Background: an optimization exercise with open tools, aiming at small area and a short achievable clock period. Do not read the settings as production practice. At most, simulation tests tie the RTL to the original design; equivalence was not proved. The series may have gaps, and a smaller design here may also do less where the tests do not look. For run 2, only the layout was checked, not whether the RTL still works. Power is estimated from default activity; no workload was simulated.

==> design.v <==
`timescale 1ns / 1ps
module alu(
    input [2:0] funct3_in,    
    input [6:0] opcode_in, funct7_in,
    input [31:0] rs1_value_in, mux_result_in,    
    output reg [31:0] alu_result_out, raw_output
);
    localparam  reg_reg     = 7'b0110011,
                immediate   = 7'b0010011;
    always @(*) begin
        alu_result_out = 32'b0;
        case (opcode_in)
            immediate: begin
                case (funct3_in)
                    3'b000: alu_result_out = rs1_value_in + mux_result_in;
                    3'b001: alu_result_out = rs1_value_in << mux_result_in[4:0];
                    3'b010: alu_result_out = ($signed(rs1_value_in) < $signed(mux_result_in)) ? 1 : 0;
                    3'b011: alu_result_out = (rs1_value_in < mux_result_in) ? 1 : 0;
                    3'b100: alu_result_out = rs1_value_in ^ mux_result_in;
                    3'b101: begin
                        if (mux_result_in[11:5] == 0) alu_result_out = rs1_value_in >> mux_result_in[4:0];
                        else alu_result_out = $signed(rs1_value_in) >>> mux_result_in[4:0];
                    end
                    3'b110: alu_result_out = rs1_value_in | mux_result_in;
                    3'b111: alu_result_out = rs1_value_in & mux_result_in;          
                endcase
            end
            reg_reg: begin
                case (funct3_in)
                    3'b000: begin
                        if (funct7_in == 0) alu_result_out = rs1_value_in + mux_result_in;
                        else alu_result_out = rs1_value_in - mux_result_in;
                    end
                    3'b001: alu_result_out = rs1_value_in << mux_result_in[4:0];
                    3'b010: alu_result_out = ($signed(rs1_value_in) < $signed(mux_result_in)) ? 1 : 0;
                    3'b011: alu_result_out = (rs1_value_in < mux_result_in) ? 1 : 0;
                    3'b100: alu_result_out = rs1_value_in ^ mux_result_in;
                    3'b101: begin
                        if (funct7_in == 0) alu_result_out = rs1_value_in >> mux_result_in[4:0];
                        else alu_result_out = $signed(rs1_value_in) >>> mux_result_in[4:0];
                    end
                    3'b110: alu_result_out = rs1_value_in | mux_result_in;
                    3'b111: alu_result_out = rs1_value_in & mux_result_in;
                endcase             
            end
            default: begin
                alu_result_out = 32'b0;
            end
        endcase
        raw_output = alu_result_out;
    end        
endmodule
`timescale 1ns / 1ps
module decoder(
    input [31:0] instruction,
    output reg imm_sel_out, write_enable_out,
    output reg [2:0] funct3_out,
    output reg [4:0] rd_sel_out, rs1_sel_out, rs2_sel_out,
    output reg [6:0] funct7_out, opcode_out,
    output reg [11:0] imm_value_out
);
    localparam  reg_reg         = 7'b0110011,
                immediate       = 7'b0010011,
                upper_immediate = 7'b0110111,
                store           = 7'b0100011,
                branch          = 7'b1100011,
                jump            = 7'b1101111;
   always @(*) begin
        opcode_out = instruction[6:0];
        funct7_out = instruction[31:25];
        rs2_sel_out = instruction[24:20];
        rs1_sel_out = instruction[19:15];
        funct3_out = instruction[14:12];
        rd_sel_out = instruction[11:7];
        imm_value_out = instruction[31:20];
        imm_sel_out = 0;
        write_enable_out = 0;
        case (opcode_out)
            immediate: begin
                imm_sel_out = 1;
                write_enable_out = 1;             
            end
            reg_reg: begin
                imm_sel_out = 0;
                write_enable_out = 1;
            end
            default: begin
                imm_sel_out = 0;
                write_enable_out = 0;
            end
        endcase
   end
endmodule
`timescale 1ns / 1ps
module mux_alu(
    input imm_sel_in,
    input [11:0] imm_value_in,
    input [31:0] rs2_value_in,
    output [31:0] mux_result_out,
    output [11:0] trace_imm    
);
    assign mux_result_out = (imm_sel_in) ? {{20{imm_value_in[11]}}, imm_value_in} : rs2_value_in;
    assign trace_imm = imm_value_in;
endmodule
`timescale 1ns / 1ps
module raw_handler(
    input clk,
    input write_enable_in, write_enable_in_2,
    input [4:0] rs1_sel_in, rs2_sel_in, rd_write_back_in, rd_write_back_in_2,
    input [31:0] rs1_value_in, rs2_value_in, rd_value_in, rd_wb_value_2,
    output reg [4:0] get_rs1, get_rs2,
    output reg [31:0] rs1_value_out, rs2_value_out    
);
    always @(*) begin
        get_rs1 = rs1_sel_in;
        get_rs2 = rs2_sel_in;
        if (write_enable_in && rd_write_back_in != 5'b00000 && rs1_sel_in == rd_write_back_in) begin
            rs1_value_out = rd_value_in;
        end
        else if (write_enable_in_2 && rd_write_back_in_2 != 5'b00000 && rs1_sel_in == rd_write_back_in_2) begin
            rs1_value_out = rd_wb_value_2;
        end
        else begin
            rs1_value_out = rs1_value_in;
        end
        if (write_enable_in && rd_write_back_in != 5'b00000 && rs2_sel_in == rd_write_back_in) begin
            rs2_value_out = rd_value_in;
        end
        else if (write_enable_in_2 && rd_write_back_in_2 != 5'b00000 && rs2_sel_in == rd_write_back_in_2) begin
            rs2_value_out = rd_wb_value_2;
        end        
        else begin
            rs2_value_out = rs2_value_in;
        end
    end
endmodule
`timescale 1ns / 1ps
module register_file(
    input clk, write_enable_in,
    input [4:0] rd_sel_in, rs1_sel_in, rs2_sel_in,
    input [31:0] write_data_in,
    output reg [31:0] rs1_value_out, rs2_value_out,
    output reg [4:0] trace_rd, trace_rs1, trace_rs2,
    output reg [31:0] trace_write_in
);
    reg [31:0] registers [0:31];
    always @(*) begin
        rs1_value_out = (rs1_sel_in == 5'b00000) ? 32'b0 : registers[rs1_sel_in];
        rs2_value_out = (rs2_sel_in == 5'b00000) ? 32'b0 : registers[rs2_sel_in];
    end
    always @(posedge clk) begin
        if (write_enable_in && rd_sel_in != 5'b00000) begin
            registers[rd_sel_in] <= write_data_in;
        end   
        trace_rd <= rd_sel_in;
        trace_rs1 <= rs1_sel_in;
        trace_rs2 <= rs2_sel_in;
        trace_write_in <= write_data_in;   
    end
endmodule
`timescale 1ns / 1ps
module pipeline_reg_alu(
    input clk,
    input write_enable_in,
    input [4:0] rd_sel_in,
    input [31:0] alu_result_in,
    output reg write_enable_out,
    output reg [4:0] rd_sel_out, rd_write_back_2,
    output reg [31:0] alu_result_out, rd_wb_value_2
);
    always @(posedge clk) begin
        rd_sel_out <= rd_sel_in;
        alu_result_out <= alu_result_in;
        write_enable_out <= write_enable_in;
        rd_write_back_2 <= rd_sel_in;
        rd_wb_value_2 <= alu_result_in;                        
    end
endmodule
`timescale 1ns / 1ps
module pipeline_reg_decoder(
    input clk,
    input write_enable_in,
    input [31:0] mux_result_in, rs1_value_in,
    input [6:0] opcode_in, funct7_in,
    input [4:0] rd_sel_in,
    input [2:0] funct3_in,
    output reg write_enable_out,
    output reg [31:0] mux_result_out, rs1_value_out,
    output reg [6:0] opcode_out, funct7_out,
    output reg [4:0] rd_sel_out, raw_rd,
    output reg [2:0] funct3_out
);
    always @(posedge clk) begin
        write_enable_out <= write_enable_in;
        mux_result_out <= mux_result_in;
        rs1_value_out <= rs1_value_in;
        opcode_out <= opcode_in;
        funct7_out <= funct7_in;
        rd_sel_out <= rd_sel_in;
        funct3_out <= funct3_in;
        raw_rd <= rd_sel_in;  
    end
endmodule
`timescale 1ns / 1ps
module pipeline_reg_instruction(
    input clk,
    input [31:0] instruction_in,
    output reg [31:0] instruction_out,
    output reg [31:0] trace_instruction
);
    always @(posedge clk) begin
        instruction_out <= instruction_in;
        trace_instruction <= instruction_in;
    end
endmodule
`timescale 1ns / 1ps
module program_counter(
    input clk, rst_n,
    output reg [31:0] program_count
);
    always @(posedge clk) begin
        if (!rst_n) begin
            program_count <= 0;
        end
        else begin
            program_count <= program_count + 4;
        end
    end
endmodule
`timescale 1ns / 1ps
module cpu(
    input rst_n, clk,
    input [31:0] imem_insn,
    output [31:0] imem_addr,
    output [31:0] trace_instruction, trace_rd_value,
    output [11:0] trace_imm,
    output [4:0] trace_rd, trace_rs1, trace_rs2
);
    wire        imm_sel,
                write_enable,
                write_enable_reg,
                write_enable_alu;
    wire [31:0] instruction_reg,
                mux_result,
                mux_result_reg,
                rs1_value,
                rs1_value_reg,
                rs2_value,
                rs2_value_reg,
                alu_result,
                alu_result_reg,
                rd_wb_value,
                rd_wb_value_2,
                raw_rs1_value,
                raw_rs2_value;
    wire [11:0] imm_value;
    wire [6:0]  funct7,
                funct7_reg,
                opcode,
                opcode_reg;
    wire [4:0]  rd_sel,
                rd_sel_reg,
                rd_sel_wb,
                rd_write_back,
                rd_write_back_2,
                rs1_sel,
                rs1_sel_reg,
                rs2_sel,
                rs2_sel_reg,
                get_rs1,
                get_rs2;                
    wire [2:0]  funct3,
                funct3_reg;    
    pipeline_reg_instruction pri(
        .clk(clk),
        .instruction_in(imem_insn),
        .instruction_out(instruction_reg),
        .trace_instruction(trace_instruction)
    );
    pipeline_reg_decoder prd(
        .clk(clk),
        .write_enable_in(write_enable),
        .mux_result_in(mux_result),
        .rs1_value_in(raw_rs1_value),
        .opcode_in(opcode),
        .funct7_in(funct7),
        .rd_sel_in(rd_sel),
        .funct3_in(funct3),
        .write_enable_out(write_enable_reg),
        .mux_result_out(mux_result_reg),
        .rs1_value_out(rs1_value_reg),
        .opcode_out(opcode_reg),
        .funct7_out(funct7_reg),
        .rd_sel_out(rd_sel_reg),
        .funct3_out(funct3_reg),
        .raw_rd(rd_write_back)
    );
    pipeline_reg_alu pra(
        .clk(clk),
        .write_enable_in(write_enable_reg),
        .rd_sel_in(rd_sel_reg),
        .alu_result_in(alu_result),
        .write_enable_out(write_enable_alu),
        .rd_sel_out(rd_sel_wb),
        .alu_result_out(alu_result_reg),
        .rd_write_back_2(rd_write_back_2),
        .rd_wb_value_2(rd_wb_value_2)
    );
    program_counter pc(
        .clk(clk),
        .rst_n(rst_n),
        .program_count(imem_addr)
    );
    decoder dcr(
        .instruction(instruction_reg),
        .funct3_out(funct3),
        .funct7_out(funct7),
        .rd_sel_out(rd_sel),
        .rs1_sel_out(rs1_sel),
        .rs2_sel_out(rs2_sel),
        .imm_value_out(imm_value),
        .opcode_out(opcode),
        .imm_sel_out(imm_sel),
        .write_enable_out(write_enable)
    );
    mux_alu mux(
        .imm_sel_in(imm_sel),
        .imm_value_in(imm_value),
        .rs2_value_in(raw_rs2_value),
        .mux_result_out(mux_result),
        .trace_imm(trace_imm)
    );
    alu alu(
        .opcode_in(opcode_reg),
        .funct3_in(funct3_reg),
        .funct7_in(funct7_reg),
        .rs1_value_in(rs1_value_reg),
        .mux_result_in(mux_result_reg),
        .alu_result_out(alu_result),
        .raw_output(rd_wb_value)
    );
    raw_handler rwh(
        .clk(clk),
        .write_enable_in(write_enable_reg),
        .write_enable_in_2(write_enable_alu),
        .rs1_sel_in(rs1_sel),
        .rs2_sel_in(rs2_sel),
        .rd_write_back_in(rd_write_back),
        .rd_write_back_in_2(rd_write_back_2),
        .rs1_value_in(rs1_value),
        .rs2_value_in(rs2_value),
        .rd_value_in(rd_wb_value),
        .rd_wb_value_2(rd_wb_value_2),
        .get_rs1(get_rs1),
        .get_rs2(get_rs2),
        .rs1_value_out(raw_rs1_value),
        .rs2_value_out(raw_rs2_value)
    );
    register_file rgf(
        .clk(clk),
        .write_enable_in(write_enable_alu),
        .rd_sel_in(rd_sel_wb),
        .rs1_sel_in(get_rs1),
        .rs2_sel_in(get_rs2),
        .write_data_in(alu_result_reg),
        .rs1_value_out(rs1_value),
        .rs2_value_out(rs2_value),
        .trace_rd(trace_rd),
        .trace_rs1(trace_rs1),
        .trace_rs2(trace_rs2),
        .trace_write_in(trace_rd_value) 
    );
endmodule
==> run.sh <==
#!/bin/bash
# synth_recipe.tcl (not shown) runs the flow's synth.tcl, then flattens the netlist and writes it again
# the make line also repeats each setting of config.mk as NAME=value (left out here)
make -C /OpenROAD-flow-scripts/flow DESIGN_CONFIG=/design/flow/config.mk WORK_HOME=/design/flow/orfs CLKGATE_MAP_FILE= SYNTH_SCRIPT=/design/flow/synth_recipe.tcl finish
==> config.mk <==
export PLATFORM = sky130hd
export DESIGN_NAME = cpu
export DESIGN_NICKNAME = cpu
export VERILOG_FILES = /design/flow/design.v
export SDC_FILE = /design/flow/constraint.sdc
export NUM_CORES = 4
export LEC_CHECK = 0
export CAP_MARGIN = 20
export CORE_MARGIN = 2
export CORE_UTILIZATION = 50
export SLEW_MARGIN = 20
==> constraint.sdc <==
create_clock -name core_clock -period 5.0 [get_ports {clk}]
set_input_delay 1.0000 -clock core_clock [delete_from_list [all_inputs] [get_ports {clk}]]
set_output_delay 1.0000 -clock core_clock [all_outputs]
set_load 0.01 [all_outputs]
==> flow_metrics.py, run 1 <==
metrics = {
    "status": {
        "status": "no timing/DRC/antenna violations",
    },
    "global_routing": {
        "antenna_found_initial": 7,
        "grt_max_degree": 94,
        "use_met1_pct": 49.6,
        "grt_pass1_wl_um": 333000,
    },
    "hold_path": {
        "worstHoldPathCells": 0,
    },
    "logic_synthesis": {
        "synth-seq-cells": 1258,
        "avgSynthCellArea_sq_um": 13.6,
        "synth_cells": 4725,
        "synth.largest_area_cell": "edfxtp_1",
        "synth_adder_area_share_pct": 1.98,
        "yosys-top-cells-area": "edfxtp_1 48%, mux4_2 13%, dfxtp_1 7.3%",
        "synthMuxAreaShare_pct": 21.2,
        "synthFlopType": "edfxtp_1",
    },
    "critical_path": {
        "r2r_start": "prd.mux_result_out[4]",
        "worst-path-stages": 13,
        "critical_path.max_fanout": 9,
        "path_buf_inv": 2,
        "crit_arrival_ps": 5310,
        "startpoint": "prd.mux_result_out[4]",
        "cpMaxStageDelayCell": "a2111oi_0",
    },
    "clock_network": {
        "clkLatencyLatePin_ps": 790,
        "tritoncts": "yes",
        "cts_buffer_depth": 3,
        "cts.repair.resized": 0,
        "cts_buffers": 139,
        "clk_pin_slew_ps": 60,
        "cts_max_level": 4,
    },
    "power": {
        "p_leak_nw": 26.3,
        "clkPwrFrac_pct": 39.9,
        "p_sw_share_pct": 27.6,
        "powerClk_mw": 10.2,
        "cellPowerDensity_nw_per_um2": 349,
        "power_switching_mw": 7.04,
    },
    "placed_design": {
        "dp_hpwl_um": 154000,
        "io_buffers": 154,
    },
    "floorplanning": {
        "die_area_sq_um": 131000,
        "rows": 131,
        "die_x_um": 362,
    },
    "layout": {
        "drive_gt1_share_pct": 19.0,
        "multi_input_area_sq_um": 27000,
    },
    "drt": {
        "wl_met3_um": 26600,
        "wl_met2_um": 106000,
        "dr.pass1.iters": 8,
        "drt-met1-wl_um": 92100,
        "wl_per_cell_um": 35.2,
    },
    "sta": {
        "final-hold-violation-count": 0,
    },
}
## run 1: metrics by stage
stage | instance area, sq um | util [%] | std cells
after floorplan | 64200 | - | 4758
after global placement | 68700 | 53.9 | 6419
after detailed placement | 68700 | 53.9 | 6420
after CTS | 73200 | 57.5 | 6672
after global routing | 73200 | 57.5 | 6672
final | 73200 | 57.5 | 6675
## run 1: registers in the layout, indices dropped and copies added, names as in the netlist, 3 cells and up
name,count
rgf.trace_rs2,5
prd.rs1_value_out,32
prd.opcode_out,7
prd.funct3_out,3
pra.rd_write_back_2,5
prd.rd_sel_out,5
prd.funct7_out,7
prd.mux_result_out,32
pc.program_count,30
pri.instruction_out,32
rgf.trace_write_in,32
rgf.trace_rd,5
rgf.registers,1024
pra.alu_result_out,32
rgf.trace_rs1,5
## run 1: layout make-up
| type | count | area share [%] |
|---|---|---|
| Antenna cell | 3 | 0.0103 |
| Clock buffer | 187 | 5.12 |
| Clock inverter | 65 | 1.02 |
| Inverter | 121 | 0.627 |
| Multi-Input combinational cell | 3006 | 36.9 |
| Sequential cell | 1258 | 48.5 |
| Tap cell | 1662 | 2.84 |
| Timing Repair Buffer | 373 | 5.03 |
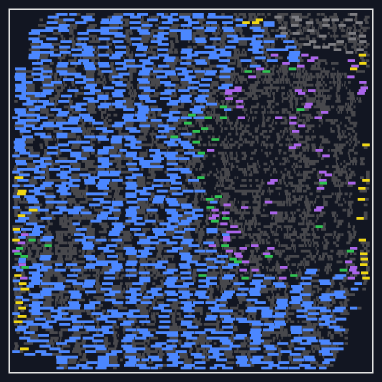
Fig. 1. Flops by top-level scope (run 1).
(1 px per um) Other sequential cells in the stronger gray, the rest of the logic in the fainter gray.
[green] `pra` | flops: 38
[purple] `prd` | flops: 87
[yellow] `pri` | flops: 32 | where: spread over the die
[blue] `rgf` | flops: 1071 | where: spread over the die

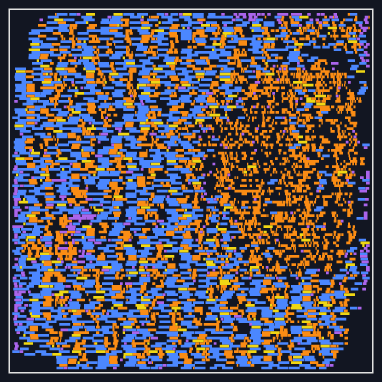
Fig. 2. Placed cells, one color a class (run 1).
(1 px per um)
[yellow] clock drivers and dummy loads | cells: 252 | share of their area: 6.3%
[orange] combinational and other logic | cells: 3127 | share of their area: 39%
[blue] sequential cells | cells: 1258 | share of their area: 50%
[purple] remaining buffers and delay cells | cells: 373 | share of their area: 5.2%

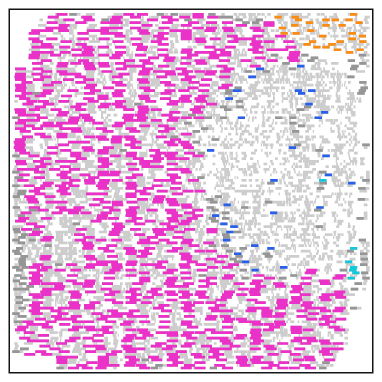
Fig. 3. Where the registers sit (run 1).
(1 px per um) Other sequential cells in the stronger gray, the rest of the logic in the fainter gray.
[orange] `pc.program_count` | flops: 30 | where: upper right
[blue] `prd.mux_result_out` | flops: 32
[cyan] `prd.opcode_out` | flops: 7
[magenta] `rgf.registers` | flops: 1024 | where: spread over the die
not colored: 165

--- run 2 (changed files replaced; the others as in run 1) ---
==> design.v <==
`timescale 1ns / 1ps
module cpu(
    input rst_n, clk,
    input [31:0] imem_insn,
    output [31:0] imem_addr,
    output [31:0] trace_instruction, trace_rd_value,
    output [11:0] trace_imm,
    output [4:0] trace_rd, trace_rs1, trace_rs2
);
    reg [31:2] pc;
    always @(posedge clk) begin
        if (!rst_n) pc <= 30'd0;
        else pc <= pc + 30'd1;
    end
    assign imem_addr = {pc, 2'b00};
    reg [31:0] ir;
    always @(posedge clk) ir <= imem_insn;
    assign trace_instruction = ir;
    assign trace_imm = ir[31:20];
    reg [31:0] a_q, b_q;         
    reg        we_e;             
    reg [4:0]  rd_e;
    reg        sub_q, sra_q;
    reg [7:0]  sel_q;            
    reg [31:0] res_q;            
    reg        we_r;
    reg [4:0]  rd_r;
    reg [31:0] rd_value_t;       
    reg [4:0]  rd_t, rs1_t, rs2_t;
    wire [31:0] alu_res;
    wire [4:0] rs1 = ir[19:15];
    wire [4:0] rs2 = ir[24:20];
    wire [4:0] rd  = ir[11:7];
    wire [2:0] f3  = ir[14:12];
    wire is_imm = (ir[6:0] == 7'b0010011);
    wire is_reg = (ir[6:0] == 7'b0110011);
    wire alt    = |ir[31:25];
    wire we_d   = (is_imm | is_reg) & (rd != 5'd0);
    wire [4:0] nrs1 = imem_insn[19:15];
    wire [4:0] nrs2 = imem_insn[24:20];
    reg  [31:1] dec1, dec2;
    reg  fe1, fe2, fr1, fr2;
    always @(posedge clk) begin
        dec1 <= 32'd1 << nrs1 >> 1;
        dec2 <= 32'd1 << nrs2 >> 1;
        fe1  <= we_d && (rd == nrs1);
        fe2  <= we_d && (rd == nrs2);
        fr1  <= we_e && (rd_e == nrs1);
        fr2  <= we_e && (rd_e == nrs2);
    end
    reg [31:0] regs [1:31];
    reg [31:0] rf1, rf2;
    integer ri;
    always @(*) begin
        rf1 = 32'd0;
        rf2 = 32'd0;
        for (ri = 1; ri < 32; ri = ri + 1) begin
            rf1 = rf1 | ({32{dec1[ri]}} & regs[ri]);
            rf2 = rf2 | ({32{dec2[ri]}} & regs[ri]);
        end
    end
    wire fe2b = fe2 && !is_imm;
    wire sub_d = (is_reg && f3 == 3'b000 && alt) || f3 == 3'b010 || f3 == 3'b011;
    wire [31:0] a_old = fr1 ? res_q : rf1;
    wire [31:0] b_old = is_imm ? {{20{ir[31]}}, ir[31:20]} : (fr2 ? res_q : rf2);
    always @(posedge clk) begin
        we_e  <= we_d;
        rd_e  <= rd;
        sub_q <= sub_d;
        sra_q <= alt;
        sel_q <= 8'd1 << f3;
        rs1_t <= rs1;
        rs2_t <= rs2;
    end
    wire [31:0] a  = a_q;
    wire [31:0] bx = b_q;        
    wire [32:0] g0 = {a & bx, sub_q};
    wire [32:0] p0 = {a ^ bx, 1'b0};
    wire [32:0] g1, p1, g2, p2, g3, p3, g4, p4, g5, p5, c;
    genvar gi;
    generate for (gi = 0; gi < 33; gi = gi + 1) begin : g_ks
        if (gi >= 1)  begin : l1 assign g1[gi] = g0[gi] | (p0[gi] & g0[gi-1]);  assign p1[gi] = p0[gi] & p0[gi-1];  end
        else          begin : k1 assign g1[gi] = g0[gi]; assign p1[gi] = p0[gi]; end
        if (gi >= 2)  begin : l2 assign g2[gi] = g1[gi] | (p1[gi] & g1[gi-2]);  assign p2[gi] = p1[gi] & p1[gi-2];  end
        else          begin : k2 assign g2[gi] = g1[gi]; assign p2[gi] = p1[gi]; end
        if (gi >= 4)  begin : l3 assign g3[gi] = g2[gi] | (p2[gi] & g2[gi-4]);  assign p3[gi] = p2[gi] & p2[gi-4];  end
        else          begin : k3 assign g3[gi] = g2[gi]; assign p3[gi] = p2[gi]; end
        if (gi >= 8)  begin : l4 assign g4[gi] = g3[gi] | (p3[gi] & g3[gi-8]);  assign p4[gi] = p3[gi] & p3[gi-8];  end
        else          begin : k4 assign g4[gi] = g3[gi]; assign p4[gi] = p3[gi]; end
        if (gi >= 16) begin : l5 assign g5[gi] = g4[gi] | (p4[gi] & g4[gi-16]); assign p5[gi] = p4[gi] & p4[gi-16]; end
        else          begin : k5 assign g5[gi] = g4[gi]; assign p5[gi] = p4[gi]; end
        if (gi >= 32) begin : l6 assign c[gi] = g5[gi] | (p5[gi] & g5[gi-32]); end
        else          begin : k6 assign c[gi] = g5[gi]; end
    end endgenerate
    wire [31:0] p = p0[32:1];
    wire ltu = ~c[32];
    wire lts = p[31] ? ~c[31] : a[31];
    wire        left = sel_q[1];
    wire [31:0] a_rev;
    generate for (gi = 0; gi < 32; gi = gi + 1) begin : g_rev
        assign a_rev[gi] = a[31 - gi];
    end endgenerate
    wire [31:0] sh_in = left ? a_rev : a;
    wire        fill  = sra_q & ~left & a[31];
    wire [31:0] shr   = $signed({fill, sh_in}) >>> bx[4:0];
    wire [31:0] shl;
    generate for (gi = 0; gi < 32; gi = gi + 1) begin : g_rev2
        assign shl[gi] = shr[31 - gi];
    end endgenerate
    wire [31:0] other =
          ({32{sel_q[1]}} & shl)
        | ({32{sel_q[2]}} & {31'd0, lts})
        | ({32{sel_q[3]}} & {31'd0, ltu})
        | ({32{sel_q[4]}} & (a ^ bx))
        | ({32{sel_q[5]}} & shr)
        | ({32{sel_q[6]}} & (a | bx))
        | ({32{sel_q[7]}} & (a & bx));
    wire [31:0] r0 = other | ({32{sel_q[0]}} &  p);
    wire [31:0] r1 = other | ({32{sel_q[0]}} & ~p);
    assign alu_res = (c[31:0] & r1) | (~c[31:0] & r0);
    wire [31:0] a0 = fe1 ? r0 : a_old;
    wire [31:0] a1 = fe1 ? r1 : a_old;
    wire [31:0] b0 = (fe2b ? r0 : b_old) ^ {32{sub_d}};
    wire [31:0] b1 = (fe2b ? r1 : b_old) ^ {32{sub_d}};
    always @(posedge clk) begin
        a_q <= (c[31:0] & a1) | (~c[31:0] & a0);
        b_q <= (c[31:0] & b1) | (~c[31:0] & b0);
    end
    always @(posedge clk) begin
        res_q <= alu_res;
        rd_r  <= rd_e;
        we_r  <= we_e;
    end
    always @(posedge clk) begin
        if (we_r) regs[rd_r] <= res_q;
        rd_t       <= rd_r;
        rd_value_t <= res_q;
    end
    assign trace_rd_value = rd_value_t;
    assign trace_rd  = rd_t;
    assign trace_rs1 = rs1_t;
    assign trace_rs2 = rs2_t;
endmodule
==> config.mk <==
export PLATFORM = sky130hd
export DESIGN_NAME = cpu
export DESIGN_NICKNAME = cpu
export VERILOG_FILES = /design/flow/design.v
export SDC_FILE = /design/flow/constraint.sdc
export NUM_CORES = 4
export LEC_CHECK = 0
export CAP_MARGIN = 20
export CORE_MARGIN = 2
export CORE_UTILIZATION = 50
export SETUP_SLACK_MARGIN = 1.8
export SLEW_MARGIN = 20
==> flow_metrics.py, run 2 <==
metrics = {
    "sta": {
        "setup_viol": 0,
        "final-hold-violation-count": 0,
        "finalCritPeriodShare_pct": 67.7,
        "post-route-min-period_ps": 3380,
        "fmax_ghz": 0.295,
        "maxSlewHeadroom_pct": 13.4,
        "tns_ps": 0,
    },
    "clock_network": {
        "clk_pin_slew_ps": 60,
        "cts_buffers": 136,
        "tritoncts": "yes",
        "cts_buffer_depth": 3,
        "clkLatencyLatePin_ps": 790,
        "holdBufCountCts": 0,
        "cts_max_level": 4,
    },
    "layout": {
        "nNonClkBuffers": 408,
        "drive_gt1_share_pct": 17.2,
        "multi_input_gates": 2516,
        "multi_input_area_share_pct": 29.5,
        "fill_cells": 8836,
        "regMostFlops": "regs",
        "flops_and_latches": 1285,
        "area_dominant_class": "flip-flops and latches",
        "n_all_inverters": 89,
        "multi_input_area_sq_um": 19400,
        "final_cells": 6040,
        "num_antenna_cells": 9,
        "clkCellAreaFrac_pct": 6.95,
        "largest_reg_flops": 992,
        "buffer_area_share_pct": 5.86,
        "n_clock_buffer": 172,
    },
    "logic_synthesis": {
        "synth-async-reset-ratio_pct": 0,
        "ys_seq_area_share_pct": 63.7,
        "avgSynthCellArea_sq_um": 13.3,
        "synth_cells": 4216,
        "synth.largest_area_cell": "edfxtp_1",
        "yosys-top-cells-area": "edfxtp_1 53%, dfxtp_1 10%, a22oi_1 5.6%",
        "synthFlopType": "edfxtp_1",
        "synth-edff-count": 992,
        "synth-seq-cells": 1285,
    },
    "global_routing": {
        "grt_pass1_wl_um": 369000,
        "use_met3_pct": 22.8,
        "grt_max_degree": 65,
        "antenna_found_initial": 19,
        "grt_overflow": 0,
    },
    "floorplanning": {
        "rows": 122,
        "die_x_um": 339,
        "taps": 1488,
        "initial_core_util_pct": 50.5,
        "die_area_sq_um": 115000,
    },
    "status": {
        "status": "no timing/DRC/antenna violations",
    },
    "drt": {
        "dr.pass1.iters": 10,
        "wl_met3_um": 49900,
        "via_per_inst": 7.99,
        "wl_per_cell_um": 45.5,
        "drt_iter0_drc": 11400,
        "drt-met1-wl_um": 89100,
        "wl_met2_um": 111000,
        "routed_wl_um": 275000,
        "antenna_left": 0,
    },
    "critical_path": {
        "path_buf_inv": 2,
        "end_kind": "register",
        "critical_path.max_fanout": 17,
        "crit_arrival_ps": 4020,
        "cpMaxStageDelayCell": "dfxtp_2",
    },
    "placed_design": {
        "dp.cells": 5756,
        "place_congestion": 0.988,
        "dp_hpwl_um": 164000,
        "io_buffers": 154,
    },
    "power": {
        "p_sw_share_pct": 28.7,
        "pg_comb_mw": 5.00,
        "power_switching_mw": 8.18,
        "p_leak_nw": 22.1,
        "cellPowerDensity_nw_per_um2": 433,
        "powerClk_mw": 10.5,
        "clkPwrFrac_pct": 36.8,
    },
}
run 2: final timing paths:
path	start	end	slack, ps	depth (start not counted)
max	dec2[14]	b_q[27]	1620	8
min	ir[15]	rs1_t[0]	350	0
max reg2reg	dec2[14]	b_q[27]	1620	8
min reg2reg	ir[15]	rs1_t[0]	350	0
run 2: what timing repair did:
item	in CTS	in global routing
gates cloned	2	0
pin swaps	8	14
setup buffers	16	10
resized for setup	72	68
endpoints found under the setup margin	94	40
run 2: kinds of logic after synthesis:
family                     count (synthesis)  share of synthesized area, %
and+or+nand+nor                          738                          6.66
xor gates and xnor gates                  99                          1.55
AOI/OAI and AO/OA                       1497                          20.2
DFF                                     1285                          63.7
muxes                                    115                          3.49
buffers and inverters                    416                          2.97
adders and majority gates                 65                          1.45
other                                      1                       0.00670
run 2: through the flow:
stage	utilization, %	hold slack [ps]	setup WS, ps	cell area (sq um)
after floorplan	-	336	1780	56000
after global placement	54.4	333	1070	60300
after detailed placement	54.5	337	1040	60400
after CTS	59.0	351	1730	65400
after global routing	59.4	358	1680	65800
final	59.4	351	1620	65900
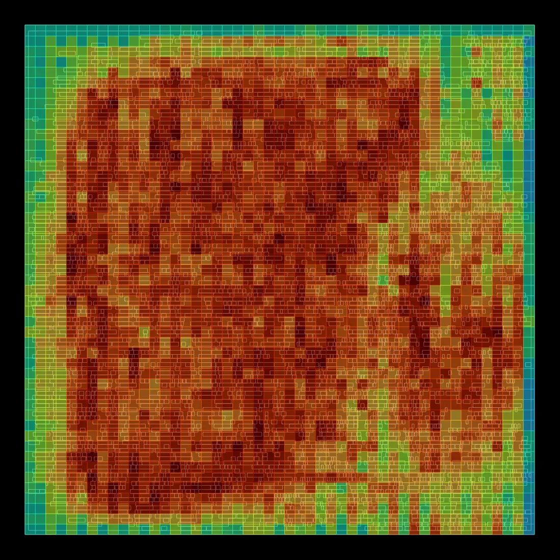
Fig. 4. Track usage over the die (run 2).
grt met2 use: 65.2%
GR Layer Usage met1: 56.3%
gr usage total: 46.6%
final core occ: 59.4%

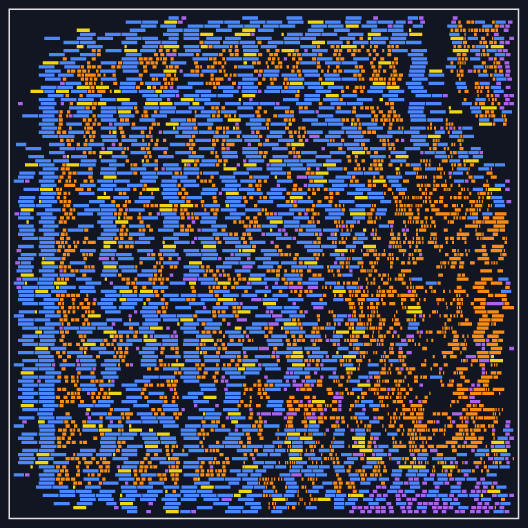
Fig. 5. Placed cells, one color a class (run 2).
(1.5 px per um)
[blue] sequential cells | cells: 1285 | share of their area: 56%
[orange] combinational and other logic | cells: 2605 | share of their area: 31%
[purple] remaining buffers and delay cells | cells: 408 | share of their area: 6.0%
[yellow] clock drivers and dummy loads | cells: 245 | share of their area: 7.1%

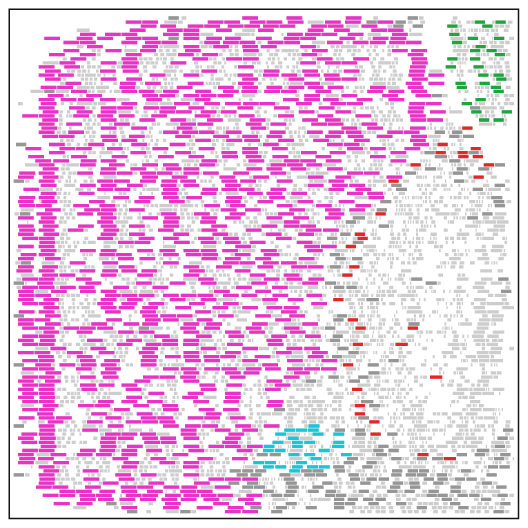
Fig. 6. Where the registers sit (run 2).
(1.5 px per um) Other sequential cells in the stronger gray, the rest of the logic in the fainter gray.
[red] `b_q` | flops: 32
[cyan] `dec1` | flops: 31 | where: bottom center
[magenta] `regs` | flops: 992
[green] `pc` | flops: 30 | where: upper right
Reg area: 35800 sq um
sequential portion of the cell area: 54.4%

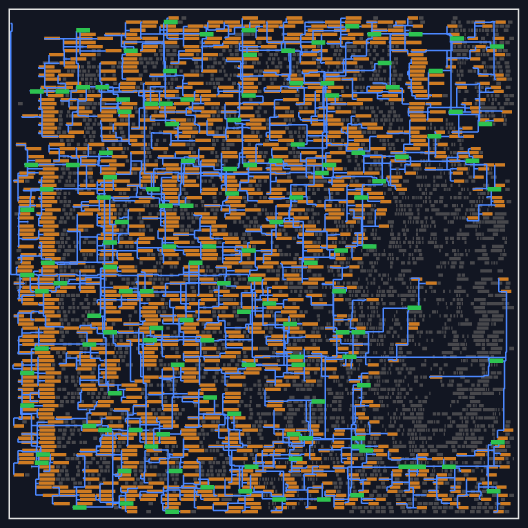
Fig. 7. Clock wires, drivers and flops (run 2).
(1.5 px per um)
[blue] clock wires | length: 15200 um
[orange] flip-flops | count: 1285
[green] clock drivers | count: 136
routed clock nets: 137

==> run 3: changes to the inputs <==
--- a/design.v
+++ b/design.v
@@ -18,6 +18,8 @@
     assign trace_instruction = ir;
     assign trace_imm = ir[31:20];
     reg [31:0] a_q, b_q;         
+    reg [6:0]  s1_q, s2_q;
+    reg [2:0]  s3_q;
     reg        we_e;             
     reg [4:0]  rd_e;
     reg        sub_q, sra_q;
@@ -75,7 +77,7 @@
     wire [31:0] a  = a_q;
     wire [31:0] bx = b_q;        
     wire [32:0] g0 = {a & bx, sub_q};
-    wire [32:0] p0 = {a ^ bx, 1'b0};
+    wire [32:0] p0 = {a | bx, 1'b0};      
     wire [32:0] g1, p1, g2, p2, g3, p3, g4, p4, g5, p5, c;
     genvar gi;
     generate for (gi = 0; gi < 33; gi = gi + 1) begin : g_ks
@@ -92,27 +94,32 @@
         if (gi >= 32) begin : l6 assign c[gi] = g5[gi] | (p5[gi] & g5[gi-32]); end
         else          begin : k6 assign c[gi] = g5[gi]; end
     end endgenerate
-    wire [31:0] p = p0[32:1];
+    wire [31:0] p = a ^ bx;
     wire ltu = ~c[32];
     wire lts = p[31] ? ~c[31] : a[31];
-    wire        left = sel_q[1];
-    wire [31:0] a_rev;
-    generate for (gi = 0; gi < 32; gi = gi + 1) begin : g_rev
-        assign a_rev[gi] = a[31 - gi];
+    wire        fill = sra_q & a[31];
+    wire [37:0] x0 = {{3{fill}}, a, 3'b000};           
+    wire [31:0] l1, l2, shv;
+    generate for (gi = 0; gi < 32; gi = gi + 1) begin : g_sh1
+        assign l1[gi] = (s1_q[0] & x0[gi+3])
+                      | (s1_q[1] & x0[gi+4]) | (s1_q[2] & x0[gi+5]) | (s1_q[3] & x0[gi+6])
+                      | (s1_q[4] & x0[gi+2]) | (s1_q[5] & x0[gi+1]) | (s1_q[6] & x0[gi]);
     end endgenerate
-    wire [31:0] sh_in = left ? a_rev : a;
-    wire        fill  = sra_q & ~left & a[31];
-    wire [31:0] shr   = $signed({fill, sh_in}) >>> bx[4:0];
-    wire [31:0] shl;
-    generate for (gi = 0; gi < 32; gi = gi + 1) begin : g_rev2
-        assign shl[gi] = shr[31 - gi];
+    wire [55:0] x1 = {{12{fill}}, l1, 12'd0};          
+    generate for (gi = 0; gi < 32; gi = gi + 1) begin : g_sh2
+        assign l2[gi] = (s2_q[0] & x1[gi+12])
+                      | (s2_q[1] & x1[gi+16]) | (s2_q[2] & x1[gi+20]) | (s2_q[3] & x1[gi+24])
+                      | (s2_q[4] & x1[gi+8])  | (s2_q[5] & x1[gi+4])  | (s2_q[6] & x1[gi]);
+    end endgenerate
+    wire [63:0] x2 = {{16{fill}}, l2, 16'd0};          
+    generate for (gi = 0; gi < 32; gi = gi + 1) begin : g_sh3
+        assign shv[gi] = (s3_q[0] & x2[gi+16]) | (s3_q[1] & x2[gi+32]) | (s3_q[2] & x2[gi]);
     end endgenerate
     wire [31:0] other =
-          ({32{sel_q[1]}} & shl)
+          ({32{sel_q[1] | sel_q[5]}} & shv)
         | ({32{sel_q[2]}} & {31'd0, lts})
         | ({32{sel_q[3]}} & {31'd0, ltu})
         | ({32{sel_q[4]}} & (a ^ bx))
-        | ({32{sel_q[5]}} & shr)
         | ({32{sel_q[6]}} & (a | bx))
         | ({32{sel_q[7]}} & (a & bx));
     wire [31:0] r0 = other | ({32{sel_q[0]}} &  p);
@@ -120,11 +127,22 @@
     assign alu_res = (c[31:0] & r1) | (~c[31:0] & r0);
     wire [31:0] a0 = fe1 ? r0 : a_old;
     wire [31:0] a1 = fe1 ? r1 : a_old;
-    wire [31:0] b0 = (fe2b ? r0 : b_old) ^ {32{sub_d}};
-    wire [31:0] b1 = (fe2b ? r1 : b_old) ^ {32{sub_d}};
+    wire [31:0] bt0 = fe2b ? r0 : b_old;
+    wire [31:0] bt1 = fe2b ? r1 : b_old;
+    wire [31:0] b0 = bt0 ^ {32{sub_d}};
+    wire [31:0] b1 = bt1 ^ {32{sub_d}};
+    wire [4:0] sh = (c[4:0] & bt1[4:0]) | (~c[4:0] & bt0[4:0]);
+    wire       left_d = (f3 == 3'b001);
+    wire [2:0] sh_dec1 = {sh[1:0] == 2'd3, sh[1:0] == 2'd2, sh[1:0] == 2'd1};
+    wire       sh_n1   = (sh[1:0] == 2'd0);
+    wire [2:0] sh_dec2 = {sh[3:2] == 2'd3, sh[3:2] == 2'd2, sh[3:2] == 2'd1};
+    wire       sh_n2   = (sh[3:2] == 2'd0);
     always @(posedge clk) begin
         a_q <= (c[31:0] & a1) | (~c[31:0] & a0);
         b_q <= (c[31:0] & b1) | (~c[31:0] & b0);
+        s1_q <= {left_d ? sh_dec1 : 3'd0, left_d ? 3'd0 : sh_dec1, sh_n1};
+        s2_q <= {left_d ? sh_dec2 : 3'd0, left_d ? 3'd0 : sh_dec2, sh_n2};
+        s3_q <= {left_d & sh[4], ~left_d & sh[4], ~sh[4]};
     end
     always @(posedge clk) begin
         res_q <= alu_res;
--- a/config.mk
+++ b/config.mk
@@ -8,5 +8,7 @@
 export CAP_MARGIN = 20
 export CORE_MARGIN = 2
 export CORE_UTILIZATION = 50
-export SETUP_SLACK_MARGIN = 1.8
+export CTS_CLUSTER_DIAMETER = 80
+export CTS_CLUSTER_SIZE = 25
+export SETUP_SLACK_MARGIN = 2.3
 export SLEW_MARGIN = 20
==> flow_metrics.py, run 3 <==
metrics = {
    "status": {
        "status": "no timing/DRC/antenna violations",
    },
    "power": {
        "clkPwrFrac_pct": 25.5,
        "p_sw_share_pct": 30.9,
    },
    "sta": {
        "tns_ps": 0,
        "setup_slack_ps": 1870,
        "setup_viol": 0,
        "fmax_ghz": 0.319,
        "post-route-min-period_ps": 3130,
    },
    "global_routing": {
        "grt_max_degree": 38,
        "grt_overflow": 0,
        "met2_usage_pct": 66.3,
        "antenna_found_initial": 22,
        "grt_pass1_wl_um": 377000,
    },
    "hold_path": {
        "worstHoldPathCells": 0,
        "holdPathEnd": "rs1_t[2]",
    },
    "layout": {
        "clkCellAreaFrac_pct": 3.07,
        "multi_input_area_share_pct": 30.8,
        "multi_input_gates": 2563,
        "drive_gt1_share_pct": 21.2,
        "n_clock_buffer": 93,
        "flops_and_latches": 1302,
        "final_cells": 6175,
        "final-seq-area_sq_um": 36300,
        "area_dominant_class": "flip-flops and latches",
        "seq_area_share_pct": 54.4,
        "design_area_sq_um": 66800,
    },
    "critical_path": {
        "crit_arrival_ps": 3710,
        "endpoint": "b_q[26]",
        "worst-path-stages": 8,
        "critical_path.max_fanout": 15,
        "worstReg2RegEnd": "b_q[26]",
        "startpoint": "dec2[2]",
        "r2r_slack_ps": 1870,
        "r2r_start": "dec2[2]",
    },
    "drt": {
        "wl_per_cell_um": 45.8,
        "antenna_left": 0,
        "wl_met2_um": 113000,
        "wl_met3_um": 50600,
        "drt-met1-wl_um": 92000,
    },
    "logic_synthesis": {
        "synth_cells": 4314,
        "synth.largest_area_cell": "edfxtp_1",
        "synth-edff-count": 992,
        "synth-async-reset-ratio_pct": 0,
    },
    "placed_design": {
        "place_congestion": 1.01,
        "placed_area_sq_um": 60700,
        "io_buffers": 154,
    },
    "floorplanning": {
        "die_x_um": 339,
        "rows": 122,
        "initial_core_util_pct": 50.6,
    },
    "clock_network": {
        "clkLatencyLatePin_ps": 720,
        "cts_buffer_depth": 3,
        "cts_setup_buffers": 133,
        "holdBufCountCts": 0,
    },
}
-- run 3: cell types whose count changed after synthesis, sizes merged, moves of 22 or more --
cell and change:
a22oi +99, o21ai -75, mux4 -62, nand2 -61, a222oi +55, nand3 +40, a21oi -26, nor3 +23
mux2i -22
-- run 3: cell families (layout without fill, tap and decap cells) --
logic type / after synthesis / after routing / share of synthesized area, %
flip-flops: 1302 / 1302 / 64.1
AO/OA/AOI/OAI: 1622 / 1622 / 22.6
AND/OR/NAND/NOR: 790 / 790 / 7.37
XOR/XNOR: 74 / 74 / 1.15
adder cells (fa/ha/maj): 65 / 65 / 1.45
multiplexers: 10 / 10 / 0.183
buffers and inverters: 450 / 813 / 3.13
other: 1 / 11 / 0.00668
-- run 3: power by group through the flow --
stage / Clock, mW / Combinational (mW) / Sequential [mW]
2_1_floorplan: 0 / 1.98 / 13.6
3_3_place_gp: 0 / 4.03 / 13.6
3_5_place_dp: 0 / 4.03 / 13.6
4_1_cts: 6.43 / 4.89 / 13.3
5_1_grt: 6.78 / 5.73 / 13.4
6_report: 6.48 / 5.57 / 13.4
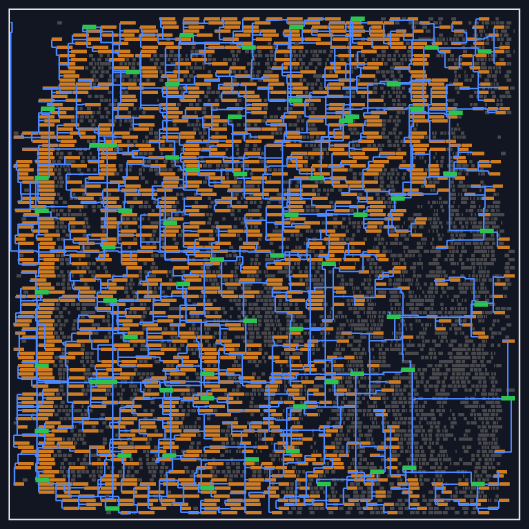
Fig. 8. Clock wires, drivers and flops (run 3).
(1.5 px per um)
[orange] flip-flops | count: 1302
[green] clock drivers | count: 67
[blue] clock wires | length: 14500 um
routed clock nets: 68

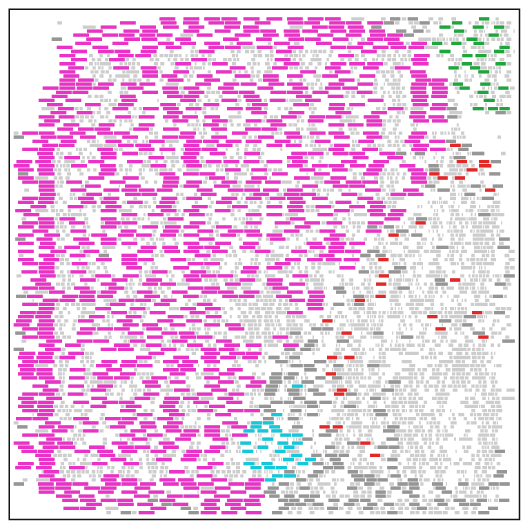
Fig. 9. Where the registers sit (run 3).
(1.5 px per um) Other sequential cells in the stronger gray, the rest of the logic in the fainter gray.
[red] `b_q` | flops: 32
[magenta] `regs` | flops: 992 | where: spread over the die
[green] `pc` | flops: 30 | where: upper right
[cyan] `dec1` | flops: 31 | where: bottom center
not colored: 217

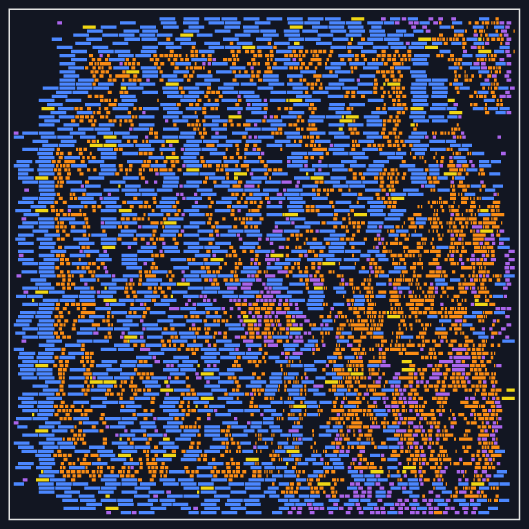
Fig. 10. Placed cells, one color a class (run 3).
(1.5 px per um)
[yellow] clock drivers and dummy loads | cells: 111 | share of their area: 3.2%
[orange] combinational and other logic | cells: 2669 | share of their area: 32%
[blue] sequential cells | cells: 1302 | share of their area: 56%
[purple] remaining buffers and delay cells | cells: 596 | share of their area: 8.6%

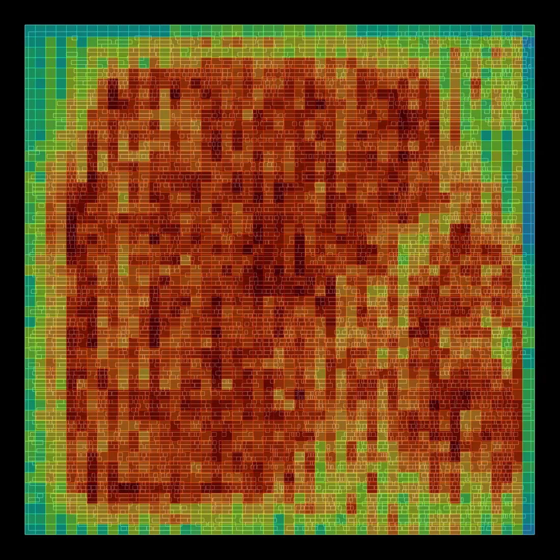
Fig. 11. Track usage over the die (run 3).
final core occ: 60.2%
gr usage total: 47.3%
met3 GRT Util: 22.0%
GR Layer Usage met1: 57.8%

## Run 4: files that changed since run 3, shown whole
==> design.v <==
`timescale 1ns / 1ps
module cm_a22oi(input a1, a2, b1, b2, output y);
    assign y = ~((a1 & a2) | (b1 & b2));
endmodule
module cm_a222oi(input a1, a2, b1, b2, c1, c2, output y);
    assign y = ~((a1 & a2) | (b1 & b2) | (c1 & c2));
endmodule
module cm_nand4(input a, b, c, d, output y);
    assign y = ~(a & b & c & d);
endmodule
module cm_nand3(input a, b, c, output y);
    assign y = ~(a & b & c);
endmodule
module cm_nor3(input a, b, c, output y);
    assign y = ~(a | b | c);
endmodule
module cm_xor2(input a, b, output y);
    assign y = a ^ b;
endmodule
module cm_nand2(input a, b, output y);
    assign y = ~(a & b);
endmodule
module cm_nor2(input a, b, output y);
    assign y = ~(a | b);
endmodule
module cm_mux2i(input a0, a1, s, output y);
    assign y = ~(s ? a1 : a0);
endmodule
module cm_inv(input a, output y);
    assign y = ~a;
endmodule
module cm_a21oi(input a1, a2, b1, output y);
    assign y = ~((a1 & a2) | b1);
endmodule
module cm_o21ai(input a1, a2, b1, output y);
    assign y = ~((a1 | a2) & b1);
endmodule
`timescale 1ns / 1ps
module ks_carry(input [31:0] gn, input [31:0] tn, input cin, output [31:0] c);
    wire [31:0] g0, t0;      
    wire [31:0] g1, t1;      
    wire [31:0] g2, t2;      
    wire [31:0] g3, t3;      
    wire [31:0] g4, t4;      
    wire [31:0] g5;          
    assign g0 = {gn[30:0], ~cin};
    assign t0 = {tn[30:0], 1'b1};
    genvar i;
    generate for (i = 0; i < 32; i = i + 1) begin : g_ks
        if (i >= 1) begin : l1
            cm_o21ai ug(.a1(t0[i]), .a2(g0[i-1]), .b1(g0[i]), .y(g1[i]));
            cm_nor2  ut(.a(t0[i]), .b(t0[i-1]), .y(t1[i]));
        end else begin : k1
            cm_inv   ug(.a(g0[i]), .y(g1[i]));
            assign t1[i] = 1'b0;
        end
        if (i >= 2) begin : l2
            cm_a21oi ug(.a1(t1[i]), .a2(g1[i-2]), .b1(g1[i]), .y(g2[i]));
            cm_nand2 ut(.a(t1[i]), .b(t1[i-2]), .y(t2[i]));
        end else begin : k2
            cm_inv   ug(.a(g1[i]), .y(g2[i]));
            assign t2[i] = 1'b1;
        end
        if (i >= 4) begin : l3
            cm_o21ai ug(.a1(t2[i]), .a2(g2[i-4]), .b1(g2[i]), .y(g3[i]));
            cm_nor2  ut(.a(t2[i]), .b(t2[i-4]), .y(t3[i]));
        end else begin : k3
            cm_inv   ug(.a(g2[i]), .y(g3[i]));
            assign t3[i] = 1'b0;
        end
        if (i >= 8) begin : l4
            cm_a21oi ug(.a1(t3[i]), .a2(g3[i-8]), .b1(g3[i]), .y(g4[i]));
            cm_nand2 ut(.a(t3[i]), .b(t3[i-8]), .y(t4[i]));
        end else begin : k4
            cm_inv   ug(.a(g3[i]), .y(g4[i]));
            assign t4[i] = 1'b1;
        end
        if (i >= 16) begin : l5
            cm_o21ai ug(.a1(t4[i]), .a2(g4[i-16]), .b1(g4[i]), .y(g5[i]));
        end else begin : k5
            cm_inv   ug(.a(g4[i]), .y(g5[i]));
        end
    end endgenerate
    assign c = g5;
endmodule
`timescale 1ns / 1ps
module rf_or33(input [32:0] s, input [32:0] d, output [2:0] o);
    wire [10:0] l1;
    genvar i;
    generate for (i = 0; i < 11; i = i + 1) begin : g_l1
        cm_a222oi u(.a1(s[3*i]), .a2(d[3*i]), .b1(s[3*i+1]), .b2(d[3*i+1]),
                    .c1(s[3*i+2]), .c2(d[3*i+2]), .y(l1[i]));
    end endgenerate
    cm_nand4 u_o0(.a(l1[0]), .b(l1[1]), .c(l1[2]),  .d(l1[3]), .y(o[0]));
    cm_nand4 u_o1(.a(l1[4]), .b(l1[5]), .c(l1[6]),  .d(l1[7]), .y(o[1]));
    cm_nand3 u_o2(.a(l1[8]), .b(l1[9]), .c(l1[10]),            .y(o[2]));
endmodule
module rf_or32(input [31:0] s, input [31:0] d, output [2:0] o);
    wire [10:0] l1;
    genvar i;
    generate for (i = 0; i < 10; i = i + 1) begin : g_l1
        cm_a222oi u(.a1(s[3*i]), .a2(d[3*i]), .b1(s[3*i+1]), .b2(d[3*i+1]),
                    .c1(s[3*i+2]), .c2(d[3*i+2]), .y(l1[i]));
    end endgenerate
    cm_a22oi u_l1x(.a1(s[30]), .a2(d[30]), .b1(s[31]), .b2(d[31]), .y(l1[10]));
    cm_nand4 u_o0(.a(l1[0]), .b(l1[1]), .c(l1[2]),  .d(l1[3]), .y(o[0]));
    cm_nand4 u_o1(.a(l1[4]), .b(l1[5]), .c(l1[6]),  .d(l1[7]), .y(o[1]));
    cm_nand3 u_o2(.a(l1[8]), .b(l1[9]), .c(l1[10]),            .y(o[2]));
endmodule
`timescale 1ns / 1ps
module cpu(
    input rst_n, clk,
    input [31:0] imem_insn,
    output [31:0] imem_addr,
    output [31:0] trace_instruction, trace_rd_value,
    output [11:0] trace_imm,
    output [4:0] trace_rd, trace_rs1, trace_rs2
);
    reg [31:2] pc;
    always @(posedge clk) begin
        if (!rst_n) pc <= 30'd0;
        else pc <= pc + 30'd1;
    end
    assign imem_addr = {pc, 2'b00};
    reg [31:0] ir;
    always @(posedge clk) ir <= imem_insn;
    assign trace_instruction = ir;
    assign trace_imm = ir[31:20];
    reg [31:0] a_q, b_q;         
    reg [4:0]  sh_q;             
    reg        we_e;             
    reg [4:0]  rd_e;
    reg        sub_q, sra_q;
    reg [7:0]  sel_q;            
    reg [31:0] res_q;            
    reg        we_r;
    reg [4:0]  rd_r;
    reg [31:0] rd_value_t;       
    reg [4:0]  rd_t, rs1_t, rs2_t;
    wire [31:0] alu_res;
    wire [4:0] rs1 = ir[19:15];
    wire [4:0] rs2 = ir[24:20];
    wire [4:0] rd  = ir[11:7];
    wire [2:0] f3  = ir[14:12];
    wire is_imm = (ir[6:0] == 7'b0010011);
    wire is_reg = (ir[6:0] == 7'b0110011);
    wire alt    = |ir[31:25];
    wire we_d   = (is_imm | is_reg) & (rd != 5'd0);
    wire [4:0] nrs1 = imem_insn[19:15];
    wire [4:0] nrs2 = imem_insn[24:20];
    wire nis_imm = (imem_insn[6:0] == 7'b0010011);
    wire fe1_n = we_d && (rd == nrs1);
    wire fr1_n = we_e && (rd_e == nrs1);
    wire fe2_n = we_d && (rd == nrs2) && !nis_imm;
    wire fr2_n = we_e && (rd_e == nrs2) && !nis_imm;
    reg  [31:1] dec1, dec2;
    reg  fe1, fe2, fr1, fr2, imm_q;
    always @(posedge clk) begin
        dec1  <= (fe1_n | fr1_n) ? 31'd0 : (32'd1 << nrs1 >> 1);
        dec2  <= (fe2_n | fr2_n | nis_imm) ? 31'd0 : (32'd1 << nrs2 >> 1);
        fe1   <= fe1_n;
        fe2   <= fe2_n;
        fr1   <= fr1_n & !fe1_n;
        fr2   <= fr2_n & !fe2_n;
        imm_q <= nis_imm;
    end
    reg [31:0] regs [1:31];
    wire [31:0] imm = {{20{ir[31]}}, ir[31:20]};
    wire [31:0] a_old_n, b_old_n;    
    genvar gi;
    generate for (gi = 0; gi < 32; gi = gi + 1) begin : g_rd
        wire [31:0] col;
        wire [2:0]  na, nb;
        assign col[0] = res_q[gi];
        genvar r;
        for (r = 1; r < 32; r = r + 1) begin : g_col
            assign col[r] = regs[r][gi];
        end
        rf_or32 u_a(.s({dec1, fr1}), .d(col), .o(na));
        rf_or33 u_b(.s({imm_q, dec2, fr2}), .d({imm[gi], col}), .o(nb));
        cm_nor3 u_an(.a(na[0]), .b(na[1]), .c(na[2]), .y(a_old_n[gi]));
        cm_nor3 u_bn(.a(nb[0]), .b(nb[1]), .c(nb[2]), .y(b_old_n[gi]));
    end endgenerate
    wire sub_d = (is_reg && f3 == 3'b000 && alt) || f3 == 3'b010 || f3 == 3'b011;
    always @(posedge clk) begin
        we_e  <= we_d;
        rd_e  <= rd;
        sub_q <= sub_d;
        sra_q <= alt;
        sel_q <= 8'd1 << f3;
        rs1_t <= rs1;
        rs2_t <= rs2;
    end
    wire [31:0] a  = a_q;
    wire [31:0] bx = b_q;        
    wire [31:0] c;
    wire [31:0] gn, tn;
    generate for (gi = 0; gi < 32; gi = gi + 1) begin : g_gt
        cm_nand2 u_g(.a(a[gi]), .b(bx[gi]), .y(gn[gi]));
        cm_nor2  u_t(.a(a[gi]), .b(bx[gi]), .y(tn[gi]));
    end endgenerate
    ks_carry u_ks(.gn(gn), .tn(tn), .cin(sub_q), .c(c));
    wire c32 = (a[31] & bx[31]) | ((a[31] | bx[31]) & c[31]);
    wire [31:0] p = a ^ bx;
    wire ltu = ~c32;
    wire lts = p[31] ? ~c[31] : a[31];
    wire        left = sel_q[1];
    wire        fill = sra_q & ~left & a[31];
    wire [31:0] x0, y0, y1, y2, y3, shv, shl;    
    generate for (gi = 0; gi < 32; gi = gi + 1) begin : g_sh
        cm_mux2i u_r(.a0(a[gi]), .a1(a[31-gi]), .s(left), .y(x0[gi]));
    end endgenerate
    wire [32:0] x0e = {~fill, x0};
    wire [33:0] y0e = {{2{fill}}, y0};
    wire [35:0] y1e = {{4{~fill}}, y1};
    wire [39:0] y2e = {{8{fill}}, y2};
    wire [47:0] y3e = {{16{~fill}}, y3};
    generate for (gi = 0; gi < 32; gi = gi + 1) begin : g_shl
        cm_mux2i u_0(.a0(x0e[gi]), .a1(x0e[gi+1]),  .s(sh_q[0]), .y(y0[gi]));
        cm_mux2i u_1(.a0(y0e[gi]), .a1(y0e[gi+2]),  .s(sh_q[1]), .y(y1[gi]));
        cm_mux2i u_2(.a0(y1e[gi]), .a1(y1e[gi+4]),  .s(sh_q[2]), .y(y2[gi]));
        cm_mux2i u_3(.a0(y2e[gi]), .a1(y2e[gi+8]),  .s(sh_q[3]), .y(y3[gi]));
        cm_mux2i u_4(.a0(y3e[gi]), .a1(y3e[gi+16]), .s(sh_q[4]), .y(shv[gi]));
        assign shl[gi] = shv[31-gi];
    end endgenerate
    wire [31:0] lg = ({32{sel_q[4]}} & (a ^ bx)) | ({32{sel_q[6]}} & (a | bx))
                   | ({32{sel_q[7]}} & (a & bx));
    wire [31:0] e0 = lg | ({32{sel_q[0]}} &  p);
    wire [31:0] e1 = lg | ({32{sel_q[0]}} & ~p);
    wire [31:0] m_n, s_n, res, fa_n, fb_n, a_d, bt;
    generate for (gi = 0; gi < 32; gi = gi + 1) begin : g_tail
        cm_mux2i u_m(.a0(e0[gi]), .a1(e1[gi]), .s(c[gi]), .y(m_n[gi]));
        cm_a22oi u_s(.a1(sel_q[5]), .a2(shv[gi]), .b1(sel_q[1]), .b2(shl[gi]), .y(s_n[gi]));
        if (gi == 0) begin : b0
            assign res[gi] = ~(m_n[gi] & s_n[gi]) | (sel_q[2] & lts) | (sel_q[3] & ltu);
        end else begin : bn
            cm_nand2 u_r(.a(m_n[gi]), .b(s_n[gi]), .y(res[gi]));
        end
        cm_nand2 u_fa(.a(fe1), .b(res[gi]), .y(fa_n[gi]));
        cm_nand2 u_fb(.a(fe2), .b(res[gi]), .y(fb_n[gi]));
        cm_nand2 u_a(.a(a_old_n[gi]), .b(fa_n[gi]), .y(a_d[gi]));
        cm_nand2 u_b(.a(b_old_n[gi]), .b(fb_n[gi]), .y(bt[gi]));
    end endgenerate
    assign alu_res = res;
    wire [31:0] b_d = bt ^ {32{sub_d}};
    wire [4:0] sh = bt[4:0];
    always @(posedge clk) begin
        a_q <= a_d;
        b_q <= b_d;
        sh_q <= sh;
    end
    always @(posedge clk) begin
        res_q <= alu_res;
        rd_r  <= rd_e;
        we_r  <= we_e;
    end
    always @(posedge clk) begin
        if (we_r) regs[rd_r] <= res_q;
        rd_t       <= rd_r;
        rd_value_t <= res_q;
    end
    assign trace_rd_value = rd_value_t;
    assign trace_rd  = rd_t;
    assign trace_rs1 = rs1_t;
    assign trace_rs2 = rs2_t;
endmodule
==> config.mk <==
export PLATFORM = sky130hd
export DESIGN_NAME = cpu
export DESIGN_NICKNAME = cpu
export VERILOG_FILES = /design/flow/design.v
export SDC_FILE = /design/flow/constraint.sdc
export NUM_CORES = 4
export LEC_CHECK = 0
export CAP_MARGIN = 20
export CORE_MARGIN = 2
export CORE_UTILIZATION = 50
export CTS_CLUSTER_DIAMETER = 80
export CTS_CLUSTER_SIZE = 25
export SETUP_SLACK_MARGIN = 2.3
export SLEW_MARGIN = 20
export SYNTH_HIERARCHICAL = 1
export SYNTH_MINIMUM_KEEP_SIZE = 0
==> flow_metrics.py, run 4 <==
metrics = {
    "status": {
        "status": "no timing/DRC/antenna violations",
    },
    "sta": {
        "setup_viol": 0,
        "finalCritPeriodShare_pct": 58.4,
        "final-hold-violation-count": 0,
        "rsz0062_at_grt": "yes",
        "tns_ps": 0,
        "fmax_ghz": 0.343,
        "post-route-min-period_ps": 2920,
        "maxSlewHeadroom_pct": 20.5,
        "setup_slack_ps": 2080,
    },
    "floorplanning": {
        "initial_core_util_pct": 50.5,
        "ios": 157,
        "die_area_sq_um": 111000,
        "die_x_um": 333,
        "taps": 1403,
    },
    "layout": {
        "fill_cells": 8709,
        "nNonClkBuffers": 348,
        "final_cells": 5546,
        "regMostFlops": "regs",
        "layout.nets": 4189,
        "largest_reg_flops": 992,
        "multi_input_area_share_pct": 29.7,
        "drive_gt1_share_pct": 16.0,
        "n_clock_buffer": 102,
        "flops_and_latches": 1291,
        "buffer_area_share_pct": 5.14,
        "multi_input_gates": 2270,
        "num_antenna_cells": 1,
        "n_all_inverters": 119,
        "clkCellAreaFrac_pct": 2.97,
        "area_dominant_class": "flip-flops and latches",
        "multi_input_area_sq_um": 18200,
        "final_cell_mix": "992 x edfxtp_1, 687 x a222oi_1, 361 x nand2_1",
    },
    "drt": {
        "routed_wl_um": 207000,
        "vias": 40800,
        "wl_per_cell_um": 37.2,
        "top_layer_used": "met5",
        "wl_met3_um": 27800,
        "dr.pass1.iters": 15,
        "drt_iter0_drc": 8514,
        "antenna_left": 0,
        "via_per_inst": 7.36,
        "wl_met2_um": 90800,
        "drt-met1-wl_um": 73300,
    },
    "global_routing": {
        "antenna_found_initial": 7,
        "grt_pass1_wl_um": 285000,
        "grt_max_degree": 35,
        "track_usage_pct": 36.0,
        "grt_overflow": 0,
    },
    "placed_design": {
        "dp_hpwl_um": 127000,
        "placed_area_sq_um": 58500,
        "io_buffers": 154,
        "dp.cells": 5381,
        "preCtsSetupSlack_ps": 1640,
        "place_congestion": 0.977,
    },
    "critical_path": {
        "end_kind": "register",
        "critical_path.max_fanout": 32,
        "path_buf_inv": 1,
        "crit_arrival_ps": 3470,
        "cpMaxStageDelayCell": "nor3_2",
        "cpLargestDelayFamily": "simple AND/OR/NAND/NOR gates",
    },
    "power": {
        "p_leak_nw": 20.3,
        "cellPowerDensity_nw_per_um2": 393,
    },
    "clock_network": {
        "cts_max_level": 2,
        "cts_buffer_depth": 3,
        "tritoncts": "yes",
        "holdBufCountCts": 0,
        "cts_buffers": 60,
        "clk_pin_slew_ps": 100,
    },
    "logic_synthesis": {
        "synth_cells": 3746,
        "avgSynthCellArea_sq_um": 14.5,
    },
}
[run 4: through the flow]
step           hold slack, ps  power [mW]
2_1_floorplan             343        15.8
3_3_place_gp              360        18.1
3_5_place_dp              343        18.1
4_1_cts                   361        23.9
5_1_grt                   368        24.8
6_report                  365        24.1
[run 4: repair_timing]
| item | in CTS | in global routing |
|---|---|---|
| gates cloned | 3 | 2 |
| setup endpoints to repair | 371 | 117 |
| gates resized for setup | 127 | 84 |
| pin swaps | 14 | 26 |
| buffers inserted | 23 | 22 |
[run 4: per-layer routing]
metal	vias up	GRT usage (%)
met5	-	0
met4	4	21.5
met3	562	8.49
met2	3208	54.7
met1	20100	47.3
li1	17000	-
[run 4: worst paths after layout]
path | depth (start not counted) | start | slack [ps] | to
worst max-delay path | 6 | dec2[21] | 2080 | b_q[11]
worst min-delay path | 0 | ir[16] | 370 | rs1_t[1]
worst max register to register | 6 | dec2[21] | 2080 | b_q[11]
worst min register to register | 0 | ir[16] | 370 | rs1_t[1]
[run 4: power breakdown]
group          internal, mW  switching, mW  total, mW
clock                  2.38           3.45       5.82
sequential             12.8          0.743       13.6
combinational          1.47           3.22       4.69
total                  16.7           7.41       24.1
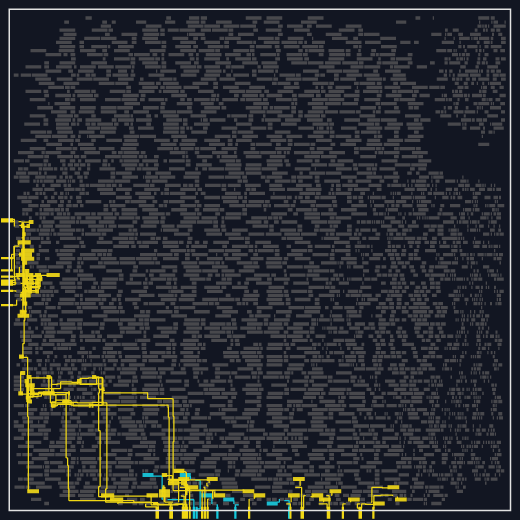
Fig. 12. Nets reached from selected ports (run 4).
(1.5 px per um)
[cyan] `trace_rs2` | direction: output | end cells: 5 | buffers: 5 | wire: 99.9 um
[yellow] `imem_insn` | direction: input | end cells: 81 | buffers: 37 | wire: 2150 um

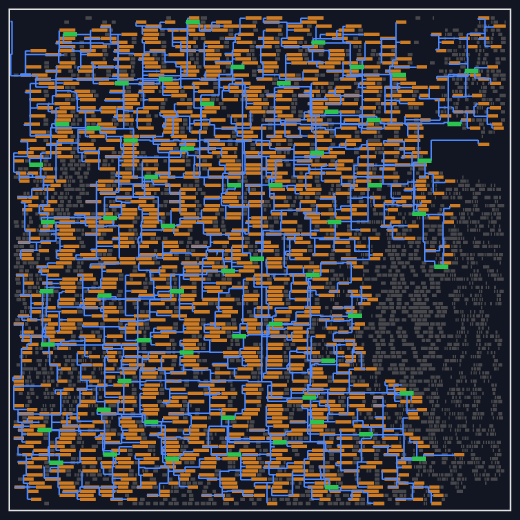
Fig. 13. Clock wires, drivers and flops (run 4).
(1.5 px per um)
[orange] flip-flops | count: 1291
[green] clock drivers | count: 60
[blue] clock wires | length: 13500 um
routed clock nets: 61
clock power share: 24.2%
clock-net power: 5.82 mW
worst-skew pair later-pin latency: 740 ps

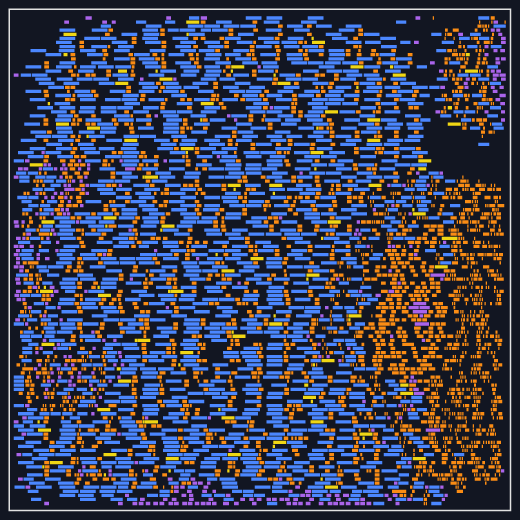
Fig. 14. Placed cells, one color a class (run 4).
(1.5 px per um)
[purple] remaining buffers and delay cells | cells: 348 | share of their area: 5.3%
[orange] combinational and other logic | cells: 2389 | share of their area: 31%
[yellow] clock drivers and dummy loads | cells: 114 | share of their area: 3.1%
[blue] sequential cells | cells: 1291 | share of their area: 60%
Placeable Area: 107000 sq um
final instance area: 61300 sq um
sequential portion of the cell area: 58.6%
Rows: 120
final core occ: 57.2%

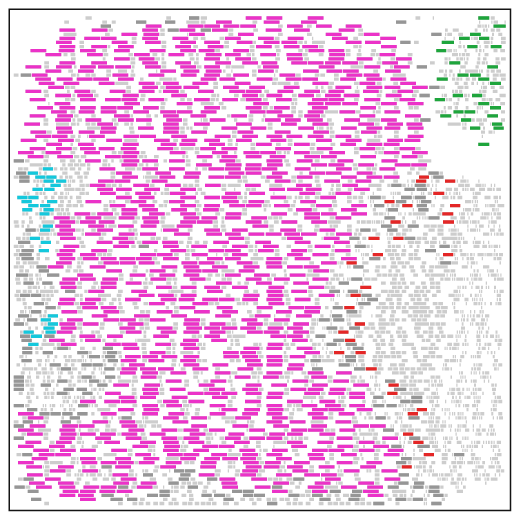
Fig. 15. Where the registers sit (run 4).
(1.5 px per um) Other sequential cells in the stronger gray, the rest of the logic in the fainter gray.
[red] `b_q` | flops: 32
[green] `pc` | flops: 30 | where: upper right
[cyan] `dec1` | flops: 31
[magenta] `regs` | flops: 992
not colored: 206
Reg area: 35900 sq um
sequential logic power: 13.6 mW

## Run 5: files that changed since run 4, shown whole
==> design.v <==
`timescale 1ns / 1ps
module cm_a22oi(input a1, a2, b1, b2, output y);
    assign y = ~((a1 & a2) | (b1 & b2));
endmodule
module cm_a222oi(input a1, a2, b1, b2, c1, c2, output y);
    assign y = ~((a1 & a2) | (b1 & b2) | (c1 & c2));
endmodule
module cm_nand4(input a, b, c, d, output y);
    assign y = ~(a & b & c & d);
endmodule
module cm_nand3(input a, b, c, output y);
    assign y = ~(a & b & c);
endmodule
module cm_nor3(input a, b, c, output y);
    assign y = ~(a | b | c);
endmodule
module cm_xor2(input a, b, output y);
    assign y = a ^ b;
endmodule
module cm_o22ai(input a1, a2, b1, b2, output y);
    assign y = ~((a1 | a2) & (b1 | b2));
endmodule
module cm_nand2b(input a_n, b, output y);
    assign y = ~(~a_n & b);
endmodule
module cm_nand2(input a, b, output y);
    assign y = ~(a & b);
endmodule
module cm_nor2(input a, b, output y);
    assign y = ~(a | b);
endmodule
module cm_mux2i(input a0, a1, s, output y);
    assign y = ~(s ? a1 : a0);
endmodule
module cm_inv(input a, output y);
    assign y = ~a;
endmodule
module cm_a21oi(input a1, a2, b1, output y);
    assign y = ~((a1 & a2) | b1);
endmodule
module cm_o21ai(input a1, a2, b1, output y);
    assign y = ~((a1 | a2) & b1);
endmodule
`timescale 1ns / 1ps
module ks_carry(input [31:0] gn, input [31:0] tn, input cin, output [31:0] c);
    wire [31:0] g0, t0;      
    wire [31:0] g1, t1;      
    wire [31:0] g2, t2;      
    wire [31:0] g3, t3;      
    wire [31:0] g4, t4;      
    wire [31:0] g5;          
    assign g0 = {gn[30:0], ~cin};
    assign t0 = {tn[30:0], 1'b1};
    genvar i;
    generate for (i = 0; i < 32; i = i + 1) begin : g_ks
        if (i >= 1) begin : l1
            cm_o21ai ug(.a1(t0[i]), .a2(g0[i-1]), .b1(g0[i]), .y(g1[i]));
            cm_nor2  ut(.a(t0[i]), .b(t0[i-1]), .y(t1[i]));
        end else begin : k1
            cm_inv   ug(.a(g0[i]), .y(g1[i]));
            assign t1[i] = 1'b0;
        end
        if (i >= 2) begin : l2
            cm_a21oi ug(.a1(t1[i]), .a2(g1[i-2]), .b1(g1[i]), .y(g2[i]));
            cm_nand2 ut(.a(t1[i]), .b(t1[i-2]), .y(t2[i]));
        end else begin : k2
            cm_inv   ug(.a(g1[i]), .y(g2[i]));
            assign t2[i] = 1'b1;
        end
        if (i >= 4) begin : l3
            cm_o21ai ug(.a1(t2[i]), .a2(g2[i-4]), .b1(g2[i]), .y(g3[i]));
            cm_nor2  ut(.a(t2[i]), .b(t2[i-4]), .y(t3[i]));
        end else begin : k3
            cm_inv   ug(.a(g2[i]), .y(g3[i]));
            assign t3[i] = 1'b0;
        end
        if (i >= 8) begin : l4
            cm_a21oi ug(.a1(t3[i]), .a2(g3[i-8]), .b1(g3[i]), .y(g4[i]));
            cm_nand2 ut(.a(t3[i]), .b(t3[i-8]), .y(t4[i]));
        end else begin : k4
            cm_inv   ug(.a(g3[i]), .y(g4[i]));
            assign t4[i] = 1'b1;
        end
        if (i >= 16) begin : l5
            cm_o21ai ug(.a1(t4[i]), .a2(g4[i-16]), .b1(g4[i]), .y(g5[i]));
        end else begin : k5
            cm_inv   ug(.a(g4[i]), .y(g5[i]));
        end
    end endgenerate
    assign c = g5;
endmodule
`timescale 1ns / 1ps
module rf_or33(input [32:0] s, input [32:0] d, output [1:0] n);
    wire [10:0] l1;
    wire [3:0]  l2;
    genvar i;
    generate for (i = 0; i < 11; i = i + 1) begin : g_l1
        cm_a222oi u(.a1(s[3*i]), .a2(d[3*i]), .b1(s[3*i+1]), .b2(d[3*i+1]),
                    .c1(s[3*i+2]), .c2(d[3*i+2]), .y(l1[i]));
    end endgenerate
    cm_nand3 u_o0(.a(l1[0]), .b(l1[1]),  .c(l1[2]), .y(l2[0]));
    cm_nand3 u_o1(.a(l1[3]), .b(l1[4]),  .c(l1[5]), .y(l2[1]));
    cm_nand3 u_o2(.a(l1[6]), .b(l1[7]),  .c(l1[8]), .y(l2[2]));
    cm_nand2 u_o3(.a(l1[9]), .b(l1[10]),            .y(l2[3]));
    cm_nor2  u_n0(.a(l2[0]), .b(l2[1]), .y(n[0]));
    cm_nor2  u_n1(.a(l2[2]), .b(l2[3]), .y(n[1]));
endmodule
module rf_or32(input [31:0] s, input [31:0] d, output [1:0] n);
    wire [10:0] l1;
    wire [3:0]  l2;
    genvar i;
    generate for (i = 0; i < 10; i = i + 1) begin : g_l1
        cm_a222oi u(.a1(s[3*i]), .a2(d[3*i]), .b1(s[3*i+1]), .b2(d[3*i+1]),
                    .c1(s[3*i+2]), .c2(d[3*i+2]), .y(l1[i]));
    end endgenerate
    cm_a22oi u_l1x(.a1(s[30]), .a2(d[30]), .b1(s[31]), .b2(d[31]), .y(l1[10]));
    cm_nand3 u_o0(.a(l1[0]), .b(l1[1]),  .c(l1[2]), .y(l2[0]));
    cm_nand3 u_o1(.a(l1[3]), .b(l1[4]),  .c(l1[5]), .y(l2[1]));
    cm_nand3 u_o2(.a(l1[6]), .b(l1[7]),  .c(l1[8]), .y(l2[2]));
    cm_nand2 u_o3(.a(l1[9]), .b(l1[10]),            .y(l2[3]));
    cm_nor2  u_n0(.a(l2[0]), .b(l2[1]), .y(n[0]));
    cm_nor2  u_n1(.a(l2[2]), .b(l2[3]), .y(n[1]));
endmodule
`timescale 1ns / 1ps
module cpu(
    input rst_n, clk,
    input [31:0] imem_insn,
    output [31:0] imem_addr,
    output [31:0] trace_instruction, trace_rd_value,
    output [11:0] trace_imm,
    output [4:0] trace_rd, trace_rs1, trace_rs2
);
    reg [31:2] pc;
    always @(posedge clk) begin
        if (!rst_n) pc <= 30'd0;
        else pc <= pc + 30'd1;
    end
    assign imem_addr = {pc, 2'b00};
    reg [31:0] ir;
    always @(posedge clk) ir <= imem_insn;
    assign trace_instruction = ir;
    assign trace_imm = ir[31:20];
    reg [31:0] a_q, b_q;         
    reg [4:0]  sh_q;             
    reg        we_e;             
    reg [4:0]  rd_e;
    reg        sub_q, sra_q;
    reg [7:0]  sel_q;            
    reg [31:0] res_q;            
    reg [4:0]  rd_r;
    reg [31:0] rd_value_t;       
    reg [4:0]  rd_t, rs1_t, rs2_t;
    wire [31:0] alu_res;
    wire [4:0] rs1 = ir[19:15];
    wire [4:0] rs2 = ir[24:20];
    wire [4:0] rd  = ir[11:7];
    wire [2:0] f3  = ir[14:12];
    wire is_imm = (ir[6:0] == 7'b0010011);
    wire is_reg = (ir[6:0] == 7'b0110011);
    wire alt    = |ir[31:25];
    wire we_d   = (is_imm | is_reg) & (rd != 5'd0);
    wire [4:0] nrs1 = imem_insn[19:15];
    wire [4:0] nrs2 = imem_insn[24:20];
    wire nis_imm = (imem_insn[6:0] == 7'b0010011);
    wire fe1_n = we_d && (rd == nrs1);
    wire fr1_n = we_e && (rd_e == nrs1);
    wire fe2_n = we_d && (rd == nrs2) && !nis_imm;
    wire fr2_n = we_e && (rd_e == nrs2) && !nis_imm;
    reg  [31:1] dec1, dec2;
    reg  fe1, fe2, fr1, fr2, imm_q;
    always @(posedge clk) begin
        dec1  <= (fe1_n | fr1_n) ? 31'd0 : (32'd1 << nrs1 >> 1);
        dec2  <= (fe2_n | fr2_n | nis_imm) ? 31'd0 : (32'd1 << nrs2 >> 1);
        fe1   <= fe1_n;
        fe2   <= fe2_n;
        fr1   <= fr1_n & !fe1_n;
        fr2   <= fr2_n & !fe2_n;
        imm_q <= nis_imm;
    end
    reg [31:0] regs [1:31];
    wire [31:0] imm = {{20{ir[31]}}, ir[31:20]};
    wire [31:0] a_n0, a_n1, b_n0, b_n1;
    genvar gi;
    generate for (gi = 0; gi < 32; gi = gi + 1) begin : g_rd
        wire [31:0] col;
        wire [1:0]  na, nb;
        assign col[0] = res_q[gi];
        genvar r;
        for (r = 1; r < 32; r = r + 1) begin : g_col
            assign col[r] = regs[r][gi];
        end
        rf_or32 u_a(.s({dec1, fr1}), .d(col), .n(na));
        rf_or33 u_b(.s({imm_q, dec2, fr2}), .d({imm[gi], col}), .n(nb));
        assign a_n0[gi] = na[0];
        assign a_n1[gi] = na[1];
        assign b_n0[gi] = nb[0];
        assign b_n1[gi] = nb[1];
    end endgenerate
    wire sub_d = (is_reg && f3 == 3'b000 && alt) || f3 == 3'b010 || f3 == 3'b011;
    always @(posedge clk) begin
        we_e  <= we_d;
        rd_e  <= rd;
        sub_q <= sub_d;
        sra_q <= alt;
        sel_q <= 8'd1 << f3;
        rs1_t <= rs1;
        rs2_t <= rs2;
    end
    wire [31:0] a  = a_q;
    wire [31:0] bx = b_q;        
    wire [31:0] c;
    wire [31:0] gn, tn;
    generate for (gi = 0; gi < 32; gi = gi + 1) begin : g_gt
        cm_nand2 u_g(.a(a[gi]), .b(bx[gi]), .y(gn[gi]));
        cm_nor2  u_t(.a(a[gi]), .b(bx[gi]), .y(tn[gi]));
    end endgenerate
    ks_carry u_ks(.gn(gn), .tn(tn), .cin(sub_q), .c(c));
    wire [31:0] p = a ^ bx;
    wire        fill = sra_q & a[31];
    wire [31:0] r0, r1, r2, r3, r4;      
    wire [31:0] q0, q1, q2, q3, q4;      
    wire [31:0] shv_n = r4, shl_n = q4;
    generate for (gi = 0; gi < 32; gi = gi + 1) begin : g_sh
        if (gi + 1 < 32) begin : r0m cm_mux2i u(.a0(a[gi]), .a1(a[gi+1]), .s(sh_q[0]), .y(r0[gi])); end
        else begin : r0f cm_mux2i u(.a0(a[gi]), .a1(fill), .s(sh_q[0]), .y(r0[gi])); end
        if (gi >= 1) begin : q0m cm_mux2i u(.a0(a[gi]), .a1(a[gi-1]), .s(sh_q[0]), .y(q0[gi])); end
        else begin : q0f assign q0[gi] = ~(~sh_q[0] & a[gi]); end
        if (gi + 2 < 32) begin : r1m cm_mux2i u(.a0(r0[gi]), .a1(r0[gi+2]), .s(sh_q[1]), .y(r1[gi])); end
        else begin : r1f cm_mux2i u(.a0(r0[gi]), .a1(fill_n), .s(sh_q[1]), .y(r1[gi])); end
        if (gi >= 2) begin : q1m cm_mux2i u(.a0(q0[gi]), .a1(q0[gi-2]), .s(sh_q[1]), .y(q1[gi])); end
        else begin : q1f assign q1[gi] = ~(sh_q[1] | q0[gi]); end
        if (gi + 4 < 32) begin : r2m cm_mux2i u(.a0(r1[gi]), .a1(r1[gi+4]), .s(sh_q[2]), .y(r2[gi])); end
        else begin : r2f cm_mux2i u(.a0(r1[gi]), .a1(fill), .s(sh_q[2]), .y(r2[gi])); end
        if (gi >= 4) begin : q2m cm_mux2i u(.a0(q1[gi]), .a1(q1[gi-4]), .s(sh_q[2]), .y(q2[gi])); end
        else begin : q2f assign q2[gi] = ~(~sh_q[2] & q1[gi]); end
        if (gi + 8 < 32) begin : r3m cm_mux2i u(.a0(r2[gi]), .a1(r2[gi+8]), .s(sh_q[3]), .y(r3[gi])); end
        else begin : r3f cm_mux2i u(.a0(r2[gi]), .a1(fill_n), .s(sh_q[3]), .y(r3[gi])); end
        if (gi >= 8) begin : q3m cm_mux2i u(.a0(q2[gi]), .a1(q2[gi-8]), .s(sh_q[3]), .y(q3[gi])); end
        else begin : q3f assign q3[gi] = ~(sh_q[3] | q2[gi]); end
        if (gi + 16 < 32) begin : r4m cm_mux2i u(.a0(r3[gi]), .a1(r3[gi+16]), .s(sh_q[4]), .y(r4[gi])); end
        else begin : r4f cm_mux2i u(.a0(r3[gi]), .a1(fill), .s(sh_q[4]), .y(r4[gi])); end
        if (gi >= 16) begin : q4m cm_mux2i u(.a0(q3[gi]), .a1(q3[gi-16]), .s(sh_q[4]), .y(q4[gi])); end
        else begin : q4f assign q4[gi] = ~(~sh_q[4] & q3[gi]); end
    end endgenerate
    wire fill_n = ~fill;
    wire [31:0] lg = ({32{sel_q[4]}} & (a ^ bx)) | ({32{sel_q[6]}} & (a | bx))
                   | ({32{sel_q[7]}} & (a & bx));
    wire [31:0] e0_n = ~(lg | ({32{sel_q[0]}} &  p));
    wire [31:0] e1_n = ~(lg | ({32{sel_q[0]}} & ~p));
    wire srl_n = ~sel_q[5];
    wire sll_n = ~sel_q[1];
    wire [31:0] m, s, res_n, res, fa_n, fb_n, a_d, bt;
    wire g31 = a[31] & bx[31];
    wire t31 = a[31] | bx[31];
    wire lt0 = (sel_q[2] & (p[31] | a[31]))  | (sel_q[3] & ~g31);
    wire lt1 = (sel_q[2] & (~p[31] & a[31])) | (sel_q[3] & ~t31);
    wire z0_n = ~(m[0] | lt0);
    wire z1_n = ~(m[0] | lt1);
    generate for (gi = 0; gi < 32; gi = gi + 1) begin : g_tail
        cm_mux2i u_m(.a0(e0_n[gi]), .a1(e1_n[gi]), .s(c[gi]), .y(m[gi]));
        cm_o22ai u_s(.a1(srl_n), .a2(shv_n[gi]), .b1(sll_n), .b2(shl_n[gi]), .y(s[gi]));
        if (gi == 0) begin : b0
            wire mc;
            cm_mux2i u_c(.a0(z0_n), .a1(z1_n), .s(c[31]), .y(mc));
            cm_nor2  u_r(.a(mc), .b(s[gi]), .y(res_n[gi]));
        end else begin : bn
            cm_nor2  u_r(.a(m[gi]), .b(s[gi]), .y(res_n[gi]));
        end
        assign res[gi] = ~res_n[gi];
        cm_nand2b u_fa(.a_n(res_n[gi]), .b(fe1), .y(fa_n[gi]));
        cm_nand2b u_fb(.a_n(res_n[gi]), .b(fe2), .y(fb_n[gi]));
        cm_nand3 u_a(.a(a_n0[gi]), .b(a_n1[gi]), .c(fa_n[gi]), .y(a_d[gi]));
        cm_nand3 u_b(.a(b_n0[gi]), .b(b_n1[gi]), .c(fb_n[gi]), .y(bt[gi]));
    end endgenerate
    assign alu_res = res;
    wire [31:0] b_d = bt ^ {32{sub_d}};
    wire [4:0] sh = bt[4:0];
    always @(posedge clk) begin
        a_q <= a_d;
        b_q <= b_d;
        sh_q <= sh;
    end
    reg [31:1] wen;
    integer ri;
    always @(posedge clk) begin
        res_q <= alu_res;
        rd_r  <= rd_e;
        wen   <= we_e ? (32'd1 << rd_e >> 1) : 31'd0;
    end
    always @(posedge clk) begin
        for (ri = 1; ri < 32; ri = ri + 1)
            if (wen[ri]) regs[ri] <= res_q;
        rd_t       <= rd_r;
        rd_value_t <= res_q;
    end
    assign trace_rd_value = rd_value_t;
    assign trace_rd  = rd_t;
    assign trace_rs1 = rs1_t;
    assign trace_rs2 = rs2_t;
endmodule
==> config.mk <==
export PLATFORM = sky130hd
export DESIGN_NAME = cpu
export DESIGN_NICKNAME = cpu
export VERILOG_FILES = /design/flow/design.v
export SDC_FILE = /design/flow/constraint.sdc
export NUM_CORES = 4
export LEC_CHECK = 0
export CAP_MARGIN = 20
export CORE_MARGIN = 2
export CORE_UTILIZATION = 60
export CTS_CLUSTER_DIAMETER = 80
export CTS_CLUSTER_SIZE = 20
export SETUP_SLACK_MARGIN = 2.6
export SLEW_MARGIN = 20
export SYNTH_HIERARCHICAL = 1
export SYNTH_MINIMUM_KEEP_SIZE = 0
==> flow_metrics.py, run 5 <==
metrics = {
    "critical_path": {
        "end_kind": "register",
        "r2r_slack_ps": 2300,
        "critical_path.max_fanout": 8,
        "cpLargestDelayFamily": "multiplexers",
        "required_ps": 5580,
        "worstSetupPathType": "reg2reg",
        "crit_chain": "buf_6, buf_16, mux2i_4, mux2i_1, mux2i_1, mux2i_1, mux2i_1, o22ai_2, nor2_2, nand2b_4, nand3_4, xnor2_2",
        "worstReg2RegEnd": "b_q[2]",
        "ff2ff_path_depth": 12,
        "path_buf_inv": 2,
        "start_kind": "register",
        "r2r_start": "sh_q[0]",
        "cpMaxStageDelayCell": "dfxtp_4",
        "slowest_delay_ps": 470,
        "cpMostUsedCell": "mux2i_1",
        "crit_arrival_ps": 3280,
    },
    "floorplanning": {
        "die_x_um": 309,
        "die_h_um": 309,
        "die_area_sq_um": 95600,
        "initial_core_util_pct": 60.8,
        "rows": 111,
    },
    "sta": {
        "maxSlewHeadroom_pct": 18.5,
        "fmax_ghz": 0.371,
        "post-route-min-period_ps": 2700,
        "final-hold-violation-count": 0,
        "setup_slack_ps": 2300,
        "fin_hold_ws_ps": 332,
        "worst_slew_pin_slew_ps": 1220,
        "drv_slew": 0,
        "rsz0062_at_grt": "yes",
        "tns_ps": 0,
        "finalCritPeriodShare_pct": 53.9,
        "setup_viol": 0,
    },
    "drt": {
        "drt_iter0_drc": 9699,
        "wl_met2_um": 86500,
        "vias": 43600,
        "drc": 0,
        "via_per_inst": 7.59,
        "top_layer_used": "met5",
        "routed_wl_um": 204000,
        "dr.pass1.iters": 12,
        "drt-met1-wl_um": 69900,
        "wl_per_cell_um": 35.5,
        "antenna_left": 0,
        "wl_met3_um": 32200,
    },
    "logic_synthesis": {
        "synth_cells": 4062,
        "avgSynthCellArea_sq_um": 13.8,
        "synth_area_sq_um": 55900,
        "yosys_warnings": 8,
    },
    "layout": {
        "layout.nets": 4539,
        "regMostFlops": "regs",
        "final_cells": 5747,
        "fill_cells": 6483,
        "final_cell_mix": "992 x edfxtp_1, 672 x a222oi_1, 276 x nor2_1",
        "layout_commonest_cell": "edfxtp_1",
        "largest_reg_flops": 992,
        "drive_gt1_share_pct": 16.9,
        "area_growth_pct": 15.1,
    },
    "global_routing": {
        "grt_pass1_wl_um": 286000,
        "grt_pass1_vias": 41700,
        "use_met1_pct": 55.3,
        "met2_usage_pct": 61.3,
        "grt_max_degree": 63,
        "antenna_found_initial": 3,
        "grt_overflow": 0,
    },
    "placed_design": {
        "placed_area_sq_um": 59800,
        "preCtsSetupSlack_ps": 1700,
        "dp_hpwl_um": 120000,
        "place_congestion": 1.04,
        "dp.cells": 5521,
    },
    "job": {
        "cap_viol_max_count": 0,
    },
    "power": {
        "cellPowerDensity_nw_per_um2": 403,
        "max-vdd-ir-drop_uv": 334,
        "p_total_mw": 25.9,
        "p_leak_nw": 22.6,
    },
    "clock_network": {
        "holdBufCountCts": 0,
        "clkLatencyLatePin_ps": 700,
        "cts_root_buf": "clkbuf_16",
        "cts_max_level": 3,
        "cts_setup_buffers": 64,
        "cts_buffer_depth": 3,
        "clk_pin_slew_ps": 90,
        "cts.repair.resized": 429,
        "tritoncts": "yes",
        "cts_sinks": 1321,
        "cts_buffers": 78,
    },
    "hold_path": {
        "holdCritPathClass": "reg2reg",
        "worstHoldPathCells": 0,
        "min_from": "rd_r[0]",
        "holdPathEnd": "rd_t[0]",
    },
    "status": {
        "status": "no timing/DRC/antenna violations",
    },
}
-- run 5: cell count changes in the layout (fill, tap and decap cells not counted), moves of 63 or more --
cell and change:
clkdlybuf4s50_1 -85, nand2_1 -164, nand3_1 +167, nand4_1 -142, nor2_1 +176, nor3_2 -63
-- run 5: area by class of cell --
class                   instances  area [sq um]  share of cell area [%]
flip-flops and latches       1321         36600                    56.9
multi-input cells            2499         19900                    30.9
repair buffers                369          3350                    5.20
clock buffers                 134          2200                    3.43
well taps                    1243          1560                    2.42
inverters                     169           638                   0.991
clock inverters                10           114                   0.177
repair inverters                1          5.00                 0.00778
diodes                          1          2.50                 0.00389
-- run 5: worst max path at each step --
stage,startpoint,end,slack (ps),cells past startpoint
floorplan,sh_q[0],b_q[31],2490,10
global placement,sh_q[0],b_q[31],1760,10
detailed placement,a_q[31],b_q[1],1700,12
CTS,sh_q[0],b_q[29],2450,12
global route,sh_q[0],b_q[1],2260,12
finish,sh_q[0],b_q[2],2300,12
-- run 5: where the power goes --
| part | internal [mW] | switching (mW) |
|---|---|---|
| sequential | 13.1 | 0.719 |
| combinational | 1.98 | 3.53 |
| clock | 3.06 | 3.60 |
| total | 18.1 | 7.85 |
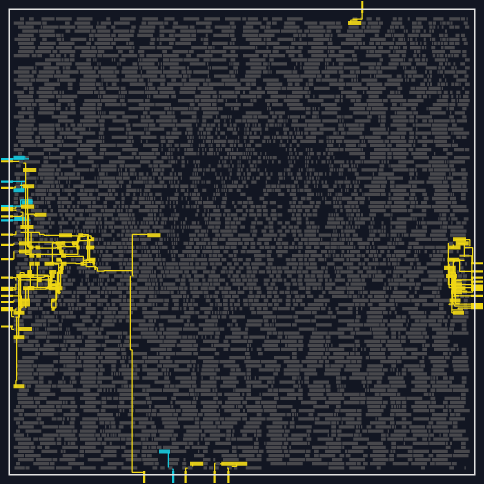
Fig. 16. Nets reached from selected ports (run 5).
(1.5 px per um)
[cyan] `trace_rs2` | direction: output | end cells: 5 | buffers: 5 | wire: 81.3 um
[yellow] `imem_insn` | direction: input | end cells: 82 | buffers: 32 | wire: 1790 um
# IOs: 157
number of port buffers: 154

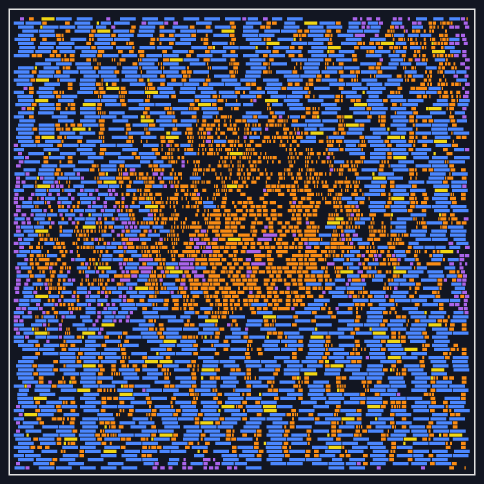
Fig. 17. Placed cells, one color a class (run 5).
(1.5 px per um)
[blue] sequential cells | cells: 1321 | share of their area: 58%
[orange] combinational and other logic | cells: 2669 | share of their area: 33%
[yellow] clock drivers and dummy loads | cells: 144 | share of their area: 3.7%
[purple] remaining buffers and delay cells | cells: 369 | share of their area: 5.3%
final core occ: 70.0%
final instance area: 64400 sq um
Placeable Area: 91900 sq um

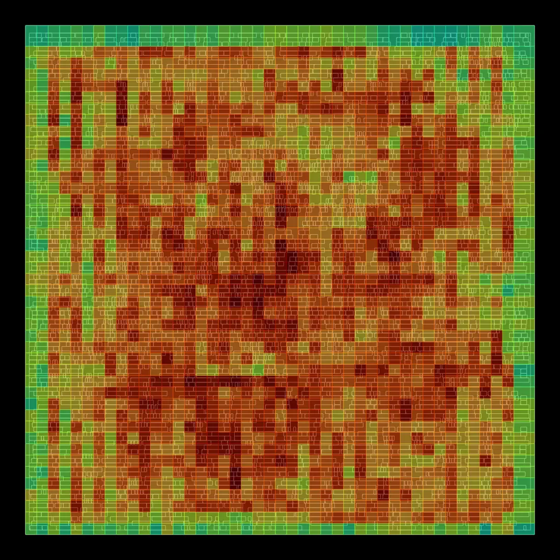
Fig. 18. Track usage over the die (run 5).
met3 GRT Util: 12.1%
gr usage total: 42.0%
GRT Max-Usage Layer: met2

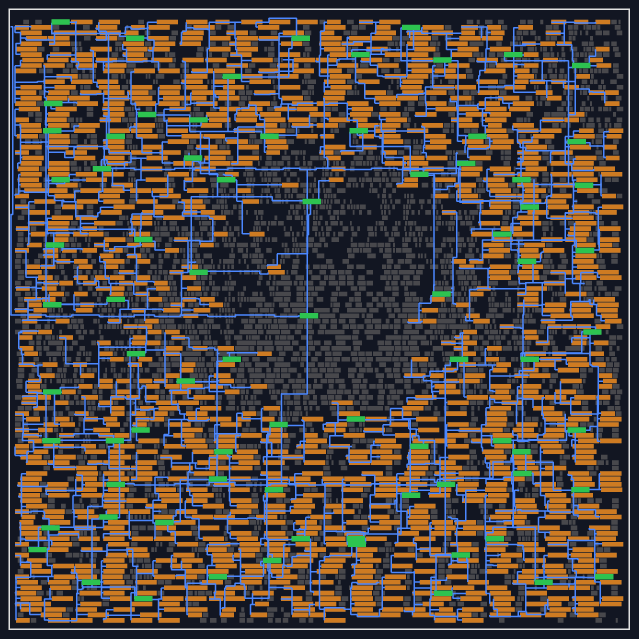
Fig. 19. Clock wires, drivers and flops (run 5).
(2 px per um)
[orange] flip-flops | count: 1321
[blue] clock wires | length: 13200 um
[green] clock drivers | count: 78
routed clock nets: 79
flops lie: spread over the die
clock-net power: 6.66 mW
Worst Skew: 32.6 ps
clock power share: 25.7%

==> run 6: changes to the inputs <==
--- a/config.mk
+++ b/config.mk
@@ -10,7 +10,7 @@
 export CORE_UTILIZATION = 60
 export CTS_CLUSTER_DIAMETER = 80
 export CTS_CLUSTER_SIZE = 20
-export SETUP_SLACK_MARGIN = 2.6
+export SETUP_SLACK_MARGIN = 2.3
 export SLEW_MARGIN = 20
 export SYNTH_HIERARCHICAL = 1
 export SYNTH_MINIMUM_KEEP_SIZE = 0
==> flow_metrics.py, run 6 <==
metrics = {
    "logic_synthesis": {
        "yosys_warnings": 8,
        "avgSynthCellArea_sq_um": 13.8,
        "synth_area_sq_um": 55900,
        "synth_cells": 4062,
    },
    "critical_path": {
        "startpoint": "ir[25]",
        "start_kind": "register",
        "crit_chain": "clkdlybuf4s50_1",
        "r2r_slack_ps": 2360,
        "r2r_start": "sh_q[1]",
        "crit_arrival_ps": 1680,
        "cpMaxStageDelayCell": "clkdlybuf4s50_1",
        "critical_path.max_fanout": 4,
        "end_kind": "primary output",
        "cpLargestDelayFamily": "buffers and inverters",
        "required_ps": 4000,
        "slowest_delay_ps": 580,
        "path_buf_inv": 1,
        "worstSetupPathType": "reg2out",
    },
    "drt": {
        "wl_per_cell_um": 35.1,
        "drt_iter0_drc": 9136,
        "routed_wl_um": 199000,
        "drc": 0,
        "via_per_inst": 7.57,
        "dr.pass1.iters": 13,
        "antenna_left": 0,
        "vias": 43100,
    },
    "status": {
        "status": "no timing/DRC/antenna violations",
    },
    "clock_network": {
        "clk_pin_slew_ps": 80,
        "cts_max_level": 3,
        "cts_buffers": 77,
        "cts_sinks": 1321,
        "cts_buffer_depth": 3,
        "cts_root_buf": "clkbuf_16",
        "tritoncts": "yes",
    },
    "power": {
        "max-vdd-ir-drop_uv": 324,
        "cellPowerDensity_nw_per_um2": 401,
        "p_leak_nw": 21.9,
        "p_total_mw": 25.1,
    },
    "floorplanning": {
        "ios": 157,
        "die_h_um": 309,
        "rows": 111,
        "core-area_sq_um": 91900,
        "die_area_sq_um": 95600,
        "die_x_um": 309,
        "initial_core_util_pct": 60.8,
    },
    "sta": {
        "rsz0062_at_grt": "yes",
        "setup_slack_ps": 2320,
        "fmax_ghz": 0.374,
        "post-route-min-period_ps": 2680,
        "finalCritPeriodShare_pct": 53.5,
        "fin_hold_ws_ps": 332,
        "maxSlewHeadroom_pct": 18.1,
        "drv_slew": 0,
        "tns_ps": 0,
        "final-hold-violation-count": 0,
        "worst_slew_pin_slew_ps": 1230,
        "setup_viol": 0,
    },
    "layout": {
        "regMostFlops": "regs",
        "layout.nets": 4481,
        "largest_reg_flops": 992,
        "design_area_sq_um": 62700,
        "num_antenna_cells": 0,
        "final_cells": 5687,
        "final_cell_mix": "992 x edfxtp_1, 672 x a222oi_1, 318 x mux2i_1",
        "drive_gt1_share_pct": 11.0,
        "area_growth_pct": 12.1,
        "layout_commonest_cell": "edfxtp_1",
    },
    "hold_path": {
        "holdCritPathClass": "reg2reg",
        "min_from": "rd_r[4]",
    },
    "placed_design": {
        "preCtsSetupSlack_ps": 1550,
        "io_buffers": 154,
        "place_congestion": 1.01,
        "placed_area_sq_um": 59800,
        "dp_hpwl_um": 118000,
        "dp.cells": 5527,
    },
    "global_routing": {
        "antenna_found_initial": 0,
        "grt_pass1_wl_um": 279000,
        "grt_pass1_vias": 41400,
        "track_usage_pct": 40.9,
        "grt_overflow": 0,
        "grt_max_degree": 39,
    },
    "job": {
        "cap_viol_max_count": 0,
    },
}
-- run 6: where the power goes --
group / switching [mW] / leakage, nW / total, mW / internal (mW)
Combinational: 3.24 / 9.01 / 4.89 / 1.65
Sequential: 0.632 / 11.8 / 13.7 / 13.0
Clock: 3.55 / 1.08 / 6.57 / 3.02
-- run 6: area by class of cell --
class,count,area [sq um]
Clock buffer,133,2180
Clock inverter,9,93.8
Fill cell,6694,29300
Inverter,169,634
Multi-Input combinational cell,2499,18700
Sequential cell,1321,36600
Tap cell,1243,1560
Timing Repair Buffer,313,2900
-- run 6: path summary, 6_finish.rpt --
path                                     end  depth (start not counted)
worst max register to register       b_q[26]                         10
worst min register to register       rd_t[4]                          0
worst max-delay path            trace_imm[5]                          1
worst min-delay path                 rd_t[4]                          0
-- run 6: per-layer routing --
layer	up-vias	global-route usage (%)	wire [um]
li1	17800	-	-
met1	20800	52.7	68900
met2	3769	60.1	85300
met3	703	12.7	30300
met4	0	26.5	15000
met5	-	0.455	0
-- run 6: repair_timing --
item / CTS / global route
gates cloned: 1 / 0
setup endpoints to repair: 149 / 55
hold buffers: 0 / 0
pin swaps: 0 / 9
hold endpoints to repair: 0 / 0
resized for setup: 76 / 67
buffers inserted: 7 / 10
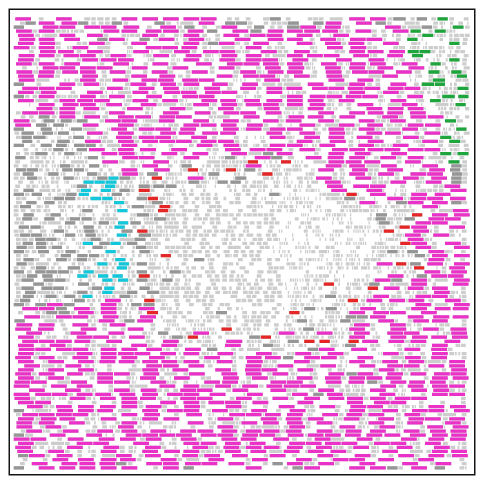
Fig. 20. Where the registers sit (run 6).
(1.5 px per um) Other sequential cells in the stronger gray, the rest of the logic in the fainter gray.
[green] `pc` | flops: 30 | where: upper right
[magenta] `regs` | flops: 992 | where: spread over the die
[cyan] `dec1` | flops: 31 | where: middle left
[red] `b_q` | flops: 32
not colored: 236
sequential portion of the cell area: 58.3%
final core occ: 68.2%
Reg area: 36600 sq um
sequential logic power: 13.7 mW

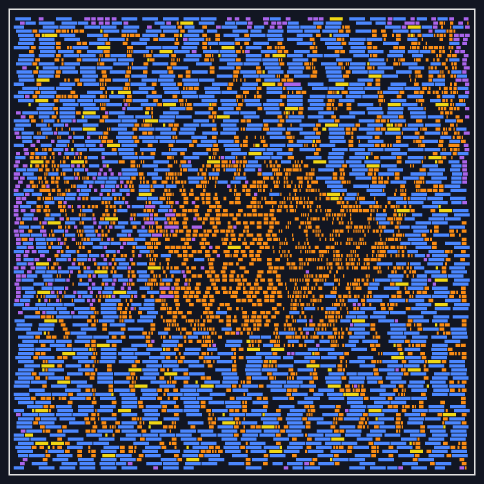
Fig. 21. Placed cells, one color a class (run 6).
(1.5 px per um)
[yellow] clock drivers and dummy loads | cells: 142 | share of their area: 3.7%
[blue] sequential cells | cells: 1321 | share of their area: 60%
[purple] remaining buffers and delay cells | cells: 313 | share of their area: 4.8%
[orange] combinational and other logic | cells: 2668 | share of their area: 32%

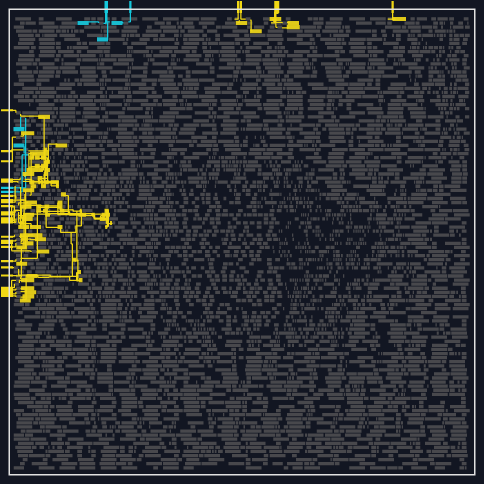
Fig. 22. Nets reached from selected ports (run 6).
(1.5 px per um)
[yellow] `imem_insn` | direction: input | end cells: 82 | buffers: 32 | wire: 1400 um
[cyan] `trace_rs2` | direction: output | end cells: 5 | buffers: 5 | wire: 158 um

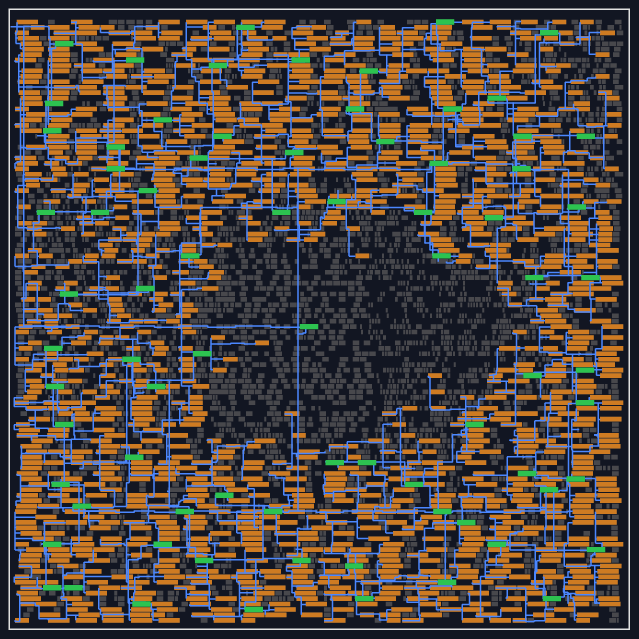
Fig. 23. Clock wires, drivers and flops (run 6).
(2 px per um)
[green] clock drivers | count: 77
[orange] flip-flops | count: 1321
[blue] clock wires | length: 13000 um
flops lie: spread over the die
routed clock nets: 78
worst-skew pair later-pin latency: 700 ps
clock power share: 26.1%
clock-net power: 6.57 mW
Worst Skew: 33.3 ps

==> run 7: changes to the inputs <==
--- a/config.mk
+++ b/config.mk
@@ -10,7 +10,7 @@
 export CORE_UTILIZATION = 60
 export CTS_CLUSTER_DIAMETER = 80
 export CTS_CLUSTER_SIZE = 20
-export SETUP_SLACK_MARGIN = 2.3
+export SETUP_SLACK_MARGIN = 2.45
 export SLEW_MARGIN = 20
 export SYNTH_HIERARCHICAL = 1
 export SYNTH_MINIMUM_KEEP_SIZE = 0
==> flow_metrics.py, run 7 <==
metrics = {
    "status": {
        "status": "no timing/DRC/antenna violations",
    },
    "critical_path": {
        "slowest_delay_ps": 390,
        "worstSetupPathType": "reg2reg",
        "r2r_start": "sh_q[0]",
        "path_buf_inv": 2,
        "required_ps": 5550,
        "ff2ff_path_depth": 12,
        "worstReg2RegEnd": "b_q[24]",
        "crit_chain": "buf_8, buf_12, mux2i_2, mux2i_1, mux2i_1, mux2i_1, mux2i_1, o22ai_2, nor2_2, nand2b_4, nand3_4, xnor2_2",
        "start_kind": "register",
        "crit_arrival_ps": 3220,
        "cpMostUsedCell": "mux2i_1",
        "cpLargestDelayFamily": "multiplexers",
        "critical_path.max_fanout": 6,
        "cpMaxStageDelayCell": "dfxtp_4",
        "r2r_slack_ps": 2330,
        "end_kind": "register",
    },
    "clock_network": {
        "cts_sinks": 1321,
        "clk_pin_slew_ps": 80,
        "cts_buffer_depth": 3,
        "cts_buffers": 76,
        "holdBufCountCts": 0,
    },
    "sta": {
        "rsz0062_at_grt": "yes",
        "final-hold-violation-count": 0,
        "post-route-min-period_ps": 2670,
        "drv_slew": 0,
        "tns_ps": 0,
        "setup_slack_ps": 2330,
        "skew_ps": 37.0,
        "setup_viol": 0,
        "fmax_ghz": 0.374,
        "worst_slew_pin_slew_ps": 1250,
    },
    "power": {
        "p_sw_share_pct": 29.7,
        "p_leak_nw": 22.3,
        "p_seq_share_pct": 54.1,
        "power_switching_mw": 7.56,
        "max-vdd-ir-drop_uv": 317,
        "cellPowerDensity_nw_per_um2": 400,
        "internal_power_mw": 17.9,
        "clkPwrFrac_pct": 25.7,
    },
    "logic_synthesis": {
        "synth_cells": 4062,
        "synth_area_sq_um": 55900,
        "yosys_warnings": 8,
    },
    "drt": {
        "via_per_inst": 7.65,
        "dr.pass1.iters": 13,
        "drc": 0,
        "wl_per_cell_um": 35.4,
        "drt_iter0_drc": 9392,
        "vias": 43700,
        "antenna_left": 0,
        "routed_wl_um": 202000,
    },
    "layout": {
        "flops_and_latches": 1321,
        "clkCellAreaFrac_pct": 3.55,
        "final_cell_mix": "992 x edfxtp_1, 672 x a222oi_1, 284 x nor2_1",
        "multi_input_gates": 2499,
        "buffer_area_share_pct": 4.87,
        "multi_input_area_sq_um": 19300,
        "regMostFlops": "regs",
        "final-seq-area_sq_um": 36700,
        "n_clock_buffer": 133,
        "num_antenna_cells": 1,
        "final_cells": 5713,
        "multi_input_area_share_pct": 30.4,
        "layout_commonest_cell": "edfxtp_1",
        "area_dominant_class": "flip-flops and latches",
    },
    "hold_path": {
        "holdCritPathClass": "reg2reg",
        "holdPathEnd": "rd_t[3]",
        "worstHoldPathCells": 0,
        "min_from": "rd_r[3]",
    },
    "floorplanning": {
        "rows": 111,
        "core-area_sq_um": 91900,
        "die_x_um": 309,
        "initial_core_util_pct": 60.8,
        "die_h_um": 309,
        "taps": 1243,
    },
    "global_routing": {
        "grt_overflow": 0,
        "grt_pass1_vias": 41600,
        "antenna_found_initial": 3,
    },
    "placed_design": {
        "place_congestion": 1.02,
        "io_buffers": 154,
        "dp.cells": 5524,
        "dp_hpwl_um": 118000,
        "preCtsSetupSlack_ps": 1700,
    },
}
## run 7: per-layer routing
metal  GRT usage (%)  share of wire (%)  up-vias  routed length (um)
met5            1.67              0.094        -                 191
met4            27.6                7.7        6               15500
met3            12.2                 16      800               31600
met2            60.3                 43     3906               86400
met1            53.6                 34    21100               68500
li1                -                  -    17900                   -
## run 7: worst max-delay path by stage
stage                              start                 end  slack, ps  cells after the start
final                            sh_q[0]             b_q[24]       2330                     12
after global routing             sh_q[0]             b_q[20]       2290                     13
after CTS                 rd_value_t[24]  trace_rd_value[24]       2450                      1
after detailed placement         a_q[31]              b_q[5]       1700                     12
after global placement           a_q[31]              b_q[5]       1720                     12
after floorplan                  sh_q[0]             b_q[31]       2460                     10
## run 7: power by group through the flow
stage	Sequential, mW	Clock, mW	Combinational (mW)
floorplan	14.2	0	2.16
global placement	14.0	0	4.42
detailed placement	14.0	0	4.47
CTS	13.7	6.54	4.60
global route	13.8	6.91	5.42
finish	13.8	6.52	5.14
## run 7: per-stage QoR
stage                     cell area, sq um  total power [mW]
after floorplan                      55900              16.4
after global placement               59800              18.4
after detailed placement             59800              18.5
after CTS                            62400              24.8
after global routing                 63600              26.1
final                                63600              25.4
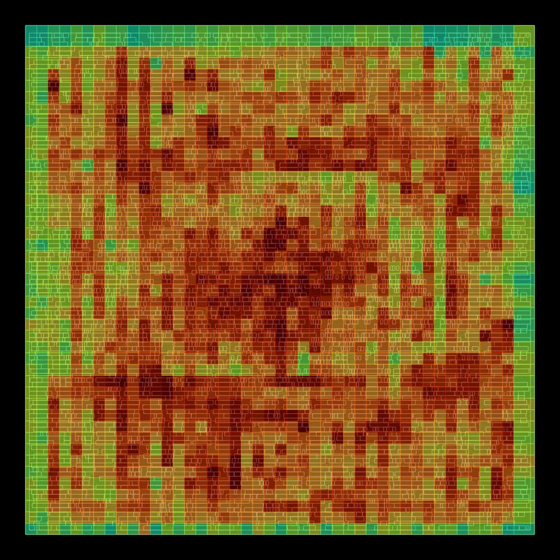
Fig. 24. Track usage over the die (run 7).
gr usage total: 41.3%
final core occ: 69.1%
met3 GRT Util: 12.2%
GR Layer Usage met1: 53.6%

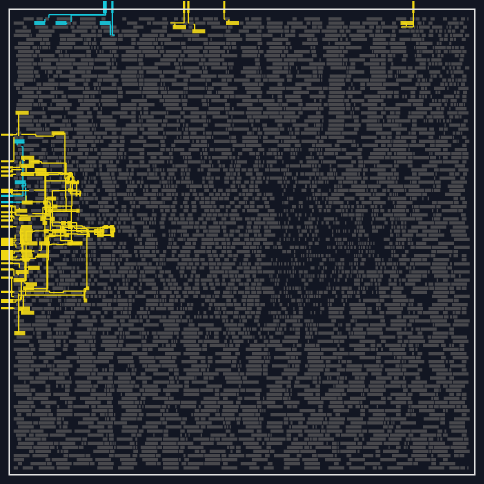
Fig. 25. Nets reached from selected ports (run 7).
(1.5 px per um)
[yellow] `imem_insn` | direction: input | end cells: 82 | buffers: 32 | wire: 1700 um
[cyan] `trace_rs2` | direction: output | end cells: 5 | buffers: 5 | wire: 172 um

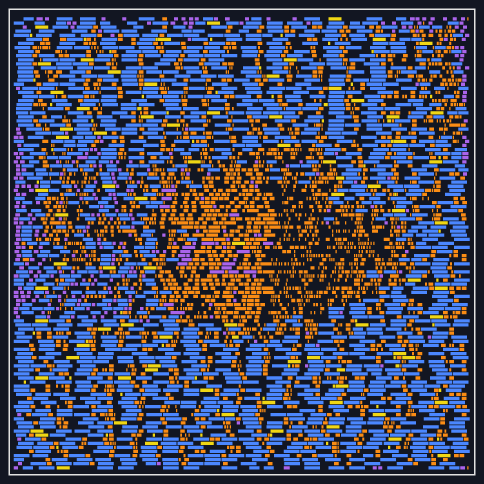
Fig. 26. Placed cells, one color a class (run 7).
(1.5 px per um)
[blue] sequential cells | cells: 1321 | share of their area: 59%
[purple] remaining buffers and delay cells | cells: 340 | share of their area: 5.0%
[yellow] clock drivers and dummy loads | cells: 139 | share of their area: 3.6%
[orange] combinational and other logic | cells: 2669 | share of their area: 32%

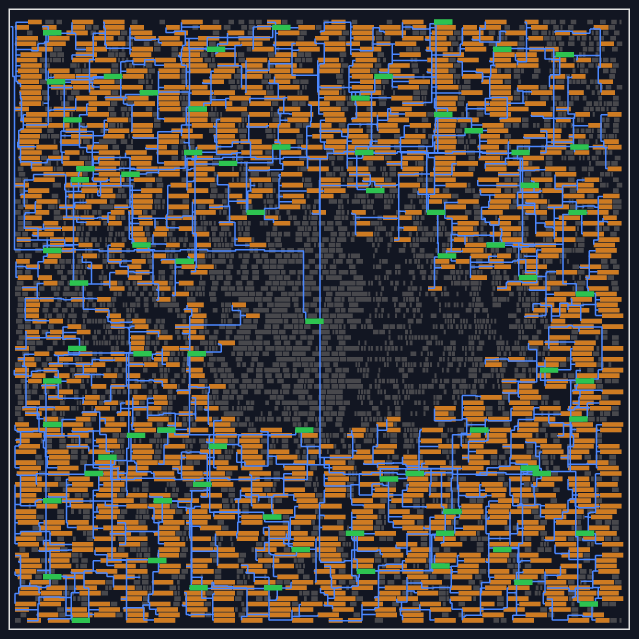
Fig. 27. Clock wires, drivers and flops (run 7).
(2 px per um)
[blue] clock wires | length: 12900 um
[orange] flip-flops | count: 1321
[green] clock drivers | count: 76
flops lie: spread over the die
routed clock nets: 77

==> run 8: changes to the inputs <==
--- a/design.v
+++ b/design.v
@@ -223,26 +223,28 @@
     generate for (gi = 0; gi < 32; gi = gi + 1) begin : g_sh
         if (gi + 1 < 32) begin : r0m cm_mux2i u(.a0(a[gi]), .a1(a[gi+1]), .s(sh_q[0]), .y(r0[gi])); end
         else begin : r0f cm_mux2i u(.a0(a[gi]), .a1(fill), .s(sh_q[0]), .y(r0[gi])); end
-        if (gi >= 1) begin : q0m cm_mux2i u(.a0(a[gi]), .a1(a[gi-1]), .s(sh_q[0]), .y(q0[gi])); end
-        else begin : q0f assign q0[gi] = ~(~sh_q[0] & a[gi]); end
         if (gi + 2 < 32) begin : r1m cm_mux2i u(.a0(r0[gi]), .a1(r0[gi+2]), .s(sh_q[1]), .y(r1[gi])); end
         else begin : r1f cm_mux2i u(.a0(r0[gi]), .a1(fill_n), .s(sh_q[1]), .y(r1[gi])); end
-        if (gi >= 2) begin : q1m cm_mux2i u(.a0(q0[gi]), .a1(q0[gi-2]), .s(sh_q[1]), .y(q1[gi])); end
-        else begin : q1f assign q1[gi] = ~(sh_q[1] | q0[gi]); end
         if (gi + 4 < 32) begin : r2m cm_mux2i u(.a0(r1[gi]), .a1(r1[gi+4]), .s(sh_q[2]), .y(r2[gi])); end
         else begin : r2f cm_mux2i u(.a0(r1[gi]), .a1(fill), .s(sh_q[2]), .y(r2[gi])); end
-        if (gi >= 4) begin : q2m cm_mux2i u(.a0(q1[gi]), .a1(q1[gi-4]), .s(sh_q[2]), .y(q2[gi])); end
-        else begin : q2f assign q2[gi] = ~(~sh_q[2] & q1[gi]); end
         if (gi + 8 < 32) begin : r3m cm_mux2i u(.a0(r2[gi]), .a1(r2[gi+8]), .s(sh_q[3]), .y(r3[gi])); end
         else begin : r3f cm_mux2i u(.a0(r2[gi]), .a1(fill_n), .s(sh_q[3]), .y(r3[gi])); end
-        if (gi >= 8) begin : q3m cm_mux2i u(.a0(q2[gi]), .a1(q2[gi-8]), .s(sh_q[3]), .y(q3[gi])); end
-        else begin : q3f assign q3[gi] = ~(sh_q[3] | q2[gi]); end
         if (gi + 16 < 32) begin : r4m cm_mux2i u(.a0(r3[gi]), .a1(r3[gi+16]), .s(sh_q[4]), .y(r4[gi])); end
         else begin : r4f cm_mux2i u(.a0(r3[gi]), .a1(fill), .s(sh_q[4]), .y(r4[gi])); end
-        if (gi >= 16) begin : q4m cm_mux2i u(.a0(q3[gi]), .a1(q3[gi-16]), .s(sh_q[4]), .y(q4[gi])); end
-        else begin : q4f assign q4[gi] = ~(~sh_q[4] & q3[gi]); end
     end endgenerate
     wire fill_n = ~fill;
+    generate for (gi = 0; gi < 32; gi = gi + 1) begin : g_shl
+        if (gi >= 16) begin : q0m cm_mux2i u(.a0(a[gi]), .a1(a[gi-16]), .s(sh_q[4]), .y(q0[gi])); end
+        else begin : q0f assign q0[gi] = ~(~sh_q[4] & a[gi]); end
+        if (gi >= 8) begin : q1m cm_mux2i u(.a0(q0[gi]), .a1(q0[gi-8]), .s(sh_q[3]), .y(q1[gi])); end
+        else begin : q1f assign q1[gi] = ~(sh_q[3] | q0[gi]); end
+        if (gi >= 4) begin : q2m cm_mux2i u(.a0(q1[gi]), .a1(q1[gi-4]), .s(sh_q[2]), .y(q2[gi])); end
+        else begin : q2f assign q2[gi] = ~(~sh_q[2] & q1[gi]); end
+        if (gi >= 2) begin : q3m cm_mux2i u(.a0(q2[gi]), .a1(q2[gi-2]), .s(sh_q[1]), .y(q3[gi])); end
+        else begin : q3f assign q3[gi] = ~(sh_q[1] | q2[gi]); end
+        if (gi >= 1) begin : q4m cm_mux2i u(.a0(q3[gi]), .a1(q3[gi-1]), .s(sh_q[0]), .y(q4[gi])); end
+        else begin : q4f assign q4[gi] = ~(~sh_q[0] & q3[gi]); end
+    end endgenerate
     wire [31:0] lg = ({32{sel_q[4]}} & (a ^ bx)) | ({32{sel_q[6]}} & (a | bx))
                    | ({32{sel_q[7]}} & (a & bx));
     wire [31:0] e0_n = ~(lg | ({32{sel_q[0]}} &  p));
--- a/config.mk
+++ b/config.mk
@@ -10,7 +10,7 @@
 export CORE_UTILIZATION = 60
 export CTS_CLUSTER_DIAMETER = 80
 export CTS_CLUSTER_SIZE = 20
-export SETUP_SLACK_MARGIN = 2.45
+export SETUP_SLACK_MARGIN = 2.3
 export SLEW_MARGIN = 20
 export SYNTH_HIERARCHICAL = 1
 export SYNTH_MINIMUM_KEEP_SIZE = 0
==> flow_metrics.py, run 8 <==
metrics = {
    "layout": {
        "design_area_sq_um": 63000,
        "layout_commonest_cell": "edfxtp_1",
    },
    "critical_path": {
        "slowest_delay_ps": 430,
        "end_kind": "register",
        "critical_path.max_fanout": 6,
        "path_buf_inv": 1,
        "worst-path-stages": 11,
        "cpLargestDelayFamily": "multiplexers",
        "worstSetupPathType": "reg2reg",
        "endpoint": "b_q[21]",
    },
    "placed_design": {
        "dp_hpwl_um": 123000,
        "dp.cells": 5521,
        "place_congestion": 1.00,
    },
    "drt": {
        "drt-met1-wl_um": 71800,
        "wl_met3_um": 34200,
        "via_per_inst": 7.69,
        "dr.pass1.iters": 14,
        "drt_iter0_drc": 9893,
        "drc": 0,
    },
    "logic_synthesis": {
        "synth_cells": 4059,
        "yosys_warnings": 8,
    },
    "power": {
        "p_total_mw": 25.7,
        "cellPowerDensity_nw_per_um2": 407,
        "power_switching_mw": 7.89,
        "p_seq_share_pct": 52.9,
        "internal_power_mw": 17.8,
    },
    "sta": {
        "worst_slew_pin_slew_ps": 1280,
        "rsz0062_at_grt": "yes",
        "setup_viol": 0,
        "finalCritPeriodShare_pct": 56.2,
        "drv_slew": 0,
        "fmax_ghz": 0.356,
    },
    "clock_network": {
        "holdBufCountCts": 0,
        "clkLatencyLatePin_ps": 710,
        "cts_root_buf": "clkbuf_16",
        "cts_buffer_depth": 3,
    },
    "floorplanning": {
        "core-area_sq_um": 91900,
    },
    "hold_path": {
        "holdPathEnd": "rd_t[4]",
        "worstHoldPathCells": 0,
    },
    "global_routing": {
        "grt_overflow": 0,
    },
    "status": {
        "status": "no timing/DRC/antenna violations",
    },
}
## run 8: layer usage
metal / up-vias / GRT usage [%]
li1: 17800 / -
met1: 21100 / 56.0
met2: 4053 / 61.2
met3: 796 / 14.3
met4: 4 / 28.4
met5: - / 0
## run 8: repair_timing
| action | 4_1_cts | 5_1_grt |
|---|---|---|
| endpoints found under the hold margin | 0 | 0 |
| gates resized for setup | 112 | 92 |
| setup buffers | 15 | 25 |
| gates cloned | 0 | 0 |
| endpoints found under the setup margin | 143 | 69 |
| pin swaps | 0 | 9 |
## run 8: power groups by stage
stage | combinational, mW | clock, mW | sequential, mW
3_3_place_gp | 4.73 | 0 | 13.9
4_1_cts | 5.04 | 6.67 | 13.6
3_5_place_dp | 4.80 | 0 | 13.9
6_report | 5.42 | 6.66 | 13.6
2_1_floorplan | 2.14 | 0 | 14.2
5_1_grt | 5.64 | 7.04 | 13.6
## run 8: cell type report
type / instances / area [sq um]
Timing Repair Buffer: 333 / 3060
Tap cell: 1243 / 1560
Inverter: 171 / 642
Multi-Input combinational cell: 2493 / 18800
Fill cell: 6730 / 28900
Sequential cell: 1321 / 36600
Antenna cell: 1 / 2.50
Clock buffer: 130 / 2150
Clock inverter: 11 / 183
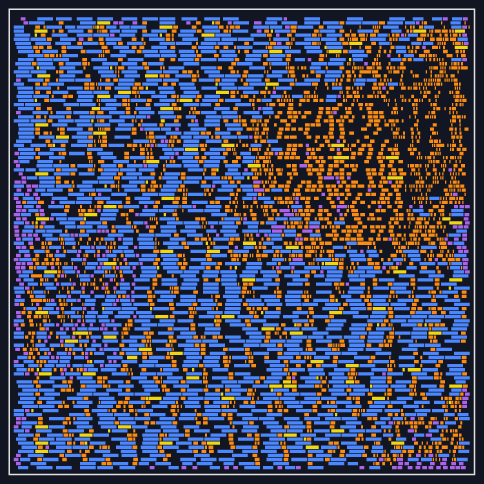
Fig. 28. Placed cells, one color a class (run 8).
(1.5 px per um)
[orange] combinational and other logic | cells: 2664 | share of their area: 32%
[yellow] clock drivers and dummy loads | cells: 141 | share of their area: 3.8%
[purple] remaining buffers and delay cells | cells: 333 | share of their area: 5.0%
[blue] sequential cells | cells: 1321 | share of their area: 60%

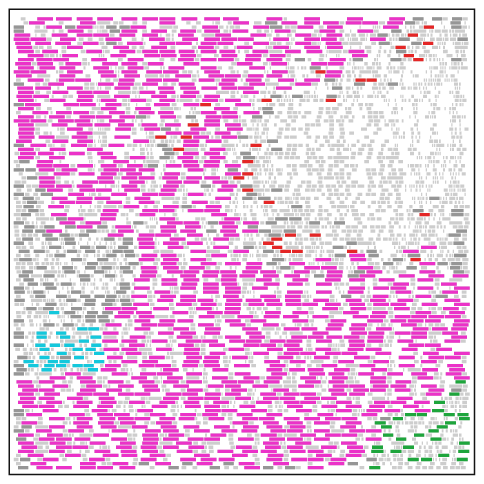
Fig. 29. Where the registers sit (run 8).
(1.5 px per um) Other sequential cells in the stronger gray, the rest of the logic in the fainter gray.
[magenta] `regs` | flops: 992 | where: spread over the die
[cyan] `dec1` | flops: 31 | where: lower left
[green] `pc` | flops: 30 | where: lower right
[red] `b_q` | flops: 32
final core occ: 68.5%
sequential portion of the cell area: 58.1%
Reg area: 36600 sq um
sequential logic power: 13.6 mW

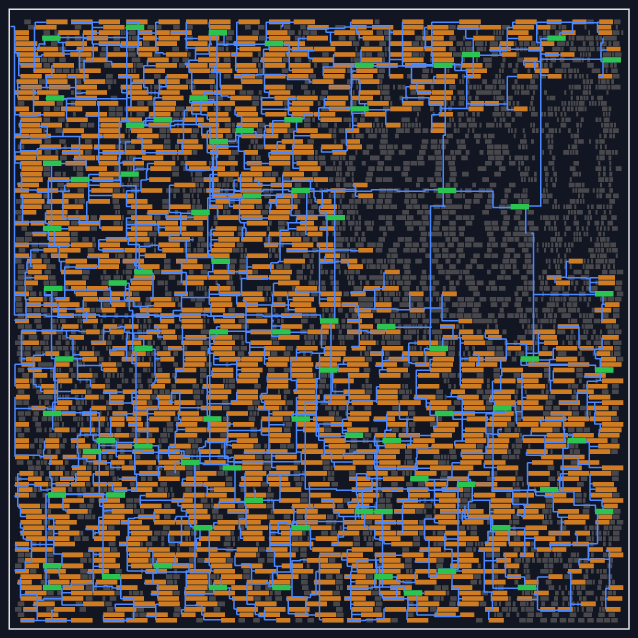
Fig. 30. Clock wires, drivers and flops (run 8).
(2 px per um)
[blue] clock wires | length: 13200 um
[green] clock drivers | count: 77
[orange] flip-flops | count: 1321
flops lie: spread over the die

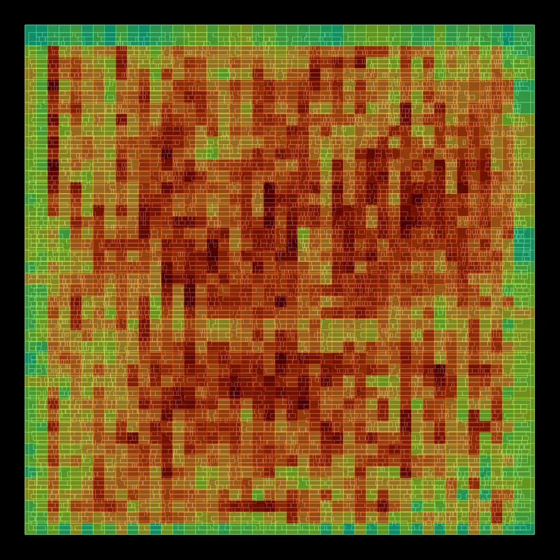
Fig. 31. Track usage over the die (run 8).
met3 GRT Util: 14.3%
per-cell routed wire length: 36.7 um
GR Layer Usage met1: 56.0%


## Gallery

Nets reached from selected ports.
(a)
(1.5 px per um)
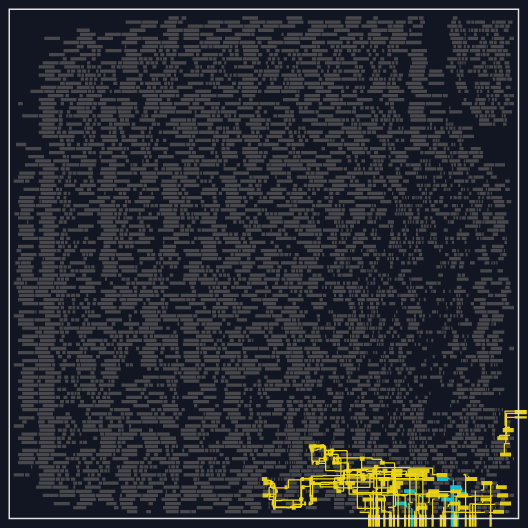
(b)
(1 px per um)
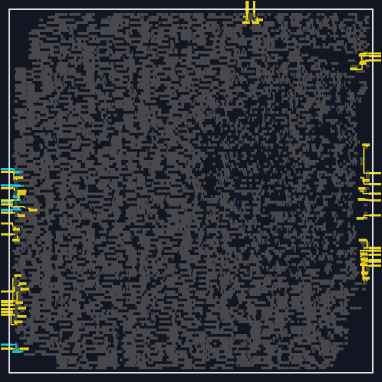
(c)
(1.5 px per um)
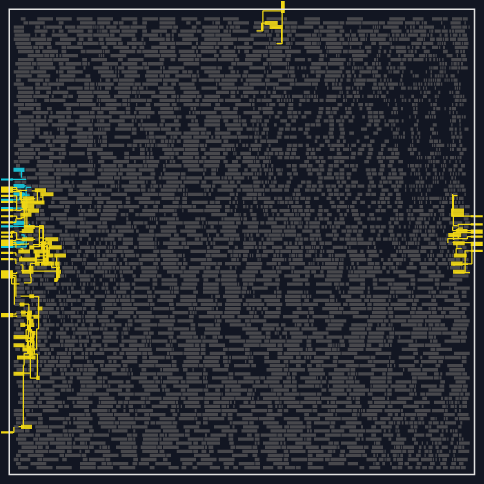
| picture | from |
|---|---|
| (b) | run 1 |
| (a) | run 2 |
| (c) | run 8 |


==> notes/layouts.md <==
Pictures saved along the way, in no particular order.

Track usage over the die.
panel A
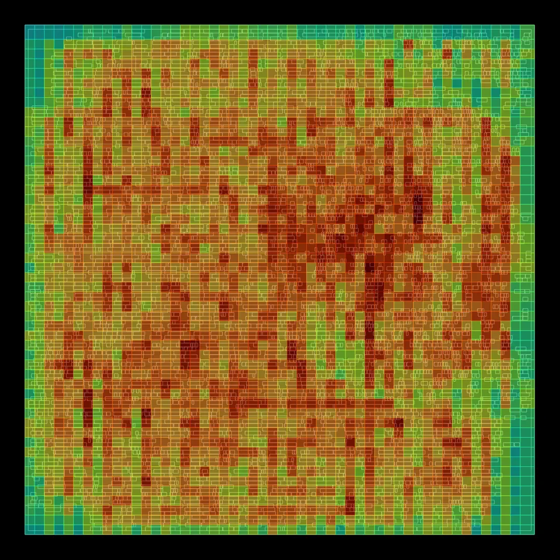
panel B
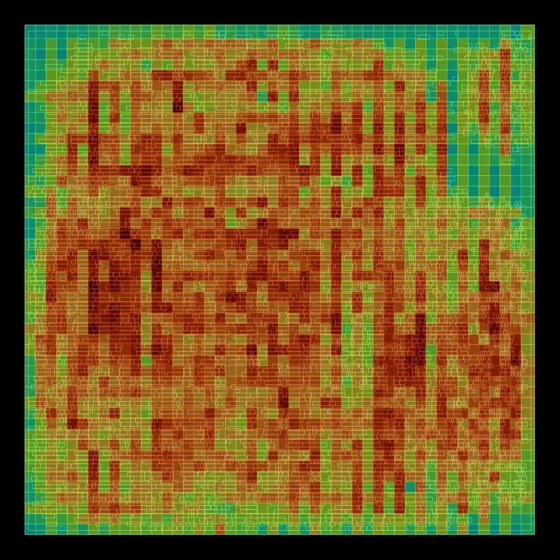
panel C
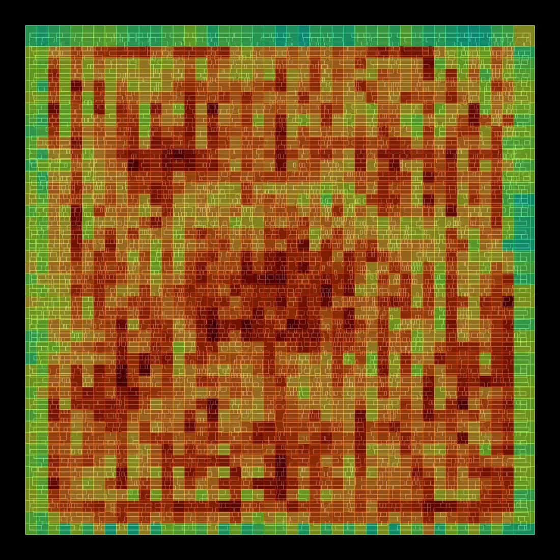
- highest utilization: panel C
- panel A = run 1
- panel C = run 6
- panel B = run 4

## afterwards: timing with drivers on the ports
In the flow no input, the clock included, has a driving cell. The finished layouts below were timed again as built, in two steps. Step 1: set_driving_cell puts a clkbuf_16 on clk and a buf_2 on each other input, an assumption about the parent block. Step 2 also shifts input and output timing later by t, the mid clock arrival at the registers, as if the neighbouring blocks saw the same clock. a / b / c = no drivers / after step 1 / after step 2; a / b = the first two.
run	t (ns)	setup slack, ns	cell pins on the clock port's net
run 1	0.845	0.370 / 0.370 / 0.370	1
run 2	0.842	1.616 / 1.616 / 1.616	1
run 3	0.774	1.867 / 1.867 / 1.867	1
run 4	0.793	2.081 / 2.081 / 1.790	1
run 5	0.753	2.303 / 2.303 / 1.999	1
run 6	0.762	2.324 / 2.246 / 1.866	1
run 7	0.764	2.327 / 2.327 / 1.944	1
run 8	0.768	2.192 / 2.192 / 1.956	1
After both steps every run listed still meets setup and hold. The setup slack of run 6, which loses most, moves by -0.078 ns with the drivers and by -0.458 ns with both steps.
